What follows belongs to an exercise in optimizing a design on an open flow for small area, a short achievable clock period and few clock cycles per item; a production flow would make more cautious choices. RTL that was checked went through simulation tests only; none was proved equivalent to the original. The series may have gaps, and a smaller design here may also do less where the tests do not look. Function not checked in runs 2 to 4: the RTL went through the layout flow alone.

`design.v`:
```
`timescale 1ns / 1ps
module Control(
    input [1:0] Opcode,
    output [7:0] CtrlSign
    );
	assign CtrlSign = (Opcode == 2'b00) ? 8'b11000001 :
					(Opcode == 2'b01) ? 8'b01101010 :
					(Opcode == 2'b10) ? 8'b00100100 :
					8'b00010000;
endmodule
`timescale 1ns / 1ps
module State_Control(
    input [1:0] State,
    output State_Reg_Write,
    output State_Memory,
    output State_PC
    );
	assign State_Memory = (State == 2'b00);
	assign State_Reg_Write = (State == 2'b01);
	assign State_PC = (State == 2'b10);
endmodule
`timescale 1ns / 1ps
module Freq_Div(
    input CLK_IN,
    input RST,
    output reg [1:0] State
    );
	always @(posedge CLK_IN or posedge RST) begin
		if(RST) begin
			State <= 2'b00;
		end else begin
			if(State == 2'b10) begin
				State <= 2'b00;
			end else begin
				State <= State + 2'b01;
			end
		end
	end
endmodule
`timescale 1ns / 1ps
module PC(
    input CLK,
    input RST,
    input State_PC,
    input [7:0] NewPC,
    output reg [7:0] PCout
    );
	always @(posedge CLK or posedge RST) begin
		if(RST) begin
			PCout <= 0;
		end else begin
			if(State_PC == 1'b1) begin
				PCout <= NewPC;
			end
		end
	end
endmodule
`timescale 1ns / 1ps
module MUX(
    input [7:0] NumA,
    input [7:0] NumB,
    input Select,
    output [7:0] Result
    );
	assign Result = (Select == 1'b0) ? NumA : NumB;
endmodule
`timescale 1ns / 1ps
module Reg_Data_Select_Converter(
    input [3:0] IN,
    output reg [1:0] OUT
    );
	always @(*) begin
		if(IN[0] == 1) begin
			OUT = 2'b00;
		end else if(IN[1] == 1) begin
			OUT = 2'b01;
		end else if(IN[2] == 1) begin
			OUT = 2'b10;
		end else if(IN[3] == 1) begin
			OUT = 2'b11;
		end else begin
			OUT = 2'b00;
		end
	end
endmodule
`timescale 1ns / 1ps
module Registers(
    input CLK,
    input RST,
    input State_Reg_Write,
    input [1:0] Read_Reg1,
    input [1:0] Read_Reg2,
    input [1:0] Write_Reg,
    input [7:0] Reg_Write_Data,
    input RegWrite,
	input [1:0] Reg_Data_Select,
	output [7:0] Reg_Data,
    output [7:0] Read_Data1,
    output [7:0] Read_Data2,
    output reg [7:0] Reg_Write_Data_Save
    );
	reg [7:0] register0;
	reg [7:0] register1;
	reg [7:0] register2;
	reg [7:0] register3;
	assign Read_Data1 = (Read_Reg1 == 2'b00) ? register0 :
						(Read_Reg1 == 2'b01) ? register1 :
						(Read_Reg1 == 2'b10) ? register2 :
						register3;
	assign Read_Data2 = (Read_Reg2 == 2'b00) ? register0 :
						(Read_Reg2 == 2'b01) ? register1 :
						(Read_Reg2 == 2'b10) ? register2 :
						register3;
	assign Reg_Data = (Reg_Data_Select == 2'b00) ? register0 :
					  (Reg_Data_Select == 2'b01) ? register1 :
					  (Reg_Data_Select == 2'b10) ? register2 :
					  register3;
	always @(posedge CLK or posedge RST) begin
		if(RST) begin
			register0 <= 0;
			register1 <= 0;
			register2 <= 0;
			register3 <= 0;
			Reg_Write_Data_Save <= 0;
		end else begin
			if(State_Reg_Write == 1'b1) begin
				Reg_Write_Data_Save <= Reg_Write_Data;
				if(RegWrite == 1'b1) begin
					case(Write_Reg)
						2'b00 : register0 <= Reg_Write_Data;
						2'b01 : register1 <= Reg_Write_Data;
						2'b10 : register2 <= Reg_Write_Data;
						2'b11 : register3 <= Reg_Write_Data;
					endcase
				end
			end
		end
	end
endmodule
`timescale 1ns / 1ps
module ALU(
    input [7:0] NumA,
    input [7:0] NumB,
    input ALUOP,
    output [7:0] Result
    );
	assign Result = NumA + NumB;
endmodule
`timescale 1ns / 1ps
module v8_to_5_Compressor(
    input [7:0] Address8bits,
    output [4:0] Address5bits
    );
	assign Address5bits = Address8bits[4:0];
endmodule
`timescale 1ns / 1ps
module Data_Memory(
    input CLK,
    input RST,
    input State_Memory,
    input [4:0] Address,
    input [7:0] Write_Data,
    input MemRead,
    input MemWrite,
    output reg [7:0] Read_Data
    );
	reg [255:0] mem;
	genvar i;
	generate
		for(i = 0; i < 32; i = i + 1) begin : word
			always @(posedge CLK or posedge RST) begin
				if(RST) begin
					mem[8*i +: 8] <= (i < 16) ? i : (16 - i);
				end else begin
					if(State_Memory == 1'b1 && MemWrite == 1'b1 && Address == i) begin
						mem[8*i +: 8] <= Write_Data;
					end
				end
			end
		end
	endgenerate
	always @(posedge CLK) begin
		if(State_Memory == 1'b1 && MemRead == 1'b1) begin
			Read_Data <= mem[8*Address +: 8];
		end
	end
endmodule
`timescale 1ns / 1ps
module Sign_Extend(
    input [1:0] IN,
    output [7:0] OUT
    );
	assign OUT = (IN[1] == 1) ? 8'b11111100 + IN : 8'b00000000 + IN;
endmodule
`timescale 1ns / 1ps
module v7_Segment(
    input [3:0] hex,
    output reg [6:0] seg
    );
	always @(*) begin
		case(hex)
			4'b0000 : seg = 7'b0111111;
			4'b0001 : seg = 7'b0000110;
			4'b0010 : seg = 7'b1011011;
			4'b0011 : seg = 7'b1001111;
			4'b0100 : seg = 7'b1100110;
			4'b0101 : seg = 7'b1101101;
			4'b0110 : seg = 7'b1111101;
			4'b0111 : seg = 7'b0000111;
			4'b1000 : seg = 7'b1111111;
			4'b1001 : seg = 7'b1101111;
			4'b1010 : seg = 7'b1110111;
			4'b1011 : seg = 7'b1111100;
			4'b1100 : seg = 7'b0111001;
			4'b1101 : seg = 7'b1011110;
			4'b1110 : seg = 7'b1111001;
			4'b1111 : seg = 7'b1110001;
		endcase
	end
endmodule
`timescale 1ns / 1ps
module Microprocessor(
    input [7:0] Instruction,
    input CLK_IN,
    input RST,
	input [3:0] SEL_REG,
    output [7:0] Read_Address,	 
    output [6:0] SEG1,   
	output [6:0] SEG2,	 
	output [6:0] SEG3,   
	output [6:0] SEG4,	 
	output [6:0] SEG5,   
	output [6:0] SEG6	 
    );
	wire CLK;				 
	wire State_PC;			 
	wire [1:0] State;		 
	wire [7:0] CtrlSign;	 
	wire [7:0] Imm;			 
	wire [7:0] Read_Data1;		 
	wire [7:0] Read_Data2;		 
	wire [7:0] ALU_Result;	 
	wire [7:0] Read_Data;	 
	wire [7:0] Reg_Write_Data_Save;	 
	wire State_Reg_Write;	 
	wire State_Memory;		 
	wire [7:0] NewPC;
	wire [1:0] Write_Reg;
	wire [7:0] Reg_Write_Data;	
	wire [7:0] ALU_Input2;
	wire [4:0] ALU_Result_5;		 
	wire [1:0] Reg_Data_Select;		 
	wire [7:0] Reg_Data;
	assign CLK = CLK_IN;
	Freq_Div FD1(.CLK_IN(CLK_IN), .RST(RST), .State(State));	 
	State_Control SC1(.State(State), .State_Reg_Write(State_Reg_Write), .State_Memory(State_Memory), .State_PC(State_PC));	 
	Control C1(.Opcode(Instruction[7:6]), .CtrlSign(CtrlSign));	 
	PC P1(.CLK(CLK), .RST(RST), .State_PC(State_PC), .NewPC(CtrlSign[4] ? (Read_Address + 8'b00000001 + Imm) : (Read_Address + 8'b00000001)), .PCout(Read_Address));
	assign Write_Reg = (CtrlSign[7] == 1) ? Instruction[1:0] : Instruction[3:2];
	MUX M2(.NumA(ALU_Result), .NumB(Read_Data), .Select(CtrlSign[1]), .Result(Reg_Write_Data));
	Reg_Data_Select_Converter RDSC1(.IN(SEL_REG), .OUT(Reg_Data_Select));
	Registers R1(.CLK(CLK), .RST(RST), .State_Reg_Write(State_Reg_Write), .Read_Reg1(Instruction[5:4]), 
				.Read_Reg2(Instruction[3:2]), .Write_Reg(Write_Reg), .Reg_Write_Data(Reg_Write_Data), 
				.RegWrite(CtrlSign[6]), .Read_Data1(Read_Data1), .Read_Data2(Read_Data2), 
				.Reg_Write_Data_Save(Reg_Write_Data_Save), .Reg_Data_Select(Reg_Data_Select),
				.Reg_Data(Reg_Data));
	MUX M3(.NumA(Read_Data2), .NumB(Imm), .Select(CtrlSign[5]), .Result(ALU_Input2));
	ALU A1(.NumA(Read_Data1), .NumB(ALU_Input2), .ALUOP(CtrlSign[0]), .Result(ALU_Result));
	v8_to_5_Compressor COMP1(.Address8bits(ALU_Result), .Address5bits(ALU_Result_5));
	Data_Memory D1(.CLK(CLK), .RST(RST), .State_Memory(State_Memory), .Address(ALU_Result_5),
				.Write_Data(Read_Data2), .MemRead(CtrlSign[3]), .MemWrite(CtrlSign[2]), .Read_Data(Read_Data));
	Sign_Extend SE1(.IN(Instruction[1:0]), .OUT(Imm));
	v7_Segment V1(.hex(Reg_Write_Data_Save[7:4]), .seg(SEG1));
	v7_Segment V2(.hex(Reg_Write_Data_Save[3:0]), .seg(SEG2));
	v7_Segment V3(.hex(Read_Address[7:4]), .seg(SEG3));
	v7_Segment V4(.hex(Read_Address[3:0]), .seg(SEG4));
	v7_Segment V5(.hex(Reg_Data[7:4]), .seg(SEG5));
	v7_Segment V6(.hex(Reg_Data[3:0]), .seg(SEG6));
endmodule
```
`run.sh`:
```
#!/bin/bash
# synth_recipe.tcl (not shown) runs the flow's synth.tcl, then flattens the netlist and writes it again
# the make line also repeats each setting of config.mk as NAME=value (left out here)
make -C /OpenROAD-flow-scripts/flow DESIGN_CONFIG=/design/flow/config.mk WORK_HOME=/design/flow/orfs CLKGATE_MAP_FILE= SYNTH_SCRIPT=/design/flow/synth_recipe.tcl finish
```
`config.mk`:
```
export PLATFORM = sky130hd
export DESIGN_NAME = Microprocessor
export DESIGN_NICKNAME = Microprocessor
export VERILOG_FILES = /design/flow/design.v
export SDC_FILE = /design/flow/constraint.sdc
export NUM_CORES = 4
export LEC_CHECK = 0
export CAP_MARGIN = 20
export CORE_MARGIN = 2
export CORE_UTILIZATION = 40
export SLEW_MARGIN = 20
```
`constraint.sdc`:
```
create_clock -name core_clock -period 6.0 [get_ports {CLK_IN}]
set_input_delay 1.2000 -clock core_clock [delete_from_list [all_inputs] [get_ports {CLK_IN}]]
set_output_delay 1.2000 -clock core_clock [all_outputs]
set_load 0.01 [all_outputs]
```
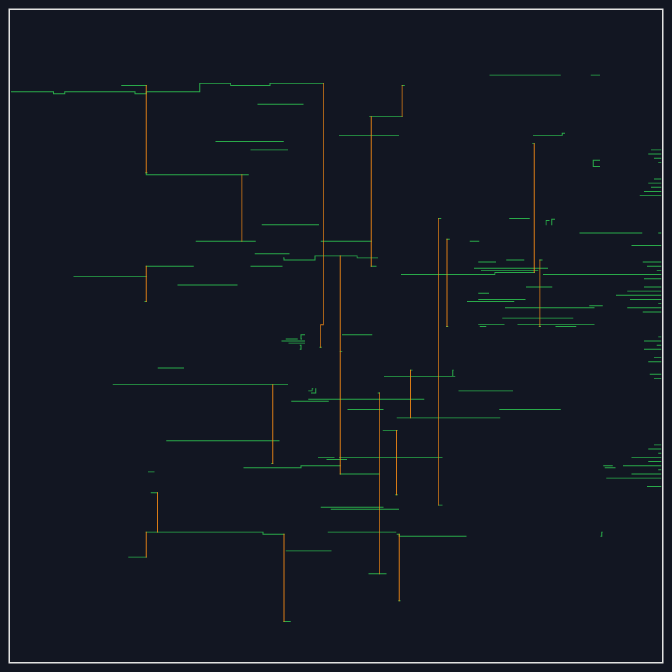
**Above:** run 1 (wiring by layer).
Two of the layers only.
layer	color	wire length
metal 3	green	1520 µm
metal 4	orange	659 µm
wire per inst: 20.5 µm
Global Route Usage Sum: 18.2%
Routed WL: 40600 µm
Vias: 10900

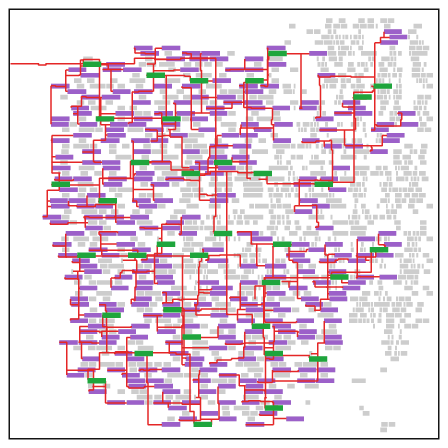
**Above:** run 1 (clock wires, drivers and flops).
[clock drivers] green | count: 35
[flip-flops] purple | count: 314
[clock wires] red | length: 4220 µm
routed clock nets	36

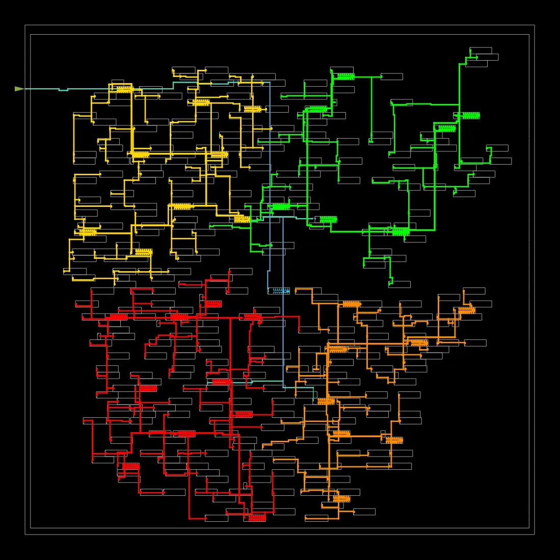
**Above:** run 1 (clock tree after CTS).
htree depth: 2
clk root buf: clkbuf_16
TritonCTS Buffers: 35
Seq cells: 314
clock sink count: 314

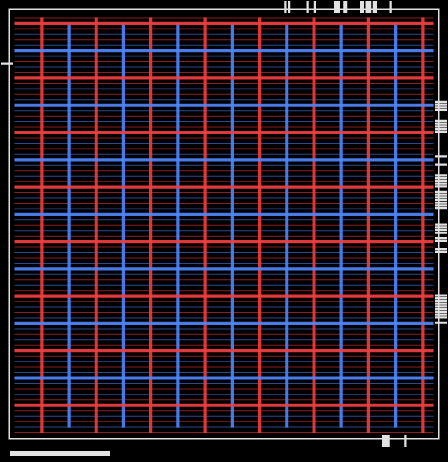
**Above:** run 1 (supply network).
Bar = 50 µm. Pins as bars on the die edge.
net	color
VDD	blue
VSS	red
met1 rails	77
rows	76
met4 straps	15
signal pins	64
core area: 0.0432 mm²
Die Width: 213 µm
Die Y: 213 µm

==> summary.md, run 1 <==
| Metric | Value |
|---|---|
| Commonest cells in the netlist | `mux2_2 (247), dfrtp_1 (182), dfstp_2 (124)` |
| Setup TNS | `0 ns` |
| Post-synth ARST share | `between 90 and 100%` |
| Antenna viol nets, final | `0` |
| Max Cap Viol | `0` |
| CP Launch Type | `input pin` |
| Most common cell in the netlist | `mux2_2` |
| Clock latency at the later pin of the worst-skew pair | `around 0.52 ns` |
| Area Growth Syn to Fin | `14.2%` |
| Count of input and output buffers | `63` |
| Vias per cell | `about 5.5` |
| Initial core utilization | `about 40%` |
| Depth of the most critical reg-to-reg path | `9` |
| Vias in the first global route | `between 10000 and 15000` |
| Nets | `about 1500` |
| Remaining global-route overflow | `0` |
| Met1 Wirelength | `roughly 18000 µm` |
| Mux cell area share after synthesis | `30.4%` |
| Synthesized cell area | `0.0175 mm²` |
| Unrepaired setup endpoints after global routing | `no` |
| Tightest Pin Transition | `0.865 ns` |
| DR WL met3 | `1520 µm` |
| Skew final | `about 0.018 ns` |
| Global placer's final weighted congestion | `just over 0.8` |
| Post-Synth XOR/XNOR Area | `1.46%` |
| RR Startpoint | `R1.register0[0]` |
| Num rows | `76` |
| Largest cells by area after synthesis | `dfrtp_1 (26%), dfstp_2 (19%), mux2_2 (16%), mux4_2 (13%), ha_1 (4.4%)` |
| Fin. Hold Viols | `0` |
| Yosys Warn Count | `6` |
| Max_slew headroom | `approximately 42%` |
| Met1 usage | `roughly 25%` |
| Metal2 WL | `about 20000 µm` |
| Main synth FF type | `dfrtp_1` |
| Initial antenna violation count | `0` |
| Worst Min Path Start | `D1.mem[9]` |
| Worst EP arrival | `~4.5 ns` |
| Hold path depth | `1` |
| Synth Net Count | `between 1000 and 1500` |
| Final slew viol count | `0` |
| Largest family of logic cells by synthesized area | `multiplexers` |
| Post-Syn Instances | `~1300` |
| Simple-gate share of the synthesized area | `around 7.9%` |
| Critical path class | `input pin to output port` |
| CTS max path bufs | `3` |
| Min cycle time layout | `around 5.7 ns` |
| DRT Pass-1 Iters | `5` |
| Worst path required time | `roughly 4.8 ns` |
| Post-synth EDFFs | `8` |
| Top Layer Used | `met4` |
| Area post-placement | `~0.019 mm²` |
| Reg2reg setup slack | `2.06 ns` |
| Netlist cell types | `68` |
| Post-Synth Adder-Cell Area | `around 4.6%` |
| Top Ports | `64` |
| Post-synthesis compound-gate area fraction | `~6.5%` |
| Full die area | `approximately 0.046 mm²` |
| Per-instance average area after synthesis | `13.2 µm²` |
| Crit path launch | `SEL_REG[1]` |
| Antenna diodes | `0` |
| Post-route DRC violation count | `0` |
| Synth top area share | `approximately a quarter` |
| First-pass GRT wire length | `64400 µm` |
| Final Cycle Share | `~94%` |
| Design Area, Final | `between 0.02 and 0.025 mm²` |
| TritonCTS clock tree | `done` |
| Largest net degree at the start of global routing | `between 100 and 150` |
| Endpoint, Worst Hold | `D1.mem[9]` |
| CP Max Fanout | `14` |
| Worst min-delay path category | `register to register` |
| Met2 Usage GRT | `a little under a third` |
| Register area share after synthesis | `45.9%` |
| CTS clk-pin slew, worst paths | `approximately 0.060 ns` |
| #FFs+latches synth | `roughly 310` |
| Status | `finished clean` |
| Busiest grt layer | `met2` |
| Highest Clock Rate | `177 MHz` |
| Reg-to-Reg End | `D1.mem[63]` |
| Final setup viols | `0` |
| Layout cells sized above 1 | `between 40% and 50%` |
| Synth area leader | `dfrtp_1` |
| Met3 Use GR | `~2.1%` |
| 1st-iter DRT viols | `644` |
| Worst setup path end | `SEG6[3]` |
| DP HPWL | `between 20000 and 30000 µm` |
| CP Capture Type | `output port` |
Testbench counts for the RTL of run 1, summed over its fixed seeds: cycles 18,231, instructions 6,109.
-- run 1: repair_timing --
item | in CTS | in global routing
hold endpoints to repair | 0 | 0
hold buffers | 0 | 0
resized for setup | 0 | 2
buffers inserted | 0 | 0
setup endpoints to repair | 0 | 4
-- run 1: critical path, stage by stage --
cell and delay [ns]:
clkdlybuf4s50_1 0.76, nor3_2 0.13, nor2_1 0.43, mux2i_1 0.52, inv_1 0.17, ha_1 0.30, nor2_1 0.06, a211oi_1 0.25
a21o_1 0.11, clkdlybuf4s50_1 0.52
-- run 1: cell type report --
type	count	area [µm²]
Sequential cell	314	8050
Fill cell	3914	23100
Clock inverter	9	66.3
Timing Repair Buffer	99	988
Clock buffer	53	1030
Tap cell	585	732
Inverter	46	176
Multi-Input combinational cell	877	8980
-- run 1: through the flow --
stage | util, % | hold slack [ns] | std cells | worst slack, ns
2_1_floorplan | - | 0.455 | 1324 | 0.830
3_3_place_gp | 43.8 | 0.468 | 1921 | 0.335
3_5_place_dp | 43.8 | 0.481 | 1921 | 0.251
4_1_cts | 46.4 | 0.494 | 1983 | 0.235
5_1_grt | 46.4 | 0.502 | 1983 | 0.0505
6_report | 46.4 | 0.490 | 1983 | 0.336
-- run 1: layout by cell type (no fill, tap or decap), types with 29 or more instances in the layout --
cell,Yosys,routed
a21oi_1,51,51
buf_4,5,29
clkbuf_16,0,36
clkdlybuf4s50_1,0,63
dfrtp_1,182,182
dfstp_2,124,124
ha_1,61,60
inv_1,46,45
mux2_2,247,247
mux4_2,100,100
nand2_1,90,90
nor2_1,50,50
o21ai_0,60,59
-- run 1: state kept, by name (all words and copies together) (netlist names) --
register and flops:
R1.register1 8, R1.register2 8, FD1.State 2, D1.mem 256, P1.PCout 8, R1.register3 8
R1.register0 8, R1.Reg_Write_Data_Save 8, D1.Read_Data 8
-- run 1: cells by family after synthesis --
kind of cell	Yosys count
AOI/OAI and AO/OA	184
adders and majority gates	63
and+or+nand+nor	233
DFF	314
buffers and inverters	133
xor gates and xnor gates	21
muxes	376
**Run 1: routed metal per tile**

21 x 21 tiles, from white (low) to dark blue (high), scaled to the fullest tile. Values are wire area over tile area, all layers added.
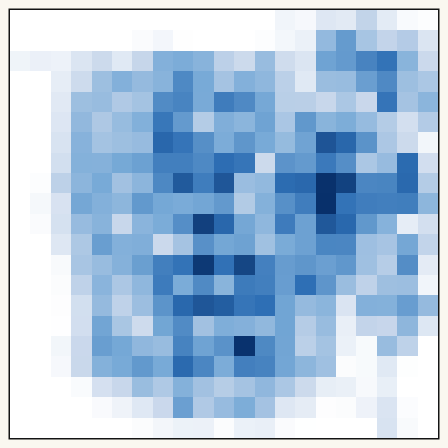

==> run 2: a larger rewrite; changed files in full <==
==> design.v <==
`timescale 1ns / 1ps
module Control(
    input [1:0] Opcode,
    output [7:0] CtrlSign
    );
	assign CtrlSign = (Opcode == 2'b00) ? 8'b11000001 :
					(Opcode == 2'b01) ? 8'b01101010 :
					(Opcode == 2'b10) ? 8'b00100100 :
					8'b00010000;
endmodule
`timescale 1ns / 1ps
module State_Control(
    input [1:0] State,
    output State_Reg_Write,
    output State_Memory,
    output State_PC
    );
	assign State_Memory = (State == 2'b00);
	assign State_Reg_Write = (State == 2'b01);
	assign State_PC = (State == 2'b10);
endmodule
`timescale 1ns / 1ps
module Freq_Div(
    input CLK_IN,
    input RST,
    output reg [1:0] State
    );
	always @(posedge CLK_IN or posedge RST) begin
		if(RST) begin
			State <= 2'b00;
		end else begin
			if(State == 2'b10) begin
				State <= 2'b00;
			end else begin
				State <= State + 2'b01;
			end
		end
	end
endmodule
`timescale 1ns / 1ps
module PC(
    input CLK,
    input RST,
    input Jump,
    input [7:0] Imm,
    output reg [7:0] PCout
    );
	always @(posedge CLK or posedge RST) begin
		if(RST) begin
			PCout <= 0;
		end else begin
			PCout <= PCout + 8'd1 + (Jump ? Imm : 8'd0);
		end
	end
endmodule
`timescale 1ns / 1ps
module MUX(
    input [7:0] NumA,
    input [7:0] NumB,
    input Select,
    output [7:0] Result
    );
	assign Result = (Select == 1'b0) ? NumA : NumB;
endmodule
`timescale 1ns / 1ps
module Reg_Data_Select_Converter(
    input [3:0] IN,
    output reg [1:0] OUT
    );
	always @(*) begin
		if(IN[0] == 1) begin
			OUT = 2'b00;
		end else if(IN[1] == 1) begin
			OUT = 2'b01;
		end else if(IN[2] == 1) begin
			OUT = 2'b10;
		end else if(IN[3] == 1) begin
			OUT = 2'b11;
		end else begin
			OUT = 2'b00;
		end
	end
endmodule
`timescale 1ns / 1ps
module Registers(
    input CLK,
    input RST,
    input [1:0] Read_Reg1,
    input [1:0] Read_Reg2,
    input [1:0] Write_Reg,
    input [7:0] Reg_Write_Data,
    input RegWrite,
    input [7:0] Result,
	input [1:0] Reg_Data_Select,
	output [7:0] Reg_Data,
    output [7:0] Read_Data1,
    output [7:0] Read_Data2,
    output reg [7:0] Reg_Write_Data_Save
    );
	reg [7:0] register0;
	reg [7:0] register1;
	reg [7:0] register2;
	reg [7:0] register3;
	assign Read_Data1 = (Read_Reg1 == 2'b00) ? register0 :
						(Read_Reg1 == 2'b01) ? register1 :
						(Read_Reg1 == 2'b10) ? register2 :
						register3;
	assign Read_Data2 = (Read_Reg2 == 2'b00) ? register0 :
						(Read_Reg2 == 2'b01) ? register1 :
						(Read_Reg2 == 2'b10) ? register2 :
						register3;
	assign Reg_Data = (Reg_Data_Select == 2'b00) ? register0 :
					  (Reg_Data_Select == 2'b01) ? register1 :
					  (Reg_Data_Select == 2'b10) ? register2 :
					  register3;
	always @(posedge CLK) begin
		if(RST) begin
			register0 <= 0;
			register1 <= 0;
			register2 <= 0;
			register3 <= 0;
		end else if(RegWrite == 1'b1) begin
			case(Write_Reg)
				2'b00 : register0 <= Reg_Write_Data;
				2'b01 : register1 <= Reg_Write_Data;
				2'b10 : register2 <= Reg_Write_Data;
				2'b11 : register3 <= Reg_Write_Data;
			endcase
		end
	end
	always @(posedge CLK or posedge RST) begin
		if(RST) begin
			Reg_Write_Data_Save <= 0;
		end else begin
			Reg_Write_Data_Save <= Result;
		end
	end
endmodule
`timescale 1ns / 1ps
module ALU(
    input [7:0] NumA,
    input [7:0] NumB,
    input ALUOP,
    output [7:0] Result
    );
	assign Result = NumA + NumB;
endmodule
`timescale 1ns / 1ps
module v8_to_5_Compressor(
    input [7:0] Address8bits,
    output [4:0] Address5bits
    );
	assign Address5bits = Address8bits[4:0];
endmodule
`timescale 1ns / 1ps
module Data_Memory(
    input CLK,
    input RST,
    input [4:0] Address,
    input [7:0] Write_Data,
    input MemWrite,
    output [7:0] Read_Data
    );
	reg [255:0] mem;
	wire [7:0] wd_lo = Write_Data & {8{~RST}};
	wire [7:0] wd_hi = Write_Data | {8{RST}};
	genvar i;
	generate
		for(i = 0; i < 32; i = i + 1) begin : word
			wire [7:0] init = (i < 16) ? i : (16 - i);
			wire       en   = RST | (MemWrite && Address == i);
			always @(posedge CLK) begin
				if(en) begin
					mem[8*i +: 8] <= (init & wd_hi) | (~init & wd_lo);
				end
			end
		end
	endgenerate
	assign Read_Data = mem[8*Address +: 8];
endmodule
`timescale 1ns / 1ps
module Sign_Extend(
    input [1:0] IN,
    output [7:0] OUT
    );
	assign OUT = (IN[1] == 1) ? 8'b11111100 + IN : 8'b00000000 + IN;
endmodule
`timescale 1ns / 1ps
module v7_Segment(
    input [3:0] hex,
    output reg [6:0] seg
    );
	always @(*) begin
		case(hex)
			4'b0000 : seg = 7'b0111111;
			4'b0001 : seg = 7'b0000110;
			4'b0010 : seg = 7'b1011011;
			4'b0011 : seg = 7'b1001111;
			4'b0100 : seg = 7'b1100110;
			4'b0101 : seg = 7'b1101101;
			4'b0110 : seg = 7'b1111101;
			4'b0111 : seg = 7'b0000111;
			4'b1000 : seg = 7'b1111111;
			4'b1001 : seg = 7'b1101111;
			4'b1010 : seg = 7'b1110111;
			4'b1011 : seg = 7'b1111100;
			4'b1100 : seg = 7'b0111001;
			4'b1101 : seg = 7'b1011110;
			4'b1110 : seg = 7'b1111001;
			4'b1111 : seg = 7'b1110001;
		endcase
	end
endmodule
`timescale 1ns / 1ps
module Microprocessor(
    input [7:0] Instruction,
    input CLK_IN,
    input RST,
	input [3:0] SEL_REG,
    output [7:0] Read_Address,	 
    output [6:0] SEG1,   
	output [6:0] SEG2,	 
	output [6:0] SEG3,   
	output [6:0] SEG4,	 
	output [6:0] SEG5,   
	output [6:0] SEG6	 
    );
	wire [1:0] op = Instruction[7:6];
	wire [1:0] rs = Instruction[5:4];
	wire [1:0] rt = Instruction[3:2];
	wire [1:0] rd = Instruction[1:0];
	wire [7:0] Imm;
	wire [7:0] Read_Data1, Read_Data2, Read_Data;
	wire [7:0] Reg_Data;
	wire [7:0] Reg_Write_Data_Save;
	wire [1:0] Reg_Data_Select;
	Sign_Extend SE1(.IN(Instruction[1:0]), .OUT(Imm));
	wire is_load  = (op == 2'b01);
	wire is_store = (op == 2'b10);
	wire is_jump  = (op == 2'b11);
	wire [7:0] Sum  = Read_Data1 + Read_Data2;	 
	wire [7:0] Addr = Read_Data1 + Imm;		 
	wire [7:0] Result = is_load ? Read_Data : (is_store ? Addr : Sum);
	PC P1(.CLK(CLK_IN), .RST(RST), .Jump(is_jump), .Imm(Imm), .PCout(Read_Address));
	Reg_Data_Select_Converter RDSC1(.IN(SEL_REG), .OUT(Reg_Data_Select));
	Registers R1(.CLK(CLK_IN), .RST(RST), .Read_Reg1(rs), .Read_Reg2(rt),
				.Write_Reg(is_load ? rt : rd), .Reg_Write_Data(is_load ? Read_Data : Sum),
				.RegWrite(op[1] == 1'b0), .Result(Result),
				.Read_Data1(Read_Data1), .Read_Data2(Read_Data2),
				.Reg_Write_Data_Save(Reg_Write_Data_Save),
				.Reg_Data_Select(Reg_Data_Select), .Reg_Data(Reg_Data));
	Data_Memory D1(.CLK(CLK_IN), .RST(RST), .Address(Addr[4:0]),
				.Write_Data(Read_Data2), .MemWrite(is_store), .Read_Data(Read_Data));
	v7_Segment V1(.hex(Reg_Write_Data_Save[7:4]), .seg(SEG1));
	v7_Segment V2(.hex(Reg_Write_Data_Save[3:0]), .seg(SEG2));
	v7_Segment V3(.hex(Read_Address[7:4]), .seg(SEG3));
	v7_Segment V4(.hex(Read_Address[3:0]), .seg(SEG4));
	v7_Segment V5(.hex(Reg_Data[7:4]), .seg(SEG5));
	v7_Segment V6(.hex(Reg_Data[3:0]), .seg(SEG6));
endmodule
==> config.mk <==
export PLATFORM = sky130hd
export DESIGN_NAME = Microprocessor
export DESIGN_NICKNAME = Microprocessor
export VERILOG_FILES = /design/flow/design.v
export SDC_FILE = /design/flow/constraint.sdc
export NUM_CORES = 4
export LEC_CHECK = 0
export CAP_MARGIN = 20
export CORE_MARGIN = 2
export CORE_UTILIZATION = 40
export SETUP_SLACK_MARGIN = 0
export SLEW_MARGIN = 20
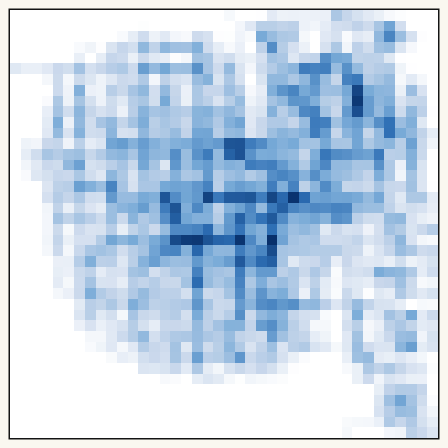
**Above:** run 2 (routed metal per tile).
40 x 40 tiles, from white (low) to dark blue (high), scaled to the fullest tile. Values are wire area over tile area, all layers added.
densest ninth of the die	center
mean over tiles	0.15
tiles over half the peak	13%
emptiest ninth of the die	south-west
wire per inst: 21.8 µm
Vias: 9315
Routed WL: 36700 µm
Global Route Usage Sum: 18.7%

==> summary.md, run 2 <==
| Metric | Value |
|---|---|
| DRT Pass-1 Iters | `5` |
| First-pass GRT wire length | `~55000 µm` |
| CTS max path bufs | `3` |
| Most common cell in the netlist | `edfxtp_1` |
| 1st-iter DRT viols | `701` |
| Commonest cells in the netlist | `edfxtp_1 (256), nand2_1 (148), mux4_2 (88)` |
| CP Max Fanout | `12` |
| Antenna viol nets, final | `0` |
| Clk root buf | `clkbuf_16` |
| Initial antenna violation count | `0` |
| Worst path required time | `~4.8 ns` |
| Synthesized cell area | `0.0152 mm²` |
| Hold path depth | `2` |
| Vias per cell | `between 5 and 6` |
| Nets | `between 1000 and 1500` |
| Synth area leader | `edfxtp_1` |
| CTS clk-pin slew, worst paths | `around 0.060 ns` |
| Yosys Warn Count | `5` |
| Util after Layout | `about 46%` |
| Global placer's final weighted congestion | `roughly 0.84` |
| Depth of the most critical reg-to-reg path | `12` |
| Min cycle time layout | `5.70 ns` |
| Count of input and output buffers | `63` |
| CP Launch Type | `input pin` |
| RR Startpoint | `R1.register2[0]` |
| Post-synth ARST share | `5.26%` |
| Highest Clock Rate | `176 MHz` |
| Die Width | `slightly below 200 µm` |
| Reg-to-Reg End | `R1.register1[3]` |
| Status | `finished clean` |
| Register area | `0.00873 mm²` |
| Post-synth EDFFs | `around 260` |
| Largest cells by area after synthesis | `edfxtp_1 (51%), mux4_2 (13%), ha_1 (5.4%), dfxtp_1 (4.2%), nand2_1 (3.7%)` |
| Netlist cell types | `between 60 and 70` |
| Max Cap Viol | `0` |
| Commonest non-fill, non-tap cell in the layout | `edfxtp_1` |
| Remaining global-route overflow | `0` |
| Largest net degree at the start of global routing | `42` |
| Top Ports | `between 60 and 70` |
| Fin. Hold Viols | `0` |
| Endpoint, Worst Hold | `R1.register3[2]` |
| TritonCTS clock tree | `done` |
| Most frequent cells in the layout | `edfxtp_1 (256), nand2_1 (148), mux4_2 (88)` |
| Synth Net Count | `between 1000 and 1500` |
| Fillcell total | `roughly 3300` |
| #FFs+latches synth | `roughly 300` |
| Final Cycle Share | `around 95%` |
| Post-route DRC violation count | `0` |
| Full die area | `0.0395 mm²` |
| Final slew viol count | `0` |
| DP HPWL | `25300 µm` |
| Post-CTS Setup Bufs | `0` |
| Unrepaired setup endpoints after global routing | `no` |
| Setup TNS | `0 ns` |
| Area Growth Syn to Fin | `14.4%` |
| Antenna diodes | `0` |
| TritonCTS Buffers | `30` |
| Register area share after synthesis | `~58%` |
| Vias in the first global route | `8999` |
| Final setup viols | `0` |
| CP Capture Type | `output port` |
| Post-CTS sizing | `0` |
| Worst Min Path Start | `R1.register3[2]` |
| Critical path class | `input pin to output port` |
| Worst EP arrival | `between 4 and 5 ns` |
| Num rows | `just over 70` |
| Worst min-delay path category | `register to register` |
| Per-instance average area after synthesis | `around 14 µm²` |
| Layout cells sized above 1 | `15.2%` |
| Skew final | `between 0.04 and 0.05 ns` |
| Max_slew headroom | `33.8%` |
| Post-CTS Hold Fix Bufs | `0` |
| Die Y | `a little under 200 µm` |
| Reg2reg setup slack | `1.82 ns` |
| Initial core utilization | `~40%` |
| Clock latency at the later pin of the worst-skew pair | `0.59 ns` |
| Area of the multi-input gates | `roughly 0.0061 mm²` |
| Core area | `~0.037 mm²` |
| Reg with most FFs | `D1.mem` |
| Max reg flops | `256` |
| Synth top area share | `slightly above 50%` |
| Tightest Pin Transition | `roughly 0.99 ns` |
| Post-Syn Instances | `approximately 1100` |
| Main synth FF type | `edfxtp_1` |
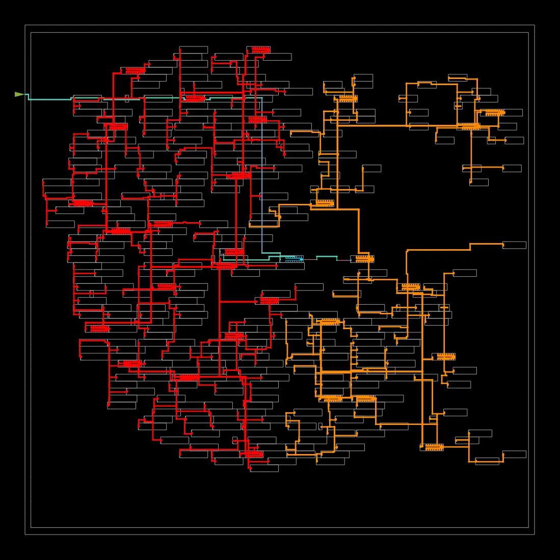
**Above:** run 2 (clock tree after CTS).
htree depth: 1
clock sink count: 304

==> run 2: worst max-delay path by stage <==
stage	from	endpoint	slack, ns	cells after the start
floorplan	Instruction[4]	R1.register2[2]	1.37	14
global placement	Instruction[4]	R1.register1[3]	0.42	12
detailed placement	SEL_REG[1]	SEG5[3]	0.40	10
CTS	SEL_REG[1]	SEG5[3]	0.38	10
global route	SEL_REG[1]	SEG5[3]	0.17	10
finish	SEL_REG[1]	SEG5[3]	0.30	10
==> run 2: cell families after synthesis <==
family	synth area share [%]
DFF	57.5
AOI/OAI and AO/OA	7.17
and+or+nand+nor	8.16
adders and majority gates	5.62
buffers and inverters	2.71
muxes	17.3
xor gates and xnor gates	1.55
==> run 2: cell type report <==
| cell class | instances | area share [%] |
|---|---|---|
| Multi-Input combinational cell | 690 | 34.9 |
| Inverter | 42 | 0.908 |
| Clock buffer | 33 | 4.39 |
| Sequential cell | 304 | 50.3 |
| Timing Repair Buffer | 85 | 4.80 |
| Tap cell | 511 | 3.68 |
| Clock inverter | 22 | 1.10 |
==> run 2: through the flow <==
stage / worst slack [ns] / std cells / area [µm²] / hold WS, ns
finish: 0.303 / 1687 / 17400 / 0.508
global route: 0.169 / 1687 / 17400 / 0.526
CTS: 0.377 / 1687 / 17400 / 0.503
detailed placement: 0.401 / 1632 / 16400 / 0.496
global placement: 0.421 / 1632 / 16400 / 0.481
floorplan: 1.37 / 1090 / 15200 / 0.450
==> run 2: critical path, stage by stage <==
cell and delay [ns]:
clkdlybuf4s50_1 0.64, nor2b_1 0.58, a22oi_1 0.16, o21ai_0 0.22, mux2_2 0.24, inv_1 0.13, ha_1 0.26, mux4_2 0.47
inv_1 0.07, clkdlybuf4s50_1 0.53
==> run 2: routing by layer <==
metal	part of all wire (%)	GRT usage (%)
met5	0	0
met4	2.5	4.78
met3	5.9	3.10
met2	47	29.8
met1	45	26.7
**Run 2: clock wires, drivers and flops**

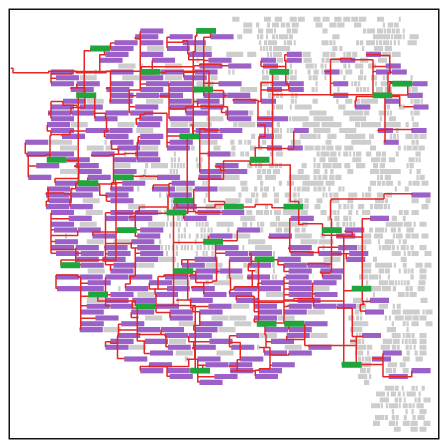

==> run 2 -> run 3 <==
--- a/config.mk
+++ b/config.mk
@@ -8,5 +8,5 @@
 export CAP_MARGIN = 20
 export CORE_MARGIN = 2
 export CORE_UTILIZATION = 40
-export SETUP_SLACK_MARGIN = 0
+export SETUP_SLACK_MARGIN = 2
 export SLEW_MARGIN = 20
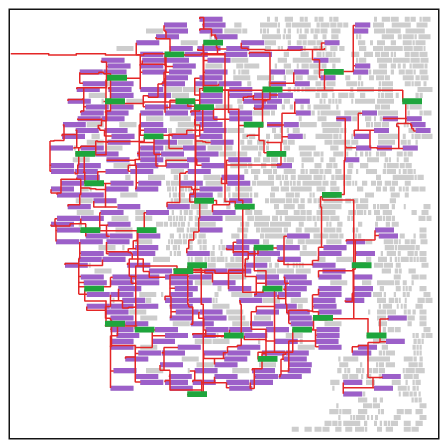
**Above:** run 3 (clock wires, drivers and flops).
[flip-flops] purple | count: 304
[clock wires] red | length: 3670 µm
[clock drivers] green | count: 34
routed clock nets	35

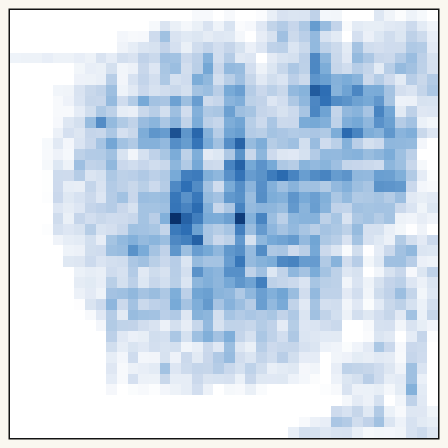
**Above:** run 3 (routed metal per tile).
40 x 40 tiles, from white (low) to dark blue (high), scaled to the fullest tile. Values are wire area over tile area, all layers added.
fullest tile	0.74
mean over tiles	0.16
emptiest ninth of the die	south-west
nearly empty tiles	24%
densest ninth of the die	center
tiles over half the peak	8.7%

==> summary.md, run 3 <==
| Metric | Value |
|---|---|
| Synth area leader | `edfxtp_1` |
| Post-synth ARST share | `~5.3%` |
| Global Route Usage Sum | `20.3%` |
| Core area | `about 0.037 mm²` |
| First-pass GRT wire length | `around 59000 µm` |
| Unrepaired setup endpoints after global routing | `yes` |
| Post-synth EDFFs | `approximately 260` |
| Hold path depth | `2` |
| Worst path required time | `around 4.8 ns` |
| CP Capture Type | `output port` |
| Htree depth | `2` |
| Skew final | `roughly 0.018 ns` |
| Die Y | `around 200 µm` |
| Remaining global-route overflow | `0` |
| Post-Syn Instances | `between 1000 and 1500` |
| Clk root buf | `clkbuf_16` |
| Worst path max stage delay | `approximately 0.45 ns` |
| Register area share after synthesis | `57.5%` |
| Wire per inst | `22.5 µm` |
| Antenna diodes | `0` |
| TritonCTS Buffers | `34` |
| Place WS | `~0.37 ns` |
| Max Cap Viol | `0` |
| Die Width | `slightly below 200 µm` |
| Nets | `about 1300` |
| Synthesized cell area | `around 0.015 mm²` |
| Max stage delay cell, worst path | `mux4_2` |
| TritonCTS clock tree | `done` |
| Critical path class | `input pin to output port` |
| Setup TNS | `0 ns` |
| Status | `finished clean` |
| Largest cells by area after synthesis | `edfxtp_1 (51%), mux4_2 (13%), ha_1 (5.4%), dfxtp_1 (4.2%), nand2_1 (3.7%)` |
| Min cycle time layout | `between 4 and 5 ns` |
| Final setup margin | `1.73 ns` |
| Max_slew headroom | `between 20 and 30%` |
| Top Ports | `64` |
| Vias per cell | `about 5.6` |
| Main synth FF type | `edfxtp_1` |
| Full die area | `roughly 0.04 mm²` |
| Clock sink count | `304` |
| DRT Pass-1 Iters | `5` |
| CTS max path bufs | `3` |
| Depth of the most critical reg-to-reg path | `14` |
| Synth top area share | `between 50% and 60%` |
| Num rows | `71` |
| Cell Chain, Critical Path | `buf_8 -> buf_6 -> buf_6 -> a22oi_2 -> o21ai_1 -> mux2_4 -> ha_4 -> inv_2 -> mux4_2 -> inv_2 -> buf_6` |
| Final slew viol count | `0` |
| Yosys Warn Count | `5` |
| DP HPWL | `about 25000 µm` |
| Final setup viols | `0` |
| Area Growth Syn to Fin | `25.7%` |
| Reg with most FFs | `D1.mem` |
| Netlist cell types | `62` |
| Initial antenna violation count | `1` |
| Highest Clock Rate | `between 200 and 250 MHz` |
| Max reg flops | `roughly 260` |
| Synth Net Count | `around 1200` |
| Initial core utilization | `about two fifths` |
| Routed WL | `between 30000 and 40000 µm` |
| Commonest cells in the netlist | `edfxtp_1 (256), nand2_1 (148), mux4_2 (88)` |
| CTS clk-pin slew, worst paths | `0.06 ns` |
| Antenna viol nets, final | `0` |
| Most common cell in the netlist | `edfxtp_1` |
| #FFs+latches synth | `304` |
| Post-CTS Hold Fix Bufs | `0` |
| Vias | `approximately 9900` |
| Tightest Pin Transition | `approximately 1.1 ns` |
| Worst min-delay path category | `register to register` |
| Global placer's final weighted congestion | `approximately 0.84` |
| Count of input and output buffers | `63` |
| CP Max Fanout | `5` |
| 1st-iter DRT viols | `between 700 and 800` |
| Critical Path Most Common Cell | `buf_6` |
| CP Launch Type | `input pin` |
[run 3: cell counts after synthesis]
Identical to the previous run, type by type.
[run 3: area by class of cell]
cell class	count	area, µm²
clock inverters	15	119
well taps	511	639
repair buffers	153	1670
multi-input cells	691	6830
fillers	3135	18400
flip-flops and latches	304	8730
clock buffers	45	913
inverters	42	171
[run 3: final timing paths]
check	slack (ns)	startpoint	endpoint
max in group asynchronous	3.61	RST	P1.PCout[5]
worst max-delay path	1.73	SEL_REG[1]	SEG6[3]
worst min-delay path	0.49	R1.register3[4]	R1.register3[4]
worst max register to register	2.21	R1.register1[1]	R1.register0[4]
min in group asynchronous	2.20	RST	R1.Reg_Write_Data_Save[7]
worst min register to register	0.49	R1.register3[4]	R1.register3[4]
[run 3: critical path, delay by kind of cell]
kind | cells | cell delay [ns]
muxes | 2 | 0.77
adders and majority gates | 1 | 0.28
AOI/OAI and AO/OA | 2 | 0.29
buffers and inverters | 6 | 0.54
[run 3: kinds of logic after synthesis]
logic type / share of synthesized area [%]
mux: 17.3
simple gates: 8.16
buf+inv: 2.71
flops: 57.5
compound gates: 7.17
xor+xnor: 1.55
fa+ha+maj: 5.62
[run 3: repair_timing]
| action | CTS | global route |
|---|---|---|
| gates resized for setup | 189 | 111 |
| setup buffers | 43 | 21 |
| endpoints found under the setup margin | 310 | 290 |
| cloned | 5 | 2 |
| pin swaps | 23 | 33 |
| endpoints found under the hold margin | 0 | 0 |
[run 3: layer usage]
metal / track usage, % / vias up / wire length, µm
li1: - / 4415 / -
met1: 27.9 / 5069 / 16500
met5: 0 / - / 0
met2: 33.8 / 378 / 19700
met3: 3.17 / 56 / 2650
met4: 5.00 / 0 / 816
[run 3: through the flow]
stage	cell area, µm²	hold slack [ns]	instances	util (%)
CTS	18500	0.487	1738	49.4
global placement	16500	0.479	1630	44.1
floorplan	15400	0.450	1090	-
detailed placement	16500	0.476	1630	44.1
finish	19100	0.489	1761	50.9
global route	19100	0.521	1761	50.9
**Run 3: clock tree after CTS**

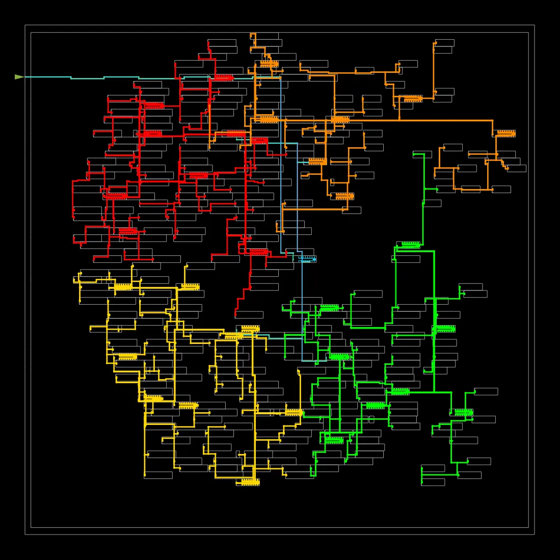

==> run 3 -> run 4 <==
--- a/design.v
+++ b/design.v
@@ -164,11 +164,12 @@
 	reg [255:0] mem;
 	wire [7:0] wd_lo = Write_Data & {8{~RST}};
 	wire [7:0] wd_hi = Write_Data | {8{RST}};
+	wire [31:0] sel = 32'd1 << Address;
 	genvar i;
 	generate
 		for(i = 0; i < 32; i = i + 1) begin : word
 			wire [7:0] init = (i < 16) ? i : (16 - i);
-			wire       en   = RST | (MemWrite && Address == i);
+			wire       en   = RST | (MemWrite & sel[i]);
 			always @(posedge CLK) begin
 				if(en) begin
 					mem[8*i +: 8] <= (init & wd_hi) | (~init & wd_lo);
@@ -176,7 +177,14 @@
 			end
 		end
 	endgenerate
-	assign Read_Data = mem[8*Address +: 8];
+	reg [7:0] rd;
+	integer j;
+	always @(*) begin
+		rd = 8'd0;
+		for(j = 0; j < 32; j = j + 1)
+			rd = rd | (mem[8*j +: 8] & {8{sel[j]}});
+	end
+	assign Read_Data = rd;
 endmodule
 `timescale 1ns / 1ps
 module Sign_Extend(
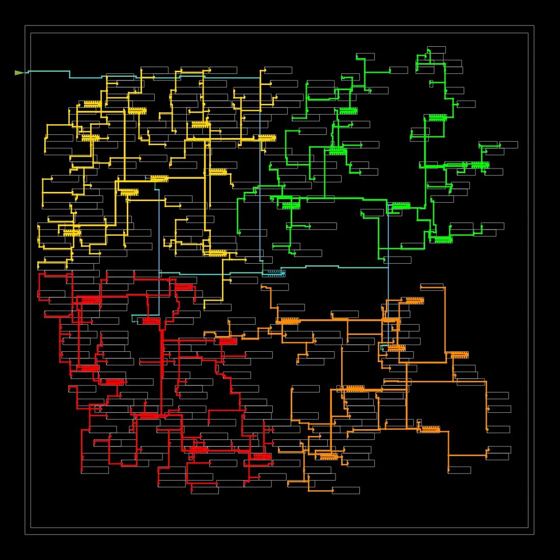
**Above:** run 4 (clock tree after CTS).
Seq cells: 304
TritonCTS Buffers: 34
htree depth: 2

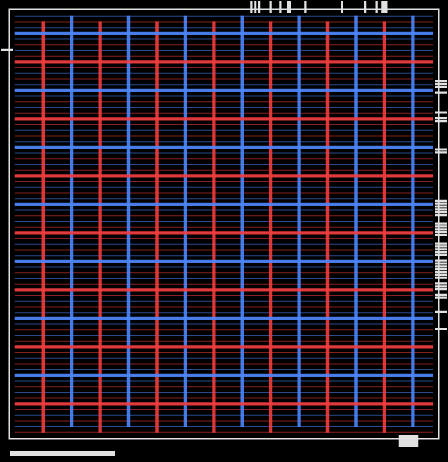
**Above:** run 4 (supply network).
Bar = 50 µm. Pins as bars on the die edge.
net	color
VDD	blue
VSS	red
met5 straps	14
rows	73

==> summary.md, run 4 <==
| Metric | Value |
|---|---|
| # placed instances | `slightly below 2000` |
| Synth area leader | `edfxtp_1` |
| Area Growth Syn to Fin | `34.0%` |
| Critical Path Most Common Cell | `buf_6` |
| CP Launch Type | `input pin` |
| Worst path max stage delay | `roughly 0.64 ns` |
| Initial core utilization | `slightly above 40%` |
| Largest cells by area after synthesis | `edfxtp_1 (48%), ha_1 (4.9%), dfxtp_1 (4.0%), nand2_1 (3.2%), mux4_2 (2.9%)` |
| Family with the most delay on the worst path | `multiplexers` |
| Final std cells w/o fill | `around 2200` |
| CTS max path bufs | `3` |
| Critical path class | `input pin to register` |
| Final Cycle Share | `roughly three quarters` |
| Worst EP arrival | `approximately 4.8 ns` |
| Skew final | `about 0.018 ns` |
| Min cycle time layout | `between 4 and 5 ns` |
| Fin. Hold Viols | `0` |
| Max stage delay cell, worst path | `fa_2` |
| Count of input and output buffers | `63` |
| Die Width | `~200 µm` |
| Place WS | `-0.0678 ns` |
| Yosys Warn Count | `5` |
| Max reg flops | `around 260` |
| Mux cell area share after synthesis | `between 6 and 7%` |
| Vias per cell | `approximately 6.3` |
| Tightest Pin Transition | `~1.2 ns` |
| Post-Synth XOR/XNOR Area | `between 1 and 1.5%` |
| Post-Synth Adder-Cell Area | `approximately 5.3%` |
| Routed WL | `~60000 µm` |
| 1st-iter DRT viols | `1947` |
| Clk root buf | `clkbuf_16` |
| Design Area, Final | `approximately 0.022 mm²` |
| Synth Net Count | `roughly 1500` |
| #FFs+latches synth | `just over 300` |
| Netlist cell types | `83` |
| Global Route Usage Sum | `28.5%` |
| Synth top area share | `47.9%` |
| CP Capture Type | `register` |
| Antenna viol nets, final | `0` |
| Post-synthesis compound-gate area fraction | `between 10% and 20%` |
| Reg with most FFs | `D1.mem` |
| CTS clk-pin slew, worst paths | `roughly 0.060 ns` |
| Largest family of logic cells by synthesized area | `compound AO/OA/AOI/OAI gates` |
| DP HPWL | `around 38000 µm` |
| Register area share after synthesis | `between 50% and 60%` |
| First-pass GRT wire length | `about 87000 µm` |
| DRT Pass-1 Iters | `6` |
| Main synth FF type | `edfxtp_1` |
| Max_slew headroom | `between 20% and 30%` |
| Critical path buffer and inverter count | `6` |
| Post-synth ARST share | `under 10%` |
| Largest net degree at the start of global routing | `34` |
| Clock latency at the later pin of the worst-skew pair | `between 0.5 and 0.6 ns` |
| Die Y | `204 µm` |
| Worst path required time | `about 6.4 ns` |
| Layout cells sized above 1 | `between 30% and 40%` |
| Status | `finished clean` |
| TritonCTS clock tree | `done` |
| Unrepaired setup endpoints after global routing | `yes` |
| Global placer's final weighted congestion | `0.978` |
| Reg2reg setup slack | `approximately 2 ns` |
| Initial antenna violation count | `2` |
| Worst min-delay path category | `register to register` |
| Final slew viol count | `0` |
| Most frequent cells in the layout | `edfxtp_1 (256), buf_4 (135), nand2_1 (108)` |
| Num rows | `73` |
| Synthesized cell area | `0.0160 mm²` |
| Vias in the first global route | `approximately 13000` |
| Cell Chain, Critical Path | `buf_8 -> mux4_2 -> ha_4 -> fa_2 -> buf_6 -> buf_6 -> buf_6 -> buf_12 -> mux2_4 -> o211ai_1 -> a21oi_2 -> a2111oi_4 -> nand4_1 -> buf_6 -> nor3_2 -> o22ai_1` |
| Hold_ws | `approximately 0.5 ns` |
| Max Cap Viol | `0` |
| Fillcell total | `~3300` |
| Commonest cells in the netlist | `edfxtp_1 (256), nand2_1 (135), o21ai_0 (86)` |
| Post-Syn Instances | `1406` |
| Antenna diodes | `0` |
| Vias | `approximately 14000` |
| Most common cell in the netlist | `edfxtp_1` |
| Post-synth EDFFs | `roughly 260` |
| Simple-gate share of the synthesized area | `a little over an eighth` |
| Post-route DRC violation count | `0` |
| Util after Layout | `54.3%` |
| Remaining global-route overflow | `0` |
| Final setup viols | `0` |
| Final setup margin | `roughly 1.5 ns` |
| Wire per inst | `27.6 µm` |
| Core area | `0.0396 mm²` |
| Top Ports | `64` |
| Clock sink count | `just over 300` |
| Per-instance average area after synthesis | `about 11 µm²` |
| Area post-placement | `around 0.018 mm²` |
| Commonest non-fill, non-tap cell in the layout | `edfxtp_1` |
| Full die area | `~0.042 mm²` |
| CP Max Fanout | `5` |
| Highest Clock Rate | `~220 MHz` |
| Nets | `approximately 1700` |
run 4: cell count changes after synthesis, moves of 15 or more:
cell	previous run	this run
o21ai_0	42	86
mux4_2	88	21
mux2_2	11	26
o211ai_1	1	18
nand4_1	0	33
buf_2	7	26
o22ai_1	1	16
nand3_1	10	64
nor3_1	12	28
and3_1	4	24
a21oi_1	45	74
clkbuf_1	37	55
run 4: cell families after synthesis:
group                    count (synthesis)
adder cells (fa/ha/maj)                 66
AO/OA/AOI/OAI                          362
AND/OR/NAND/NOR                        430
flip-flops                             304
buffers and inverters                  147
XOR/XNOR                                19
multiplexers                            78
run 4: worst paths after layout:
kind                                 start                   endpoint  depth (start not counted)
max reg2reg                R1.register2[0]  R1.Reg_Write_Data_Save[4]                         15
min                        R1.register3[3]            R1.register3[3]                          2
max in group asynchronous              RST                P1.PCout[0]                          4
min in group asynchronous              RST  R1.Reg_Write_Data_Save[2]                          3
min reg2reg                R1.register3[3]            R1.register3[3]                          2
max                         Instruction[4]  R1.Reg_Write_Data_Save[4]                         16
run 4: through the flow:
stage	setup TNS, ns
floorplan	0
global placement	-1.25
detailed placement	-0.0678
CTS	0
global route	0
finish	0
run 4: what timing repair did:
item | in CTS | in global routing
cloned | 6 | 0
gates resized for setup | 317 | 77
setup buffers | 104 | 31
endpoints found under the setup margin | 310 | 179
hold buffers | 0 | 0
pin swaps | 81 | 53
run 4: area by class of cell:
class / count / area, µm² / area share (%)
clock buffers: 40 / 895 / 4.16
clock inverters: 20 / 164 / 0.762
inverters: 49 / 203 / 0.942
multi-input cells: 956 / 8130 / 37.8
flip-flops and latches: 304 / 8730 / 40.6
well taps: 525 / 657 / 3.05
repair buffers: 273 / 2730 / 12.7
run 4: metal layers:
layer	wire (µm)	track usage (%)	share of wire (%)	vias to the layer above
met4	3490	13.7	5.8	2
met5	13	0	0.022	-
met1	23000	37.8	39	6742
met3	6900	7.29	12	224
li1	-	-	-	5833
met2	26300	43.7	44	923
**Run 4: routed metal per tile**

20 x 20 tiles, from white (low) to dark blue (high), scaled to the fullest tile. Values are wire area over tile area, all layers added.
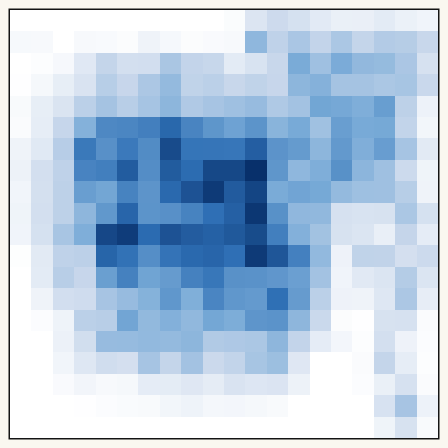

==> run 4 -> run 5 <==
--- a/design.v
+++ b/design.v
@@ -162,29 +162,19 @@
     output [7:0] Read_Data
     );
 	reg [255:0] mem;
-	wire [7:0] wd_lo = Write_Data & {8{~RST}};
-	wire [7:0] wd_hi = Write_Data | {8{RST}};
-	wire [31:0] sel = 32'd1 << Address;
 	genvar i;
 	generate
 		for(i = 0; i < 32; i = i + 1) begin : word
-			wire [7:0] init = (i < 16) ? i : (16 - i);
-			wire       en   = RST | (MemWrite & sel[i]);
 			always @(posedge CLK) begin
-				if(en) begin
-					mem[8*i +: 8] <= (init & wd_hi) | (~init & wd_lo);
+				if(RST) begin
+					mem[8*i +: 8] <= (i < 16) ? i : (16 - i);
+				end else if(MemWrite == 1'b1 && Address == i) begin
+					mem[8*i +: 8] <= Write_Data;
 				end
 			end
 		end
 	endgenerate
-	reg [7:0] rd;
-	integer j;
-	always @(*) begin
-		rd = 8'd0;
-		for(j = 0; j < 32; j = j + 1)
-			rd = rd | (mem[8*j +: 8] & {8{sel[j]}});
-	end
-	assign Read_Data = rd;
+	assign Read_Data = mem[8*Address +: 8];
 endmodule
 `timescale 1ns / 1ps
 module Sign_Extend(
--- a/config.mk
+++ b/config.mk
@@ -8,5 +8,4 @@
 export CAP_MARGIN = 20
 export CORE_MARGIN = 2
 export CORE_UTILIZATION = 40
-export SETUP_SLACK_MARGIN = 2
 export SLEW_MARGIN = 20
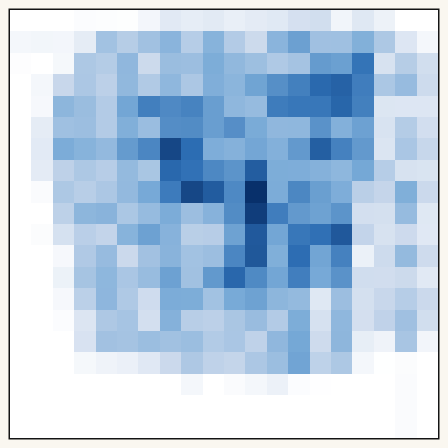
**Above:** run 5 (routed metal per tile).
20 x 20 tiles, from white (low) to dark blue (high), scaled to the fullest tile. Values are wire area over tile area, all layers added.
fullest tile	0.55
mean over tiles	0.16
emptiest ninth of the die	south-west
Routed WL: 42300 µm
wire per inst: 18.7 µm
Global Route Usage Sum: 20.5%
Vias: 12600

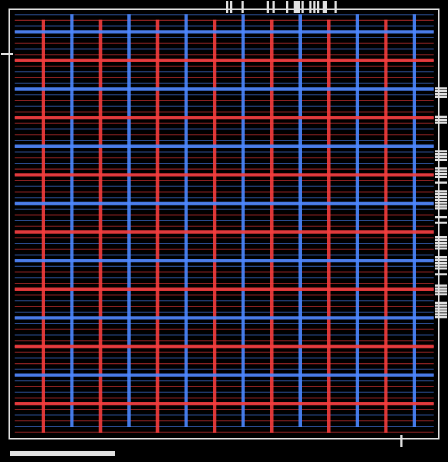
**Above:** run 5 (supply network).
Bar = 50 µm. Pins as bars on the die edge.
net	color
VSS	red
VDD	blue
rows	73
met5 straps	14
met1 rails	74

==> summary.md, run 5 <==
| Metric | Value |
|---|---|
| Post-CTS sizing | `0` |
| Post-route DRC violation count | `0` |
| Cell Chain, Critical Path | `clkdlybuf4s50_1 -> nor2b_1 -> a22oi_1 -> nor2_1 -> a21oi_1 -> o21ai_0 -> inv_1 -> ha_1 -> mux4_2 -> inv_1 -> clkdlybuf4s50_1` |
| #FFs+latches synth | `approximately 300` |
| Vias per cell | `5.60` |
| DRT Pass-1 Iters | `7` |
| Commonest cells in the netlist | `dfxtp_1 (288), nand2_1 (213), nor2_1 (173)` |
| Initial core utilization | `about two fifths` |
| Final slew viol count | `0` |
| TritonCTS clock tree | `done` |
| Max reg flops | `256` |
| Worst path required time | `about 4.8 ns` |
| Skew final | `0.0161 ns` |
| Min cycle time layout | `5.59 ns` |
| Design Area, Final | `0.0184 mm²` |
| Critical path class | `input pin to output port` |
| Antenna diodes | `0` |
| Synth area leader | `dfxtp_1` |
| Main synth FF type | `dfxtp_1` |
| Clock latency at the later pin of the worst-skew pair | `~0.5 ns` |
| Worst min-delay path category | `register to register` |
| Post-CTS Hold Fix Bufs | `0` |
| Remaining global-route overflow | `0` |
| Register area share after synthesis | `between 30% and 40%` |
| Worst path max stage delay | `0.60 ns` |
| Setup TNS | `0 ns` |
| Reg with most FFs | `D1.mem` |
| Post-CTS Setup Bufs | `0` |
| Tightest Pin Transition | `approximately 0.94 ns` |
| Top Ports | `64` |
| Final setup viols | `0` |
| Synthesized cell area | `between 0.015 and 0.02 mm²` |
| Count of input and output buffers | `63` |
| Family with the most delay on the worst path | `buffers and inverters` |
| Area Growth Syn to Fin | `15.8%` |
| TritonCTS Buffers | `35` |
| Post-synth EDFFs | `0` |
| Synth top area share | `between 30% and 40%` |
| Post-Syn Instances | `1667` |
| First-pass GRT wire length | `around 68000 µm` |
| Max Cap Viol | `0` |
| Max stage delay cell, worst path | `clkdlybuf4s50_1` |
| Layout cells sized above 1 | `15.0%` |
| Largest cells by area after synthesis | `dfxtp_1 (36%), mux4_2 (12%), mux2i_1 (8.7%), ha_1 (5.1%), nand2_1 (5.0%)` |
| Core area | `a little under 0.04 mm²` |
| Full die area | `slightly above 0.04 mm²` |
| Largest net degree at the start of global routing | `112` |
| Yosys Warn Count | `5` |
| Critical path buffer and inverter count | `4` |
| Commonest non-fill, non-tap cell in the layout | `dfxtp_1` |
| Worst EP arrival | `4.39 ns` |
| Unrepaired setup endpoints after global routing | `no` |
| Post-synth ARST share | `5.26%` |
| CP Max Fanout | `11` |
| Final Cycle Share | `93.2%` |
| Nets | `approximately 1800` |
| Status | `finished clean` |
| Fillcell total | `about 3700` |
| Die Width | `between 200 and 250 µm` |
| Most frequent cells in the layout | `dfxtp_1 (288), nand2_1 (213), nor2_1 (172)` |
| Fin. Hold Viols | `0` |
| Die Y | `roughly 200 µm` |
| Num rows | `73` |
| Highest Clock Rate | `about 180 MHz` |
| CTS clk-pin slew, worst paths | `~0.060 ns` |
| Clock sink count | `304` |
| CP Capture Type | `output port` |
| Global placer's final weighted congestion | `about 0.89` |
| Most common cell in the netlist | `dfxtp_1` |
| Netlist cell types | `slightly below 60` |
| Area post-placement | `~0.017 mm²` |
| 1st-iter DRT viols | `1119` |
| Clk root buf | `clkbuf_16` |
| DP HPWL | `between 20000 and 30000 µm` |
| Synth Net Count | `1749` |
| Initial antenna violation count | `0` |
| CP Launch Type | `input pin` |
| Htree depth | `2` |
| CTS max path bufs | `3` |
| Antenna viol nets, final | `0` |
| Max_slew headroom | `roughly 37%` |
| Per-instance average area after synthesis | `roughly 9.5 µm²` |
| Vias in the first global route | `12200` |
| Util after Layout | `a little under half` |
Testbench counts for the RTL of run 5, summed over its fixed seeds: cycles 6,109, instructions 6,109.
-- run 5: logic make-up (layout without fill, tap and decap cells) --
kind of cell | count (synthesis) | in the layout | synth area share [%]
flops | 304 | 304 | 38.7
xor+xnor | 25 | 25 | 1.42
mux | 236 | 236 | 21.6
simple gates | 496 | 496 | 13.8
buf+inv | 177 | 240 | 4.61
fa+ha+maj | 68 | 68 | 5.49
compound gates | 361 | 361 | 14.3
-- run 5: routing by layer --
layer / vias to the layer above / track usage, % / share of wire, %
li1: 6051 / - / -
met1: 6109 / 28.3 / 45
met2: 392 / 33.4 / 47
met3: 67 / 3.21 / 6.1
met4: 0 / 5.94 / 2.5
met5: - / 0 / 0
-- run 5: worst paths after layout --
kind	startpoint	cells after the start	end	slack (ns)
min in group asynchronous	RST	2	R1.Reg_Write_Data_Save[7]	1.02
worst max register to register	R1.register3[0]	11	R1.register3[6]	1.93
worst min-delay path	D1.mem[193]	2	D1.mem[193]	0.45
worst max-delay path	SEL_REG[1]	11	SEG5[3]	0.41
max in group asynchronous	RST	2	P1.PCout[7]	4.55
worst min register to register	D1.mem[193]	2	D1.mem[193]	0.45
-- run 5: final cells by class --
| type | count | area (µm²) | area share (%) |
|---|---|---|---|
| Tap cell | 525 | 657 | 3.56 |
| Sequential cell | 304 | 6170 | 33.4 |
| Inverter | 46 | 175 | 0.950 |
| Clock inverter | 14 | 133 | 0.719 |
| Clock buffer | 48 | 1000 | 5.45 |
| Timing Repair Buffer | 132 | 1210 | 6.58 |
| Multi-Input combinational cell | 1186 | 9090 | 49.3 |
-- run 5: through the flow --
step	cells	worst slack (ns)	hold WS (ns)
2_1_floorplan	1667	1.46	0.433
3_3_place_gp	2193	0.426	0.440
3_5_place_dp	2193	0.396	0.444
4_1_cts	2255	0.409	0.452
5_1_grt	2255	0.0611	0.474
6_report	2255	0.409	0.455
-- run 5: worst reg2reg max path: stages, from the launching register on --
cell and delay, ns:
dfxtp_1 0.42, mux4_2 0.32, ha_4 0.14, inv_1 0.05, fa_4 0.94, buf_12 0.31, mux4_2 0.38, mux2i_1 0.32
nand2_1 0.10, a32oi_1 0.35, a21boi_1 0.46, a211oi_1 0.15
**Run 5: wiring by layer**

Two of the layers only.
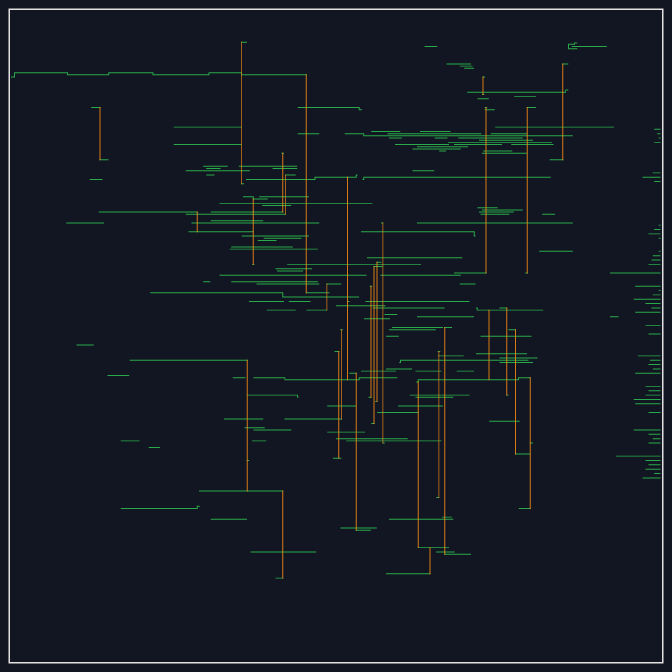

==> run 5 -> run 6 <==
--- a/design.v
+++ b/design.v
@@ -162,14 +162,16 @@
     output [7:0] Read_Data
     );
 	reg [255:0] mem;
+	wire [7:0] wd_lo = Write_Data & {8{~RST}};
+	wire [7:0] wd_hi = Write_Data | {8{RST}};
 	genvar i;
 	generate
 		for(i = 0; i < 32; i = i + 1) begin : word
+			wire [7:0] init = (i < 16) ? i : (16 - i);
+			wire       en   = RST | (MemWrite && Address == i);
 			always @(posedge CLK) begin
-				if(RST) begin
-					mem[8*i +: 8] <= (i < 16) ? i : (16 - i);
-				end else if(MemWrite == 1'b1 && Address == i) begin
-					mem[8*i +: 8] <= Write_Data;
+				if(en) begin
+					mem[8*i +: 8] <= (init & wd_hi) | (~init & wd_lo);
 				end
 			end
 		end
@@ -183,31 +185,14 @@
     );
 	assign OUT = (IN[1] == 1) ? 8'b11111100 + IN : 8'b00000000 + IN;
 endmodule
-`timescale 1ns / 1ps
-module v7_Segment(
-    input [3:0] hex,
-    output reg [6:0] seg
-    );
-	always @(*) begin
-		case(hex)
-			4'b0000 : seg = 7'b0111111;
-			4'b0001 : seg = 7'b0000110;
-			4'b0010 : seg = 7'b1011011;
-			4'b0011 : seg = 7'b1001111;
-			4'b0100 : seg = 7'b1100110;
-			4'b0101 : seg = 7'b1101101;
-			4'b0110 : seg = 7'b1111101;
-			4'b0111 : seg = 7'b0000111;
-			4'b1000 : seg = 7'b1111111;
-			4'b1001 : seg = 7'b1101111;
-			4'b1010 : seg = 7'b1110111;
-			4'b1011 : seg = 7'b1111100;
-			4'b1100 : seg = 7'b0111001;
-			4'b1101 : seg = 7'b1011110;
-			4'b1110 : seg = 7'b1111001;
-			4'b1111 : seg = 7'b1110001;
-		endcase
-	end
+module v7_Segment(input [3:0] hex, output [6:0] seg); wire [3:0] h = hex;
+assign seg[0] = ~((~h[3] & ~h[2] & ~h[1] & h[0]) | (~h[3] & h[2] & ~h[1] & ~h[0]) | (h[3] & ~h[2] & h[1] & h[0]) | (h[3] & h[2] & ~h[1] & h[0]));
+assign seg[1] = ~((~h[3] & h[2] & ~h[1] & h[0]) | (h[3] & h[2] & ~h[0]) | (h[3] & h[1] & h[0]) | (h[2] & h[1] & ~h[0]));
+assign seg[2] = ~((~h[3] & ~h[2] & h[1] & ~h[0]) | (h[3] & h[2] & h[1]) | (h[3] & h[2] & ~h[0]));
+assign seg[3] = ~((~h[3] & ~h[2] & ~h[1] & h[0]) | (~h[3] & h[2] & ~h[1] & ~h[0]) | (h[3] & ~h[2] & h[1] & ~h[0]) | (h[2] & h[1] & h[0]));
+assign seg[4] = ~((~h[3] & h[2] & ~h[1]) | (~h[3] & h[0]) | (~h[2] & ~h[1] & h[0]));
+assign seg[5] = ~((~h[3] & ~h[2] & h[1]) | (~h[3] & ~h[2] & h[0]) | (~h[3] & h[1] & h[0]) | (h[3] & h[2] & ~h[1] & h[0]));
+assign seg[6] = ~((~h[3] & ~h[2] & ~h[1]) | (~h[3] & h[2] & h[1] & h[0]) | (h[3] & h[2] & ~h[1] & ~h[0]));
 endmodule
 `timescale 1ns / 1ps
 module Microprocessor(
--- a/config.mk
+++ b/config.mk
@@ -8,4 +8,5 @@
 export CAP_MARGIN = 20
 export CORE_MARGIN = 2
 export CORE_UTILIZATION = 40
+export SETUP_SLACK_MARGIN = 2
 export SLEW_MARGIN = 20
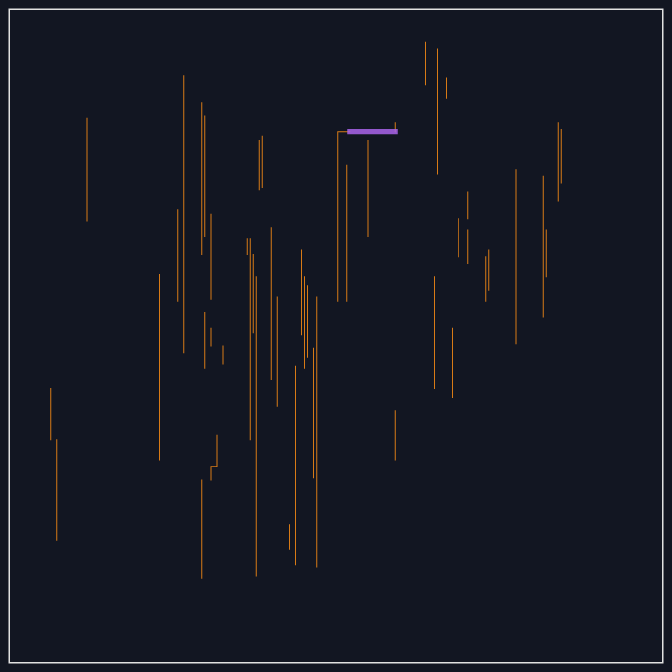
**Above:** run 6 (wiring by layer).
Two of the layers only.
layer	color	wire length
metal 5	purple	13.8 µm
metal 4	orange	1450 µm
Vias: 10900
wire per inst: 24.0 µm
Routed WL: 44200 µm
Global Route Usage Sum: 22.4%

==> summary.md, run 6 <==
| Metric | Value |
|---|---|
| Status | `finished clean` |
| Nets | `about 1300` |
| Synth area leader | `edfxtp_1` |
| Num rows | `between 70 and 80` |
| Synthesized cell area | `0.0151 mm²` |
| Synth top area share | `50.8%` |
| Post-Syn Instances | `between 1000 and 1500` |
| Per-instance average area after synthesis | `between 10 and 15 µm²` |
| Final setup viols | `0` |
| Initial antenna violation count | `1` |
| DP HPWL | `~28000 µm` |
| DRT Pass-1 Iters | `5` |
| Setup TNS | `0 ns` |
| Worst min-delay path category | `register to register` |
| Netlist cell types | `between 70 and 80` |
| Post-synth EDFFs | `between 200 and 300` |
| Top Layer Used | `met5` |
| Htree depth | `2` |
| CP Launch Type | `input pin` |
| Post-CTS Setup Bufs | `55` |
| Min cycle time layout | `a little over 4 ns` |
| Antenna viol nets, final | `0` |
| Yosys Warn Count | `4` |
| Die Y | `between 150 and 200 µm` |
| Worst EP arrival | `2.84 ns` |
| Antenna diodes | `0` |
| CTS clk-pin slew, worst paths | `0.06 ns` |
| Final setup margin | `1.96 ns` |
| Layout cells sized above 1 | `between 20% and 30%` |
| Most frequent cells in the layout | `edfxtp_1 (256), nand2_1 (139), buf_4 (72)` |
| Vias in the first global route | `10400` |
| Worst path max stage delay | `a little under 0.3 ns` |
| Critical path class | `input pin to output port` |
| Remaining global-route overflow | `0` |
| Largest net degree at the start of global routing | `61` |
| Max_slew headroom | `between 30 and 40%` |
| Met1 usage | `between 30% and 40%` |
| Clk root buf | `clkbuf_16` |
| Met3 Use GR | `~3.7%` |
| Metal2 WL | `21400 µm` |
| Global placer's final weighted congestion | `between 0.9 and 1` |
| Family with the most delay on the worst path | `compound AO/OA/AOI/OAI gates` |
| Count of input and output buffers | `63` |
| Core area | `0.0375 mm²` |
| Cell Chain, Critical Path | `buf_6 -> o21ba_4 -> buf_12 -> nor2_4 -> o41ai_4 -> buf_6 -> nor2b_4 -> and2b_1 -> nand3b_1 -> o31ai_1 -> buf_2` |
| Max Cap Viol | `0` |
| CP Max Fanout | `6` |
| Synth Net Count | `roughly 1200` |
| Most common cell in the netlist | `edfxtp_1` |
| Met1 Wirelength | `between 15000 and 20000 µm` |
| 1st-iter DRT viols | `approximately 950` |
| Clock sink count | `approximately 300` |
| Place WS | `0.493 ns` |
| Met2 Usage GRT | `between 30 and 40%` |
| Fin. Hold Viols | `0` |
| Highest Clock Rate | `~250 MHz` |
| Top Ports | `between 60 and 70` |
| First-pass GRT wire length | `65100 µm` |
| Post-synth ARST share | `5.26%` |
| TritonCTS Buffers | `34` |
| CTS max path bufs | `3` |
| Critical path buffer and inverter count | `4` |
| TritonCTS clock tree | `done` |
| Register area share after synthesis | `57.6%` |
| Unrepaired setup endpoints after global routing | `yes` |
| Area Growth Syn to Fin | `24.6%` |
| Commonest cells in the netlist | `edfxtp_1 (256), nand2_1 (169), nor2_1 (73)` |
| Final Cycle Share | `roughly two thirds` |
| Max stage delay cell, worst path | `o41ai_4` |
| Commonest non-fill, non-tap cell in the layout | `edfxtp_1` |
| Tightest Pin Transition | `~1.0 ns` |
| Initial core utilization | `40.4%` |
| Critical Path Most Common Cell | `buf_6` |
| Post-route DRC violation count | `0` |
| Main synth FF type | `edfxtp_1` |
| DR WL met3 | `3190 µm` |
| Post-CTS Hold Fix Bufs | `0` |
| Worst path required time | `4.80 ns` |
| Largest cells by area after synthesis | `edfxtp_1 (51%), mux4_2 (9.2%), dfxtp_1 (4.2%), nand2_1 (4.2%), dfrtp_1 (2.6%)` |
| Reg with most FFs | `D1.mem` |
| Vias per cell | `around 5.9` |
| #FFs+latches synth | `304` |
| Busiest grt layer | `met2` |
| Final slew viol count | `0` |
| Post-CTS sizing | `~160` |
| CP Capture Type | `output port` |
Testbench counts for the RTL of run 6, summed over its fixed seeds: cycles 6,109, instructions 6,109.
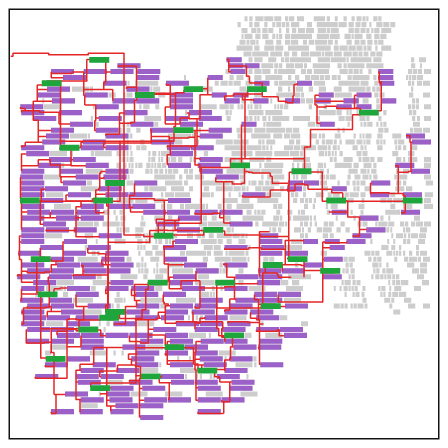
**Above:** run 6 (clock wires, drivers and flops).
[flip-flops] purple | count: 304
[clock wires] red | length: 3840 µm
[clock drivers] green | count: 34
routed clock nets	35
clock latency at the later pin of the worst-skew pair: 0.55 ns
skew final: 0.0405 ns

## run 6: cell types whose count changed after synthesis, moves of 59 or more
cell / change
edfxtp_1: +256
a21oi_1: -59
o211ai_1: -95
mux2i_1: -113
dfxtp_1: -256
nor2_1: -100
## run 6: area by class of cell
cell class | instances | area, µm²
inverters | 25 | 97.6
clock inverters | 18 | 211
well taps | 511 | 639
flip-flops and latches | 304 | 8730
clock buffers | 42 | 891
fillers | 3224 | 18600
repair buffers | 168 | 1660
multi-input cells | 777 | 6640
## run 6: cell families (layout without fill, tap and decap cells)
kind of cell / Yosys count / in the layout / share of synthesized area, %
flops: 304 / 304 / 57.6
compound gates: 246 / 246 / 11.0
mux: 103 / 103 / 12.9
buf+inv: 99 / 253 / 2.98
xor+xnor: 34 / 34 / 2.26
fa+ha+maj: 25 / 25 / 2.17
simple gates: 369 / 369 / 11.1
## run 6: worst reg2reg max path, cell delays in order (launching register included)
cell and delay, ns:
dfxtp_1 0.44, mux4_2 0.33, ha_4 0.15, inv_2 0.04, fa_2 0.39, buf_12 0.15
xnor2_4 0.18, buf_12 0.14, buf_16 0.13, buf_12 0.15, mux4_2 0.53, mux2_4 0.29
a31oi_4 0.23, a211oi_1 0.12, o21a_1 0.20
## run 6: metrics by stage
stage                     hold WS (ns)  instance area (µm²)  utilization (%)  instances
after global routing             0.546                18900             50.3       1845
after floorplan                  0.471                15300                -       1180
after detailed placement         0.511                16500             43.9       1704
after CTS                        0.517                18300             48.8       1821
after global placement           0.511                16500             43.9       1704
final                            0.517                18900             50.3       1845
## run 6: path summary, 6_finish.rpt
| check | start | slack, ns | cells after the start | to |
|---|---|---|---|---|
| min | R1.register2[7] | 0.52 | 2 | R1.register2[7] |
| max in group asynchronous | RST | 3.40 | 5 | R1.Reg_Write_Data_Save[6] |
| max | SEL_REG[0] | 1.96 | 11 | SEG5[3] |
| max reg2reg | R1.register3[0] | 2.41 | 14 | R1.register0[5] |
| min in group asynchronous | RST | 2.35 | 5 | R1.Reg_Write_Data_Save[5] |
| min reg2reg | R1.register2[7] | 0.52 | 2 | R1.register2[7] |
==> run 6 -> run 7 <==
--- a/config.mk
+++ b/config.mk
@@ -5,6 +5,7 @@
 export SDC_FILE = /design/flow/constraint.sdc
 export NUM_CORES = 4
 export LEC_CHECK = 0
+export ABC_CLOCK_PERIOD_IN_PS = 3000
 export CAP_MARGIN = 20
 export CORE_MARGIN = 2
 export CORE_UTILIZATION = 40
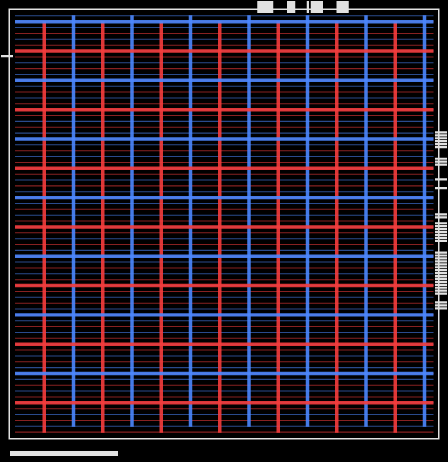
**Above:** run 7 (supply network).
Bar = 50 µm. Pins as bars on the die edge.
net	color
VSS	red
VDD	blue
met4 straps	14
rows	71
met1 rails	72
core area: 0.0375 mm²
Die Y: 199 µm
Die Width: 199 µm

==> summary.md, run 7 <==
| Metric | Value |
|---|---|
| 1st-iter DRT viols | `roughly 950` |
| CTS max path bufs | `3` |
| #FFs+latches synth | `304` |
| Main synth FF type | `edfxtp_1` |
| Clk root buf | `clkbuf_16` |
| Place WS | `about 0.5 ns` |
| Max Cap Viol | `0` |
| Family with the most delay on the worst path | `compound AO/OA/AOI/OAI gates` |
| Nets | `around 1300` |
| Post-route DRC violation count | `0` |
| Commonest cells in the netlist | `edfxtp_1 (256), nand2_1 (169), nor2_1 (73)` |
| DP HPWL | `approximately 28000 µm` |
| Max reg flops | `256` |
| Top Ports | `64` |
| DRT Pass-1 Iters | `5` |
| Metal2 WL | `around 21000 µm` |
| Layout cells sized above 1 | `28.0%` |
| TritonCTS clock tree | `done` |
| Tightest Pin Transition | `a little over 1 ns` |
| Final Cycle Share | `67.3%` |
| Max_slew headroom | `32.7%` |
| Met1 Wirelength | `around 18000 µm` |
| Max stage delay cell, worst path | `o41ai_4` |
| Wire per inst | `between 20 and 25 µm` |
| Largest net degree at the start of global routing | `just over 60` |
| Clock sink count | `approximately 300` |
| First-pass GRT wire length | `~65000 µm` |
| Post-synth ARST share | `under 10%` |
| Global Route Usage Sum | `between 20% and 30%` |
| Design Area, Final | `roughly 0.019 mm²` |
| Remaining global-route overflow | `0` |
| Worst EP arrival | `about 2.8 ns` |
| CP Capture Type | `output port` |
| CP Launch Type | `input pin` |
| Worst path max stage delay | `~0.29 ns` |
| Area Growth Syn to Fin | `24.6%` |
| Netlist cell types | `79` |
| Worst min-delay path category | `register to register` |
| Vias per cell | `5.89` |
| Setup TNS | `0 ns` |
| Critical path buffer and inverter count | `4` |
| Post-CTS Hold Fix Bufs | `0` |
| Synth area leader | `edfxtp_1` |
| Antenna viol nets, final | `0` |
| Per-instance average area after synthesis | `12.8 µm²` |
| Final slew viol count | `0` |
| Most frequent cells in the layout | `edfxtp_1 (256), nand2_1 (139), buf_4 (72)` |
| Largest cells by area after synthesis | `edfxtp_1 (51%), mux4_2 (9.2%), dfxtp_1 (4.2%), nand2_1 (4.2%), dfrtp_1 (2.6%)` |
| Min cycle time layout | `4.04 ns` |
| TritonCTS Buffers | `34` |
| Initial antenna violation count | `1` |
| DR WL met3 | `around 3200 µm` |
| Clock latency at the later pin of the worst-skew pair | `0.55 ns` |
| Final setup margin | `~2.0 ns` |
| Antenna diodes | `0` |
| Global placer's final weighted congestion | `0.902` |
| Vias | `between 10000 and 15000` |
| Critical path class | `input pin to output port` |
| Top Layer Used | `met5` |
| Fillcell total | `3224` |
| Unrepaired setup endpoints after global routing | `yes` |
| Status | `finished clean` |
| Post-synth EDFFs | `256` |
| Area post-placement | `approximately 0.016 mm²` |
| Most common cell in the netlist | `edfxtp_1` |
| Post-Syn Instances | `about 1200` |
| Synth Net Count | `approximately 1200` |
| Register area share after synthesis | `57.6%` |
| Critical Path Most Common Cell | `buf_6` |
| Highest Clock Rate | `248 MHz` |
| Synth top area share | `between 50% and 60%` |
| Routed WL | `between 40000 and 50000 µm` |
| Synthesized cell area | `around 0.015 mm²` |
| Commonest non-fill, non-tap cell in the layout | `edfxtp_1` |
| Initial core utilization | `between 40 and 50%` |
| CP Max Fanout | `6` |
| Yosys Warn Count | `4` |
| Num rows | `~70` |
| Count of input and output buffers | `63` |
| Final setup viols | `0` |
| Cell Chain, Critical Path | `buf_6 -> o21ba_4 -> buf_12 -> nor2_4 -> o41ai_4 -> buf_6 -> nor2b_4 -> and2b_1 -> nand3b_1 -> o31ai_1 -> buf_2` |
| Vias in the first global route | `roughly 10000` |
| Reg with most FFs | `D1.mem` |
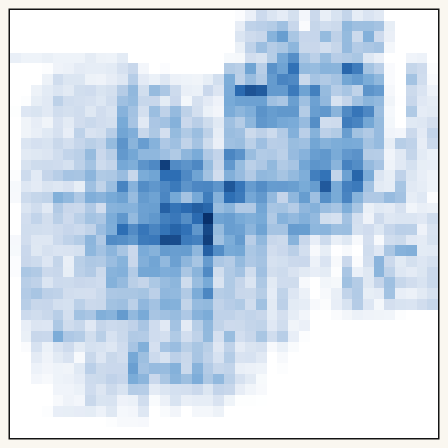
**Above:** run 7 (routed metal per tile).
40 x 40 tiles, from white (low) to dark blue (high), scaled to the fullest tile. Values are wire area over tile area, all layers added.
nearly empty tiles	25%
tiles over half the peak	11%
mean over tiles	0.18
fullest tile	0.80
emptiest ninth of the die	south-east

[run 7: worst reg2reg max path, cell delays in order (launching register included)]
cell,delay (ns)
dfxtp_1,0.44
mux4_2,0.33
ha_4,0.15
inv_2,0.04
fa_2,0.39
buf_12,0.15
xnor2_4,0.18
buf_12,0.14
buf_16,0.13
buf_12,0.15
mux4_2,0.53
mux2_4,0.29
a31oi_4,0.23
a211oi_1,0.12
o21a_1,0.20
[run 7: final cells by class]
cell class                 instances  area (µm²)  area share, %
sequential                       304        8730           46.3
multi-input combinational        777        6640           35.2
timing repair buffer             168        1660           8.82
clock buffer                      42         891           4.72
tap                              511         639           3.39
clock inverter                    18         211           1.12
inverter                          25        97.6          0.517
[run 7: timing repair]
item / 4_1_cts / 5_1_grt
gates resized for setup: 159 / 72
setup buffers: 55 / 24
gates cloned: 2 / 0
setup endpoints to repair: 310 / 259
pin swaps: 25 / 31
[run 7: worst paths after layout]
path / start / end / slack, ns / cells past startpoint
max: SEL_REG[0] / SEG5[3] / 1.96 / 11
min: R1.register2[7] / R1.register2[7] / 0.52 / 2
max reg2reg: R1.register3[0] / R1.register0[5] / 2.41 / 14
min reg2reg: R1.register2[7] / R1.register2[7] / 0.52 / 2
max in group asynchronous: RST / R1.Reg_Write_Data_Save[6] / 3.40 / 5
min in group asynchronous: RST / R1.Reg_Write_Data_Save[5] / 2.35 / 5
[run 7: through the flow]
step,std cells,util [%],hold slack [ns]
detailed placement,1704,43.9,0.511
global route,1845,50.3,0.546
global placement,1704,43.9,0.511
finish,1845,50.3,0.517
CTS,1821,48.8,0.517
floorplan,1180,-,0.471
[run 7: cell families after synthesis]
logic type               share of synthesized area, %
AND/OR/NAND/NOR                                  11.1
XOR/XNOR                                         2.26
adder cells (fa/ha/maj)                          2.17
flip-flops                                       57.6
AO/OA/AOI/OAI                                    11.0
multiplexers                                     12.9
buffers and inverters                            2.98
[run 7: metal layers]
layer | vias to the layer above | GRT usage, %
met1 | 5505 | 30.3
met5 | - | 0
met3 | 109 | 3.66
met4 | 2 | 7.57
met2 | 483 | 36.8
li1 | 4773 | -
**Run 7: clock tree after CTS**

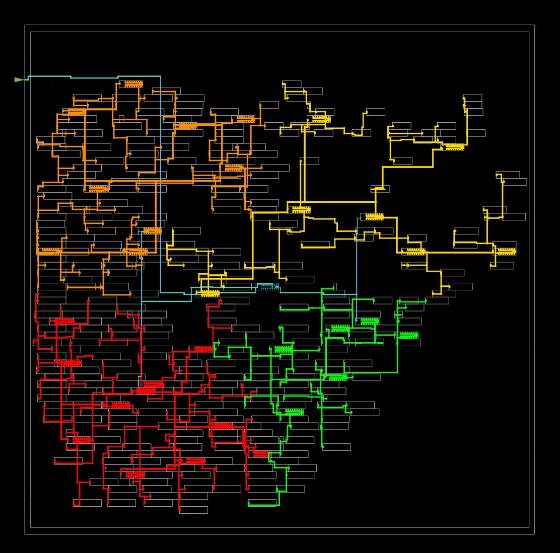

==> run 7 -> run 8 <==
--- a/config.mk
+++ b/config.mk
@@ -5,9 +5,8 @@
 export SDC_FILE = /design/flow/constraint.sdc
 export NUM_CORES = 4
 export LEC_CHECK = 0
-export ABC_CLOCK_PERIOD_IN_PS = 3000
 export CAP_MARGIN = 20
 export CORE_MARGIN = 2
 export CORE_UTILIZATION = 40
-export SETUP_SLACK_MARGIN = 2
+export SETUP_SLACK_MARGIN = 3
 export SLEW_MARGIN = 20
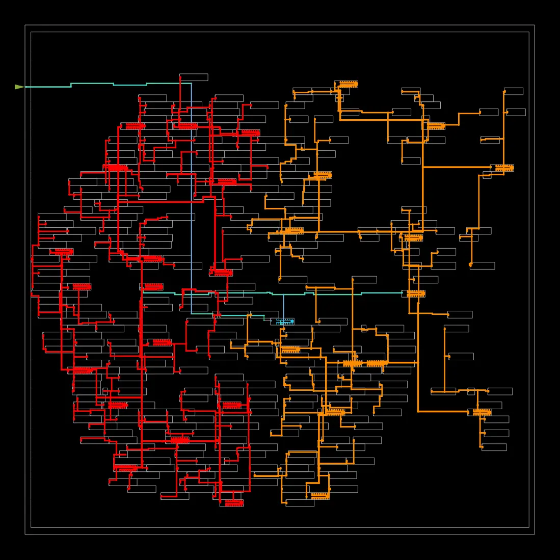
**Above:** run 8 (clock tree after CTS).
TritonCTS Buffers: 31
htree depth: 1

==> summary.md, run 8 <==
| Metric | Value |
|---|---|
| Place WS | `roughly 0.65 ns` |
| Post-synth ARST share | `~5.3%` |
| Top Ports | `64` |
| Tightest Pin Transition | `~0.97 ns` |
| Post-synth EDFFs | `between 200 and 300` |
| Netlist cell types | `79` |
| DRT Pass-1 Iters | `5` |
| Design Area, Final | `0.0209 mm²` |
| Synth area leader | `edfxtp_1` |
| Final setup margin | `1.83 ns` |
| Util after Layout | `between 50% and 60%` |
| Worst path required time | `approximately 4.8 ns` |
| Seq area share | `41.8%` |
| Final Cycle Share | `between 60% and 70%` |
| Max stage delay cell, worst path | `o41ai_4` |
| Global placer's final weighted congestion | `0.940` |
| Critical path class | `input pin to output port` |
| # placed instances | `approximately 1700` |
| NonClk Buf Share | `between 10% and 20%` |
| Dominant kind of cell | `registers` |
| Largest cells by area after synthesis | `edfxtp_1 (51%), mux4_2 (9.2%), dfxtp_1 (4.2%), nand2_1 (4.2%), dfrtp_1 (2.6%)` |
| Most common cell in the netlist | `edfxtp_1` |
| Max Cap Viol | `0` |
| Count of input and output buffers | `63` |
| Yosys Warn Count | `4` |
| Initial core utilization | `around two fifths` |
| Register area | `between 0.008 and 0.009 mm²` |
| Setup TNS | `0 ns` |
| Post-CTS Hold Fix Bufs | `0` |
| Worst path max stage delay | `0.31 ns` |
| Area post-placement | `approximately 0.017 mm²` |
| Count of multi-input gates | `between 700 and 800` |
| Post-route DRC violation count | `0` |
| Synthesized cell area | `0.0151 mm²` |
| Antenna viol nets, final | `0` |
| # Taps | `about 510` |
| CTS clk-pin slew, worst paths | `about 0.060 ns` |
| Max_slew headroom | `35.2%` |
| Fin. Hold Viols | `0` |
| Num rows | `just over 70` |
| First-pass GRT wire length | `68300 µm` |
| Clock latency at the later pin of the worst-skew pair | `0.60 ns` |
| Initial antenna violation count | `0` |
| Clk root buf | `clkbuf_16` |
| Nonclk inv count | `25` |
| Worst min-delay path category | `register to register` |
| Main synth FF type | `edfxtp_1` |
| Synth top area share | `between 50% and 60%` |
| Clock network area share | `4.86%` |
| Most frequent cells in the layout | `edfxtp_1 (256), buf_4 (118), nand2_1 (93)` |
| Final std cells w/o fill | `~1900` |
| Highest Clock Rate | `240 MHz` |
| CP Max Fanout | `7` |
| 1st-iter DRT viols | `around 1000` |
| CTS max path bufs | `3` |
| Area of the multi-input gates | `0.00772 mm²` |
| Largest net degree at the start of global routing | `36` |
| Final setup viols | `0` |
| #FFs+latches synth | `about 300` |
| Synth Net Count | `between 1000 and 1500` |
| Cell Chain, Critical Path | `buf_6 -> o21ba_4 -> buf_6 -> nor2_4 -> o41ai_4 -> buf_6 -> nor2_1 -> xor2_1 -> a22oi_1 -> buf_2` |
| Post-Syn Instances | `roughly 1200` |
| Nets | `between 1000 and 1500` |
| Commonest non-fill, non-tap cell in the layout | `edfxtp_1` |
| Area Growth Syn to Fin | `38.2%` |
| Die Width | `approximately 200 µm` |
| Final slew viol count | `0` |
| Vias in the first global route | `roughly 11000` |
| Reg with most FFs | `D1.mem` |
| Seq cells | `slightly above 300` |
| Per-instance average area after synthesis | `approximately 13 µm²` |
| CP Capture Type | `output port` |
| Max reg flops | `~260` |
| Non-Clock Buffer Count | `269` |
| Min cycle time layout | `approximately 4.2 ns` |
| Multi-input combinational area share | `36.9%` |
| Hold_ws | `roughly 0.52 ns` |
| Skew final | `between 0.01 and 0.015 ns` |
| Antenna diodes | `0` |
| Remaining global-route overflow | `0` |
| Clock buf count | `34` |
| Commonest cells in the netlist | `edfxtp_1 (256), nand2_1 (169), nor2_1 (73)` |
| CP Launch Type | `input pin` |
| Register area share after synthesis | `a little under 60%` |
| Fillcell total | `between 2000 and 3000` |
| DP HPWL | `about 30000 µm` |
| TritonCTS clock tree | `done` |
| Layout cells sized above 1 | `a little under half` |
| Worst EP arrival | `between 2 and 3 ns` |
| Status | `finished clean` |
| Full die area | `around 0.04 mm²` |
| Clock sink count | `between 300 and 400` |
| Critical Path Most Common Cell | `buf_6` |
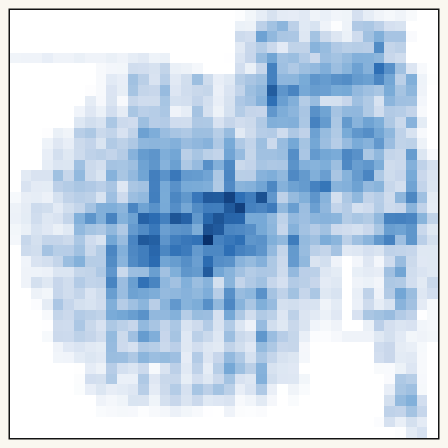
**Above:** run 8 (routed metal per tile).
40 x 40 tiles, from white (low) to dark blue (high), scaled to the fullest tile. Values are wire area over tile area, all layers added.
mean over tiles	0.20
fullest tile	0.81
emptiest ninth of the die	north-west
wire per inst: 24.6 µm
Routed WL: 47900 µm
Global Route Usage Sum: 23.4%
Vias: 11400

## run 8: cell count changes in the layout (fill, tap and decap cells not counted), sizes merged
| cell | previous run | this run |
|---|---|---|
| bufbuf | 0 | 1 |
| clkdlybuf4s15 | 0 | 7 |
| buf | 124 | 238 |
| clkdlybuf4s50 | 39 | 8 |
| clkinv | 11 | 14 |
| clkinvlp | 1 | 4 |
| nor3 | 15 | 16 |
| xor2 | 14 | 15 |
| dlygate4sd2 | 1 | 3 |
## run 8: layer usage
layer	wire length [µm]	share of wire (%)	track usage, %	vias to the layer above
met5	0	0	0	-
met4	1840	3.8	9.43	0
met3	3420	7.2	3.53	126
met2	23500	49	38.7	545
met1	19100	40	31.2	5758
li1	-	-	-	5014
## run 8: path summary, 6_finish.rpt
kind / start / endpoint / slack (ns) / cells past startpoint
worst max-delay path: SEL_REG[0] / SEG5[1] / 1.83 / 10
worst min-delay path: R1.register2[7] / R1.register2[7] / 0.52 / 2
worst max register to register: R1.register0[3] / R1.register1[2] / 2.45 / 16
worst min register to register: R1.register2[7] / R1.register2[7] / 0.52 / 2
max in group asynchronous: RST / P1.PCout[6] / 3.90 / 4
min in group asynchronous: RST / R1.Reg_Write_Data_Save[7] / 1.85 / 4
## run 8: kinds of logic (layout without fill, tap and decap cells)
logic type	after synthesis	in the layout	synth area share (%)
flip-flops	304	304	57.6
buffers and inverters	99	352	2.98
XOR/XNOR	34	35	2.26
AO/OA/AOI/OAI	246	246	11.0
multiplexers	103	103	12.9
adder cells (fa/ha/maj)	25	25	2.17
AND/OR/NAND/NOR	369	370	11.1
## run 8: what timing repair did
item / CTS / global route
endpoints found under the setup margin: 600 / 340
gates resized for setup: 385 / 202
setup buffers: 126 / 39
cloned: 6 / 3
pin swaps: 54 / 76
## run 8: worst max-delay path, delay by kind of cell
kind | cells | cell delay (ns)
buffers and inverters | 4 | 0.61
AOI/OAI and AO/OA | 3 | 0.90
xor gates and xnor gates | 1 | 0.17
and+or+nand+nor | 2 | 0.09
**Run 8: wiring by layer**

Two of the layers only.
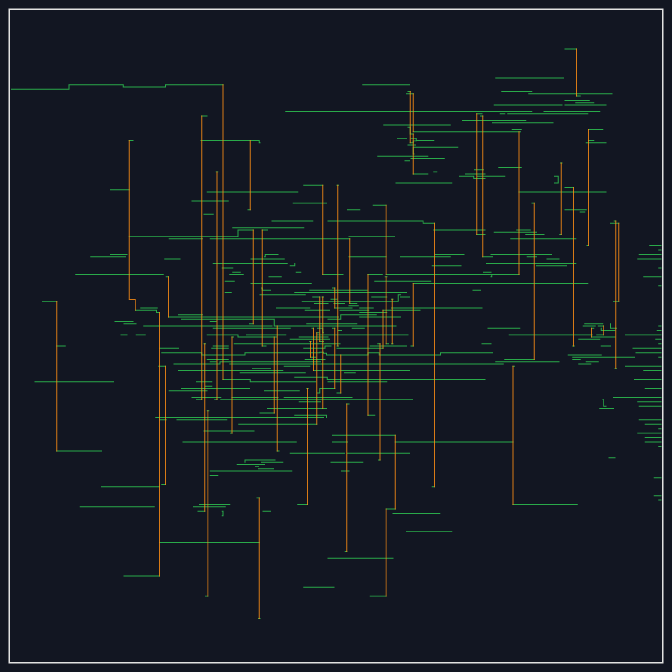

==> run 8 -> run 9 <==
--- a/config.mk
+++ b/config.mk
@@ -8,5 +8,6 @@
 export CAP_MARGIN = 20
 export CORE_MARGIN = 2
 export CORE_UTILIZATION = 40
-export SETUP_SLACK_MARGIN = 3
+export CTS_BUF_LIST = sky130_fd_sc_hd__clkbuf_8
+export SETUP_SLACK_MARGIN = 2
 export SLEW_MARGIN = 20
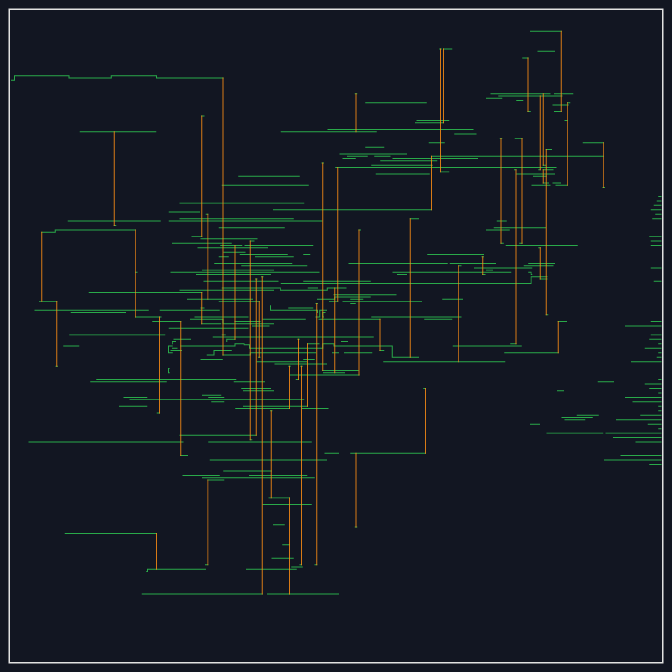
**Above:** run 9 (wiring by layer).
Two of the layers only.
layer	color	wire length
metal 3	green	3190 µm
metal 4	orange	1550 µm

==> summary.md, run 9 <==
| Metric | Value |
|---|---|
| CTS clk-pin slew, worst paths | `approximately 0.060 ns` |
| DRT Pass-1 Iters | `5` |
| Synth top area share | `between 50% and 60%` |
| CP Max Fanout | `6` |
| Synthesized cell area | `between 0.015 and 0.02 mm²` |
| Most frequent cells in the layout | `edfxtp_1 (256), nand2_1 (142), buf_4 (79)` |
| Most common cell in the netlist | `edfxtp_1` |
| Met2 Usage GRT | `36.8%` |
| Main synth FF type | `edfxtp_1` |
| Post-Syn Instances | `1180` |
| Initial core utilization | `40.4%` |
| DP HPWL | `roughly 28000 µm` |
| Reg with most FFs | `D1.mem` |
| Antenna viol nets, final | `0` |
| Worst path required time | `about 4.8 ns` |
| Core area | `0.0375 mm²` |
| Num rows | `71` |
| Global Route Usage Sum | `between 20% and 30%` |
| Metal2 WL | `between 20000 and 25000 µm` |
| Die Width | `199 µm` |
| Routed WL | `between 40000 and 50000 µm` |
| Count of input and output buffers | `63` |
| Final Cycle Share | `around two thirds` |
| Largest cells by area after synthesis | `edfxtp_1 (51%), mux4_2 (9.2%), dfxtp_1 (4.2%), nand2_1 (4.2%), dfrtp_1 (2.6%)` |
| Place WS | `approximately 0.5 ns` |
| Top Layer Used | `met4` |
| TritonCTS clock tree | `done` |
| Die Y | `199 µm` |
| Min cycle time layout | `4.09 ns` |
| Worst min-delay path category | `register to register` |
| Register area share after synthesis | `57.6%` |
| Critical path class | `input pin to output port` |
| Post-synth ARST share | `between 5 and 6%` |
| Layout cells sized above 1 | `28.3%` |
| Final std cells w/o fill | `approximately 1900` |
| Synth area leader | `edfxtp_1` |
| Vias in the first global route | `about 11000` |
| Hold_ws | `between 0.5 and 0.6 ns` |
| Commonest non-fill, non-tap cell in the layout | `edfxtp_1` |
| Nets | `roughly 1400` |
| Mux cell area share after synthesis | `between 10% and 20%` |
| Antenna diodes | `0` |
| # placed instances | `roughly 1700` |
| Post-Synth XOR/XNOR Area | `2.26%` |
| Post-synth EDFFs | `256` |
| Met1 usage | `30.1%` |
| Setup TNS | `0 ns` |
| Clock sink count | `between 300 and 400` |
| Tightest Pin Transition | `around 1.0 ns` |
| Post-Synth Adder-Cell Area | `2.17%` |
| Post-CTS Hold Fix Bufs | `0` |
| Post-CTS Setup Bufs | `54` |
| Unrepaired setup endpoints after global routing | `yes` |
| Global placer's final weighted congestion | `0.902` |
| Reg2reg setup slack | `roughly 2.5 ns` |
| Area Growth Syn to Fin | `22.9%` |
| Met1 Wirelength | `~18000 µm` |
| DR WL met3 | `about 3200 µm` |
| Worst EP arrival | `2.89 ns` |
| Netlist cell types | `79` |
| First-pass GRT wire length | `~65000 µm` |
| CP Capture Type | `output port` |
| CP Launch Type | `input pin` |
| Fin. Hold Viols | `0` |
| Largest family of logic cells by synthesized area | `multiplexers` |
| Full die area | `0.0394 mm²` |
| Simple-gate share of the synthesized area | `11.1%` |
| Max_slew headroom | `~34%` |
| Synth Net Count | `about 1200` |
| #FFs+latches synth | `304` |
| Busiest grt layer | `met2` |
| Final setup margin | `between 1.5 and 2 ns` |
| Status | `finished clean` |
| Met3 Use GR | `between 3 and 4%` |
| Vias per cell | `between 5 and 6` |
| 1st-iter DRT viols | `888` |
| Remaining global-route overflow | `0` |
| Highest Clock Rate | `245 MHz` |
| CTS max path bufs | `3` |
| Yosys Warn Count | `4` |
| Largest net degree at the start of global routing | `61` |
| Commonest cells in the netlist | `edfxtp_1 (256), nand2_1 (169), nor2_1 (73)` |
| Per-instance average area after synthesis | `roughly 13 µm²` |
| Final setup viols | `0` |
| Wire per inst | `23.6 µm` |
| Top Ports | `64` |
| Vias | `between 10000 and 15000` |
| Clock latency at the later pin of the worst-skew pair | `just over 0.6 ns` |
| Skew final | `~0.031 ns` |
| Final slew viol count | `0` |
| Initial antenna violation count | `0` |
| Max reg flops | `roughly 260` |
| Post-synthesis compound-gate area fraction | `a little over a tenth` |
| Post-CTS sizing | `152` |
| Post-route DRC violation count | `0` |
| Max Cap Viol | `0` |
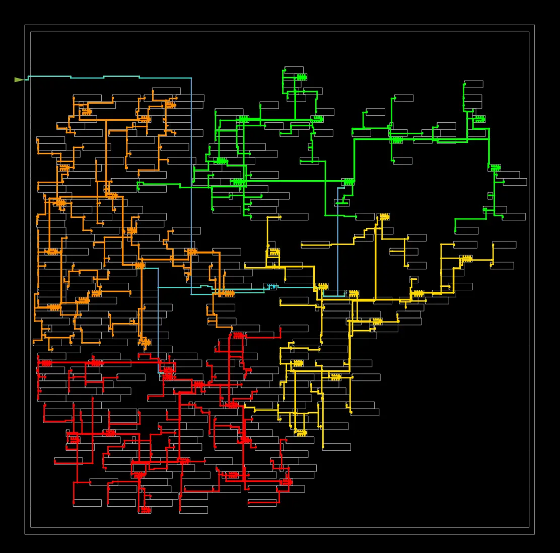
**Above:** run 9 (clock tree after CTS).
htree depth: 2
clk root buf: clkbuf_8
TritonCTS Buffers: 50

run 9: cell types whose count changed in the layout (fill, tap and decap cells not counted), moves of 15 or more:
cell | previous run | this run
clkbuf_8 | 0 | 50
dfrtp_2 | 16 | 0
dfrtp_1 | 0 | 16
nand2_1 | 93 | 142
buf_12 | 28 | 13
nand2_8 | 18 | 0
nand2_4 | 25 | 7
clkbuf_16 | 33 | 1
buf_4 | 118 | 79
buf_6 | 54 | 13
inv_1 | 19 | 35
clkdlybuf4s50_1 | 8 | 40
run 9: critical path, cell delays in order:
cell and delay (ns):
buf_6 0.10, o21ba_4 0.32, nor2_4 0.07, o41ai_4 0.28
buf_4 0.19, buf_6 0.10, or2_4 0.11, nor2_1 0.06
o31ai_2 0.25, buf_2 0.19
run 9: stage by stage:
stage / utilization (%) / area, µm²
final: 49.6 / 18600
after global routing: 49.6 / 18600
after CTS: 48.3 / 18100
after detailed placement: 43.9 / 16500
after global placement: 43.9 / 16500
after floorplan: - / 15300
run 9: area by class of cell:
cell class / instances / area (µm²)
fillers: 3266 / 18900
clock inverters: 40 / 220
multi-input cells: 777 / 6590
repair buffers: 170 / 1640
well taps: 511 / 639
flip-flops and latches: 304 / 8730
inverters: 25 / 97.6
clock buffers: 50 / 688
run 9: cell families after synthesis:
| group | after synthesis |
|---|---|
| xor+xnor | 34 |
| fa+ha+maj | 25 |
| buf+inv | 99 |
| compound gates | 246 |
| flops | 304 |
| mux | 103 |
| simple gates | 369 |
run 9: final timing paths:
| path | start | endpoint | cells after the start |
|---|---|---|---|
| max | SEL_REG[0] | SEG5[3] | 10 |
| min | R1.register2[7] | R1.register2[7] | 2 |
| max reg2reg | R1.register3[1] | D1.mem[157] | 12 |
| min reg2reg | R1.register2[7] | R1.register2[7] | 2 |
| max in group asynchronous | RST | R1.Reg_Write_Data_Save[6] | 5 |
| min in group asynchronous | RST | R1.Reg_Write_Data_Save[3] | 5 |
**Run 9: routed metal per tile**

40 x 40 tiles, from white (low) to dark blue (high), scaled to the fullest tile. Values are wire area over tile area, all layers added.
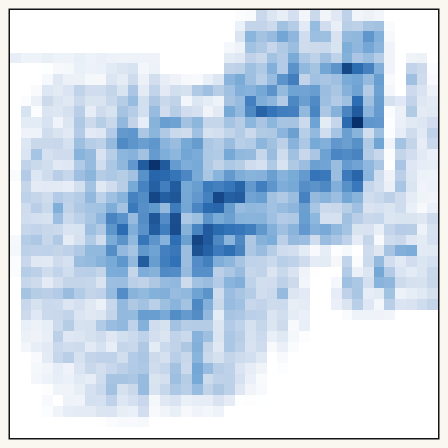

==> run 9 -> run 10 <==
--- a/config.mk
+++ b/config.mk
@@ -7,7 +7,6 @@
 export LEC_CHECK = 0
 export CAP_MARGIN = 20
 export CORE_MARGIN = 2
-export CORE_UTILIZATION = 40
-export CTS_BUF_LIST = sky130_fd_sc_hd__clkbuf_8
+export CORE_UTILIZATION = 60
 export SETUP_SLACK_MARGIN = 2
 export SLEW_MARGIN = 20
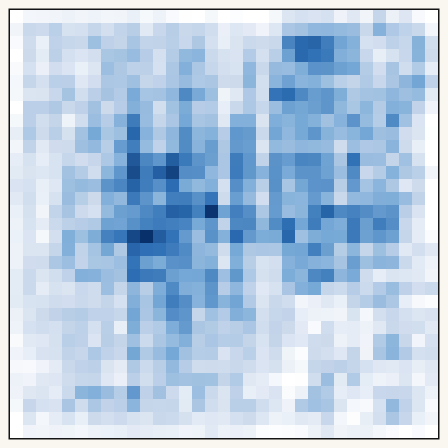
**Above:** run 10 (routed metal per tile).
33 x 33 tiles, from white (low) to dark blue (high), scaled to the fullest tile. Values are wire area over tile area, all layers added.
densest ninth of the die	center
fullest tile	0.87
nearly empty tiles	2.8%
Vias: 10900
Routed WL: 43500 µm
Global Route Usage Sum: 32.8%
wire per inst: 26.0 µm

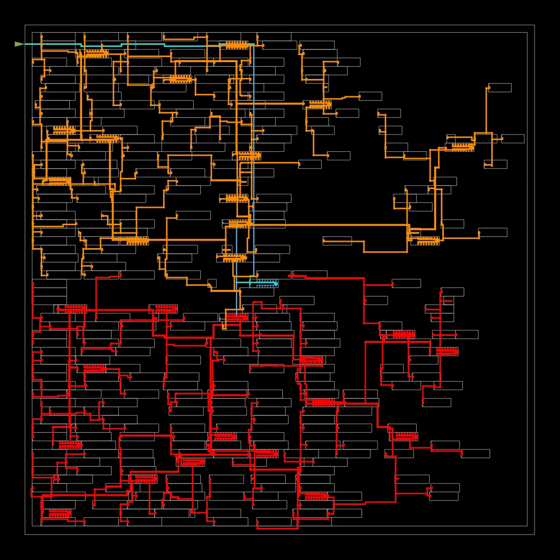
**Above:** run 10 (clock tree after CTS).
clk root buf: clkbuf_16
TritonCTS Buffers: 31
htree depth: 1

==> summary.md, run 10 <==
| Metric | Value |
|---|---|
| Synth top area share | `slightly above 50%` |
| Area of the multi-input gates | `between 0.006 and 0.007 mm²` |
| Post-synth ARST share | `between 5 and 6%` |
| Depth of the most critical reg-to-reg path | `13` |
| Full die area | `about 0.027 mm²` |
| Per-instance average area after synthesis | `between 10 and 15 µm²` |
| Endpoint, Worst Hold | `R1.register3[7]` |
| Synthesized cell area | `about 0.015 mm²` |
| Antenna viol nets, final | `0` |
| Die Width | `about 160 µm` |
| First-pass GRT wire length | `between 60000 and 70000 µm` |
| CTS max path bufs | `3` |
| Unrepaired setup endpoints after global routing | `yes` |
| Yosys Warn Count | `4` |
| Vias per cell | `between 6 and 7` |
| Reg2reg setup slack | `approximately 2.4 ns` |
| CP Capture Type | `output port` |
| Max reg flops | `between 200 and 300` |
| Register area | `0.00873 mm²` |
| Max Cap Viol | `0` |
| Initial antenna violation count | `1` |
| Netlist cell types | `79` |
| Tightest Pin Transition | `between 0.9 and 1 ns` |
| Final slew viol count | `0` |
| Count of input and output buffers | `63` |
| Die Y | `around 160 µm` |
| Remaining global-route overflow | `0` |
| Largest net degree at the start of global routing | `43` |
| Skew final | `0.0115 ns` |
| Fillcell total | `1639` |
| Post-route DRC violation count | `0` |
| Critical path class | `input pin to output port` |
| Final Cycle Share | `approximately two thirds` |
| CP Max Fanout | `7` |
| Register area share after synthesis | `around 58%` |
| CP Launch Type | `input pin` |
| Largest cells by area after synthesis | `edfxtp_1 (51%), mux4_2 (9.2%), dfxtp_1 (4.2%), nand2_1 (4.2%), dfrtp_1 (2.6%)` |
| Global placer's final weighted congestion | `roughly 0.95` |
| CTS clk-pin slew, worst paths | `0.07 ns` |
| Most frequent cells in the layout | `edfxtp_1 (256), nand2_1 (137), buf_4 (84)` |
| Fin. Hold Viols | `0` |
| Reg with most FFs | `D1.mem` |
| Main synth FF type | `edfxtp_1` |
| RR Startpoint | `R1.register2[0]` |
| Status | `finished clean` |
| Num rows | `58` |
| TritonCTS clock tree | `done` |
| #FFs+latches synth | `a little over 300` |
| Nets | `about 1400` |
| Post-synth EDFFs | `roughly 260` |
| Commonest non-fill, non-tap cell in the layout | `edfxtp_1` |
| Top Ports | `64` |
| Worst Min Path Start | `R1.register3[7]` |
| Max_slew headroom | `around 37%` |
| Reg-to-Reg End | `R1.Reg_Write_Data_Save[5]` |
| Setup TNS | `0 ns` |
| Hold path depth | `2` |
| Worst min-delay path category | `register to register` |
| Clock sink count | `a little over 300` |
| DRT Pass-1 Iters | `5` |
| Clock latency at the later pin of the worst-skew pair | `around 0.56 ns` |
| Commonest cells in the netlist | `edfxtp_1 (256), nand2_1 (169), nor2_1 (73)` |
| Worst EP arrival | `~2.9 ns` |
| Core area | `around 0.025 mm²` |
| Layout cells sized above 1 | `roughly 28%` |
| Synth Net Count | `between 1000 and 1500` |
| Final setup viols | `0` |
| Post-Syn Instances | `about 1200` |
| 1st-iter DRT viols | `1336` |
| Most common cell in the netlist | `edfxtp_1` |
| Antenna diodes | `0` |
| Min cycle time layout | `just over 4 ns` |
| Worst path required time | `around 4.8 ns` |
| Synth area leader | `edfxtp_1` |
| Initial core utilization | `approximately 61%` |
| Crit path launch | `SEL_REG[0]` |
| Highest Clock Rate | `~250 MHz` |
| DP HPWL | `approximately 28000 µm` |
| Area Growth Syn to Fin | `21.6%` |
| Vias in the first global route | `10300` |
==> run 10: layout make-up <==
cell class,count,share of cell area [%]
multi-input combinational,777,35.5
timing repair buffer,177,8.91
tap,330,2.24
clock buffer,38,4.36
sequential,304,47.4
inverter,25,0.530
clock inverter,20,1.01
==> run 10: per-stage QoR <==
step	util, %	cells	setup slack [ns]	hold slack, ns	cell area (µm²)
floorplan	-	1180	1.71	0.471	15300
global placement	65.4	1540	0.636	0.509	16300
detailed placement	65.4	1540	0.603	0.512	16300
CTS	72.2	1654	1.97	0.518	18000
global route	73.7	1671	1.89	0.554	18400
finish	73.7	1671	1.94	0.521	18400
==> run 10: what timing repair did <==
item                                   4_1_cts  5_1_grt
pin swaps                                   21       21
gates resized for setup                    142       71
endpoints found under the hold margin        0        0
cloned                                       2        1
setup buffers                               54       16
hold buffers                                 0        0
setup endpoints to repair                  310      262
==> run 10: critical path: stages <==
cell and delay [ns]:
buf_6 0.10, o21ba_4 0.29, buf_6 0.14, nor2_4 0.04, o41a_1 0.37, buf_6 0.18, nor4_4 0.30, a31oi_2 0.08
buf_2 0.15
==> run 10: how the worst max path moves through the flow <==
stage | end | slack (ns) | depth (start not counted)
2_1_floorplan | R1.Reg_Write_Data_Save[3] | 1.71 | 12
3_3_place_gp | R1.Reg_Write_Data_Save[1] | 0.64 | 10
3_5_place_dp | SEG6[3] | 0.60 | 8
4_1_cts | SEG6[3] | 1.97 | 12
5_1_grt | SEG6[2] | 1.89 | 9
6_report | SEG6[2] | 1.94 | 9
==> run 10: cells by family (layout without fill, tap and decap cells) <==
group	Yosys count	after routing	share of synthesized area, %
fa+ha+maj	25	25	2.17
flops	304	304	57.6
xor+xnor	34	34	2.26
compound gates	246	246	11.0
mux	103	103	12.9
simple gates	369	369	11.1
buf+inv	99	260	2.98
==> run 10: layer usage <==
layer | global-route usage, % | up-vias | routed length [µm]
li1 | - | 4795 | -
met1 | 45.7 | 5334 | 16900
met2 | 53.0 | 617 | 20800
met3 | 4.13 | 146 | 3670
met4 | 13.5 | 0 | 2120
met5 | 0 | - | 0

==> layout pictures side by side <==
Supply network.
Bar = 50 µm. Pins as bars on the die edge.
image #1
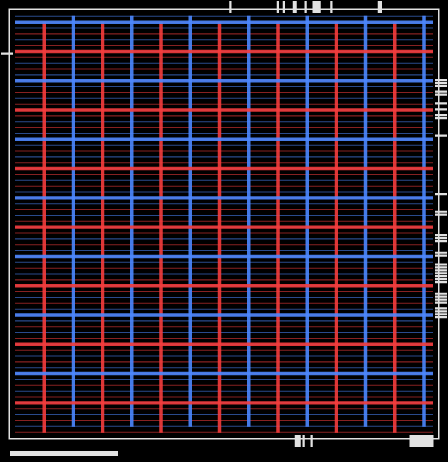
image #2
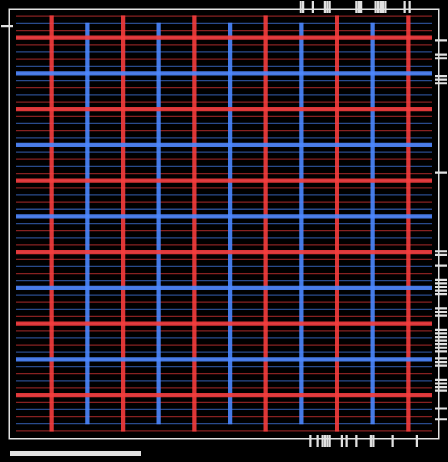
Run 10 is image #2.
Run 3 is image #1.
The one with the largest die is image #1.


==> layout pictures side by side <==
Wiring by layer.
Two of the layers only.
panel A
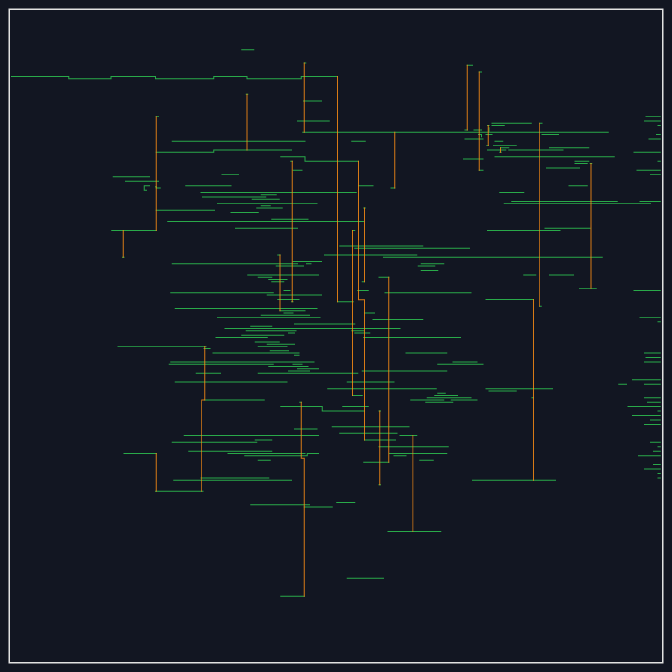
panel B
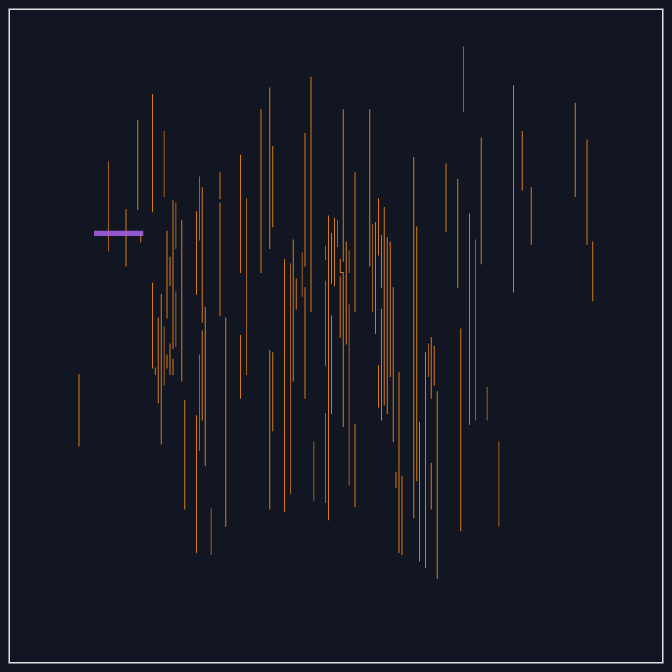
panel C
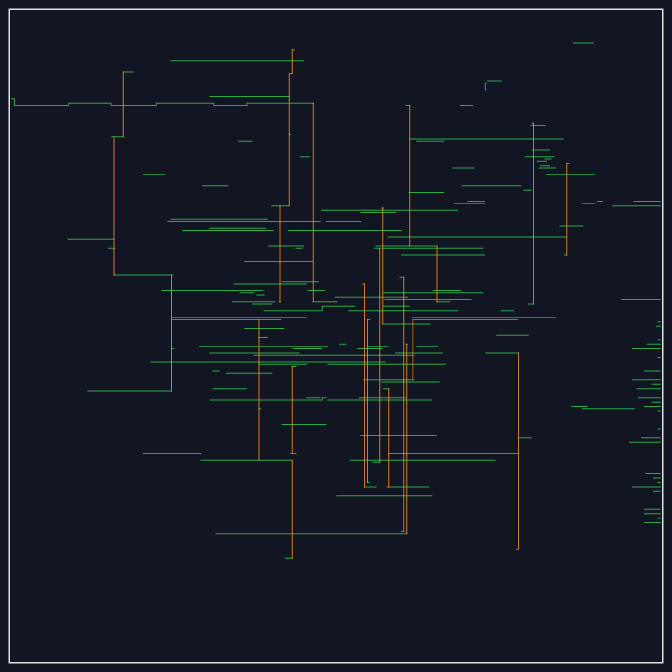
panel D
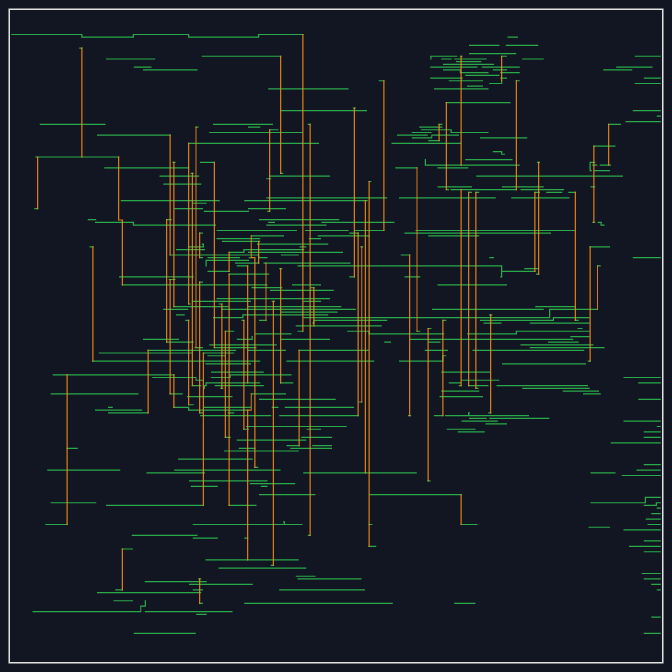
- most wire: panel B
run 2: panel C
run 3: panel A
run 4: panel B
run 10: panel D

Key to panel A:
layer	color	wire length
metal 3	green	2650 µm
metal 4	orange	817 µm

[port drivers added, routing unchanged]
The results above use ideal ports. As a check the final layouts listed here were re-extracted and re-timed, cells and wires unchanged.
Step 1 assumes that a clkbuf_16 drives the clock port and a buf_2 every other input.
Step 2, shift: input delay + t, output delay - t, t = (earliest + latest rising clock arrival at the registers) / 2. This alone moves slack from input paths to output paths.
Three values: no drivers, after step 1, after step 2; two values: the first two.
run	t (ns)	slack for setup (ns)	clock arrival spread, ns	worst slew at a driven data input, ns	cell pins on the clock port's net
run 1	0.565	0.336 / 0.298 / 0.298	0.019 / 0.019	0.05	1
run 2	0.615	0.303 / 0.280 / 0.280	0.048 / 0.049	0.05	1
run 3	0.557	1.734 / 1.694 / 1.211	0.018 / 0.018	0.07	1
run 4	0.584	1.549 / 1.546 / 0.962	0.017 / 0.018	0.06	1
run 5	0.559	0.409 / 0.387 / 0.365	0.016 / 0.016	0.04	1
run 6	0.582	1.964 / 1.931 / 1.444	0.040 / 0.040	0.06	1
run 7	0.582	1.964 / 1.931 / 1.444	0.040 / 0.040	0.06	1
run 8	0.643	1.832 / 1.786 / 1.461	0.018 / 0.018	0.06	1
run 9	0.643	1.912 / 1.878 / 1.404	0.031 / 0.031	0.05	1
run 10	0.609	1.938 / 1.870 / 1.388	0.012 / 0.012	0.07	1
After both steps every run listed still meets setup and hold. The setup slack of run 4, which loses most, moves by -0.003 ns with the drivers and by -0.587 ns with both steps.
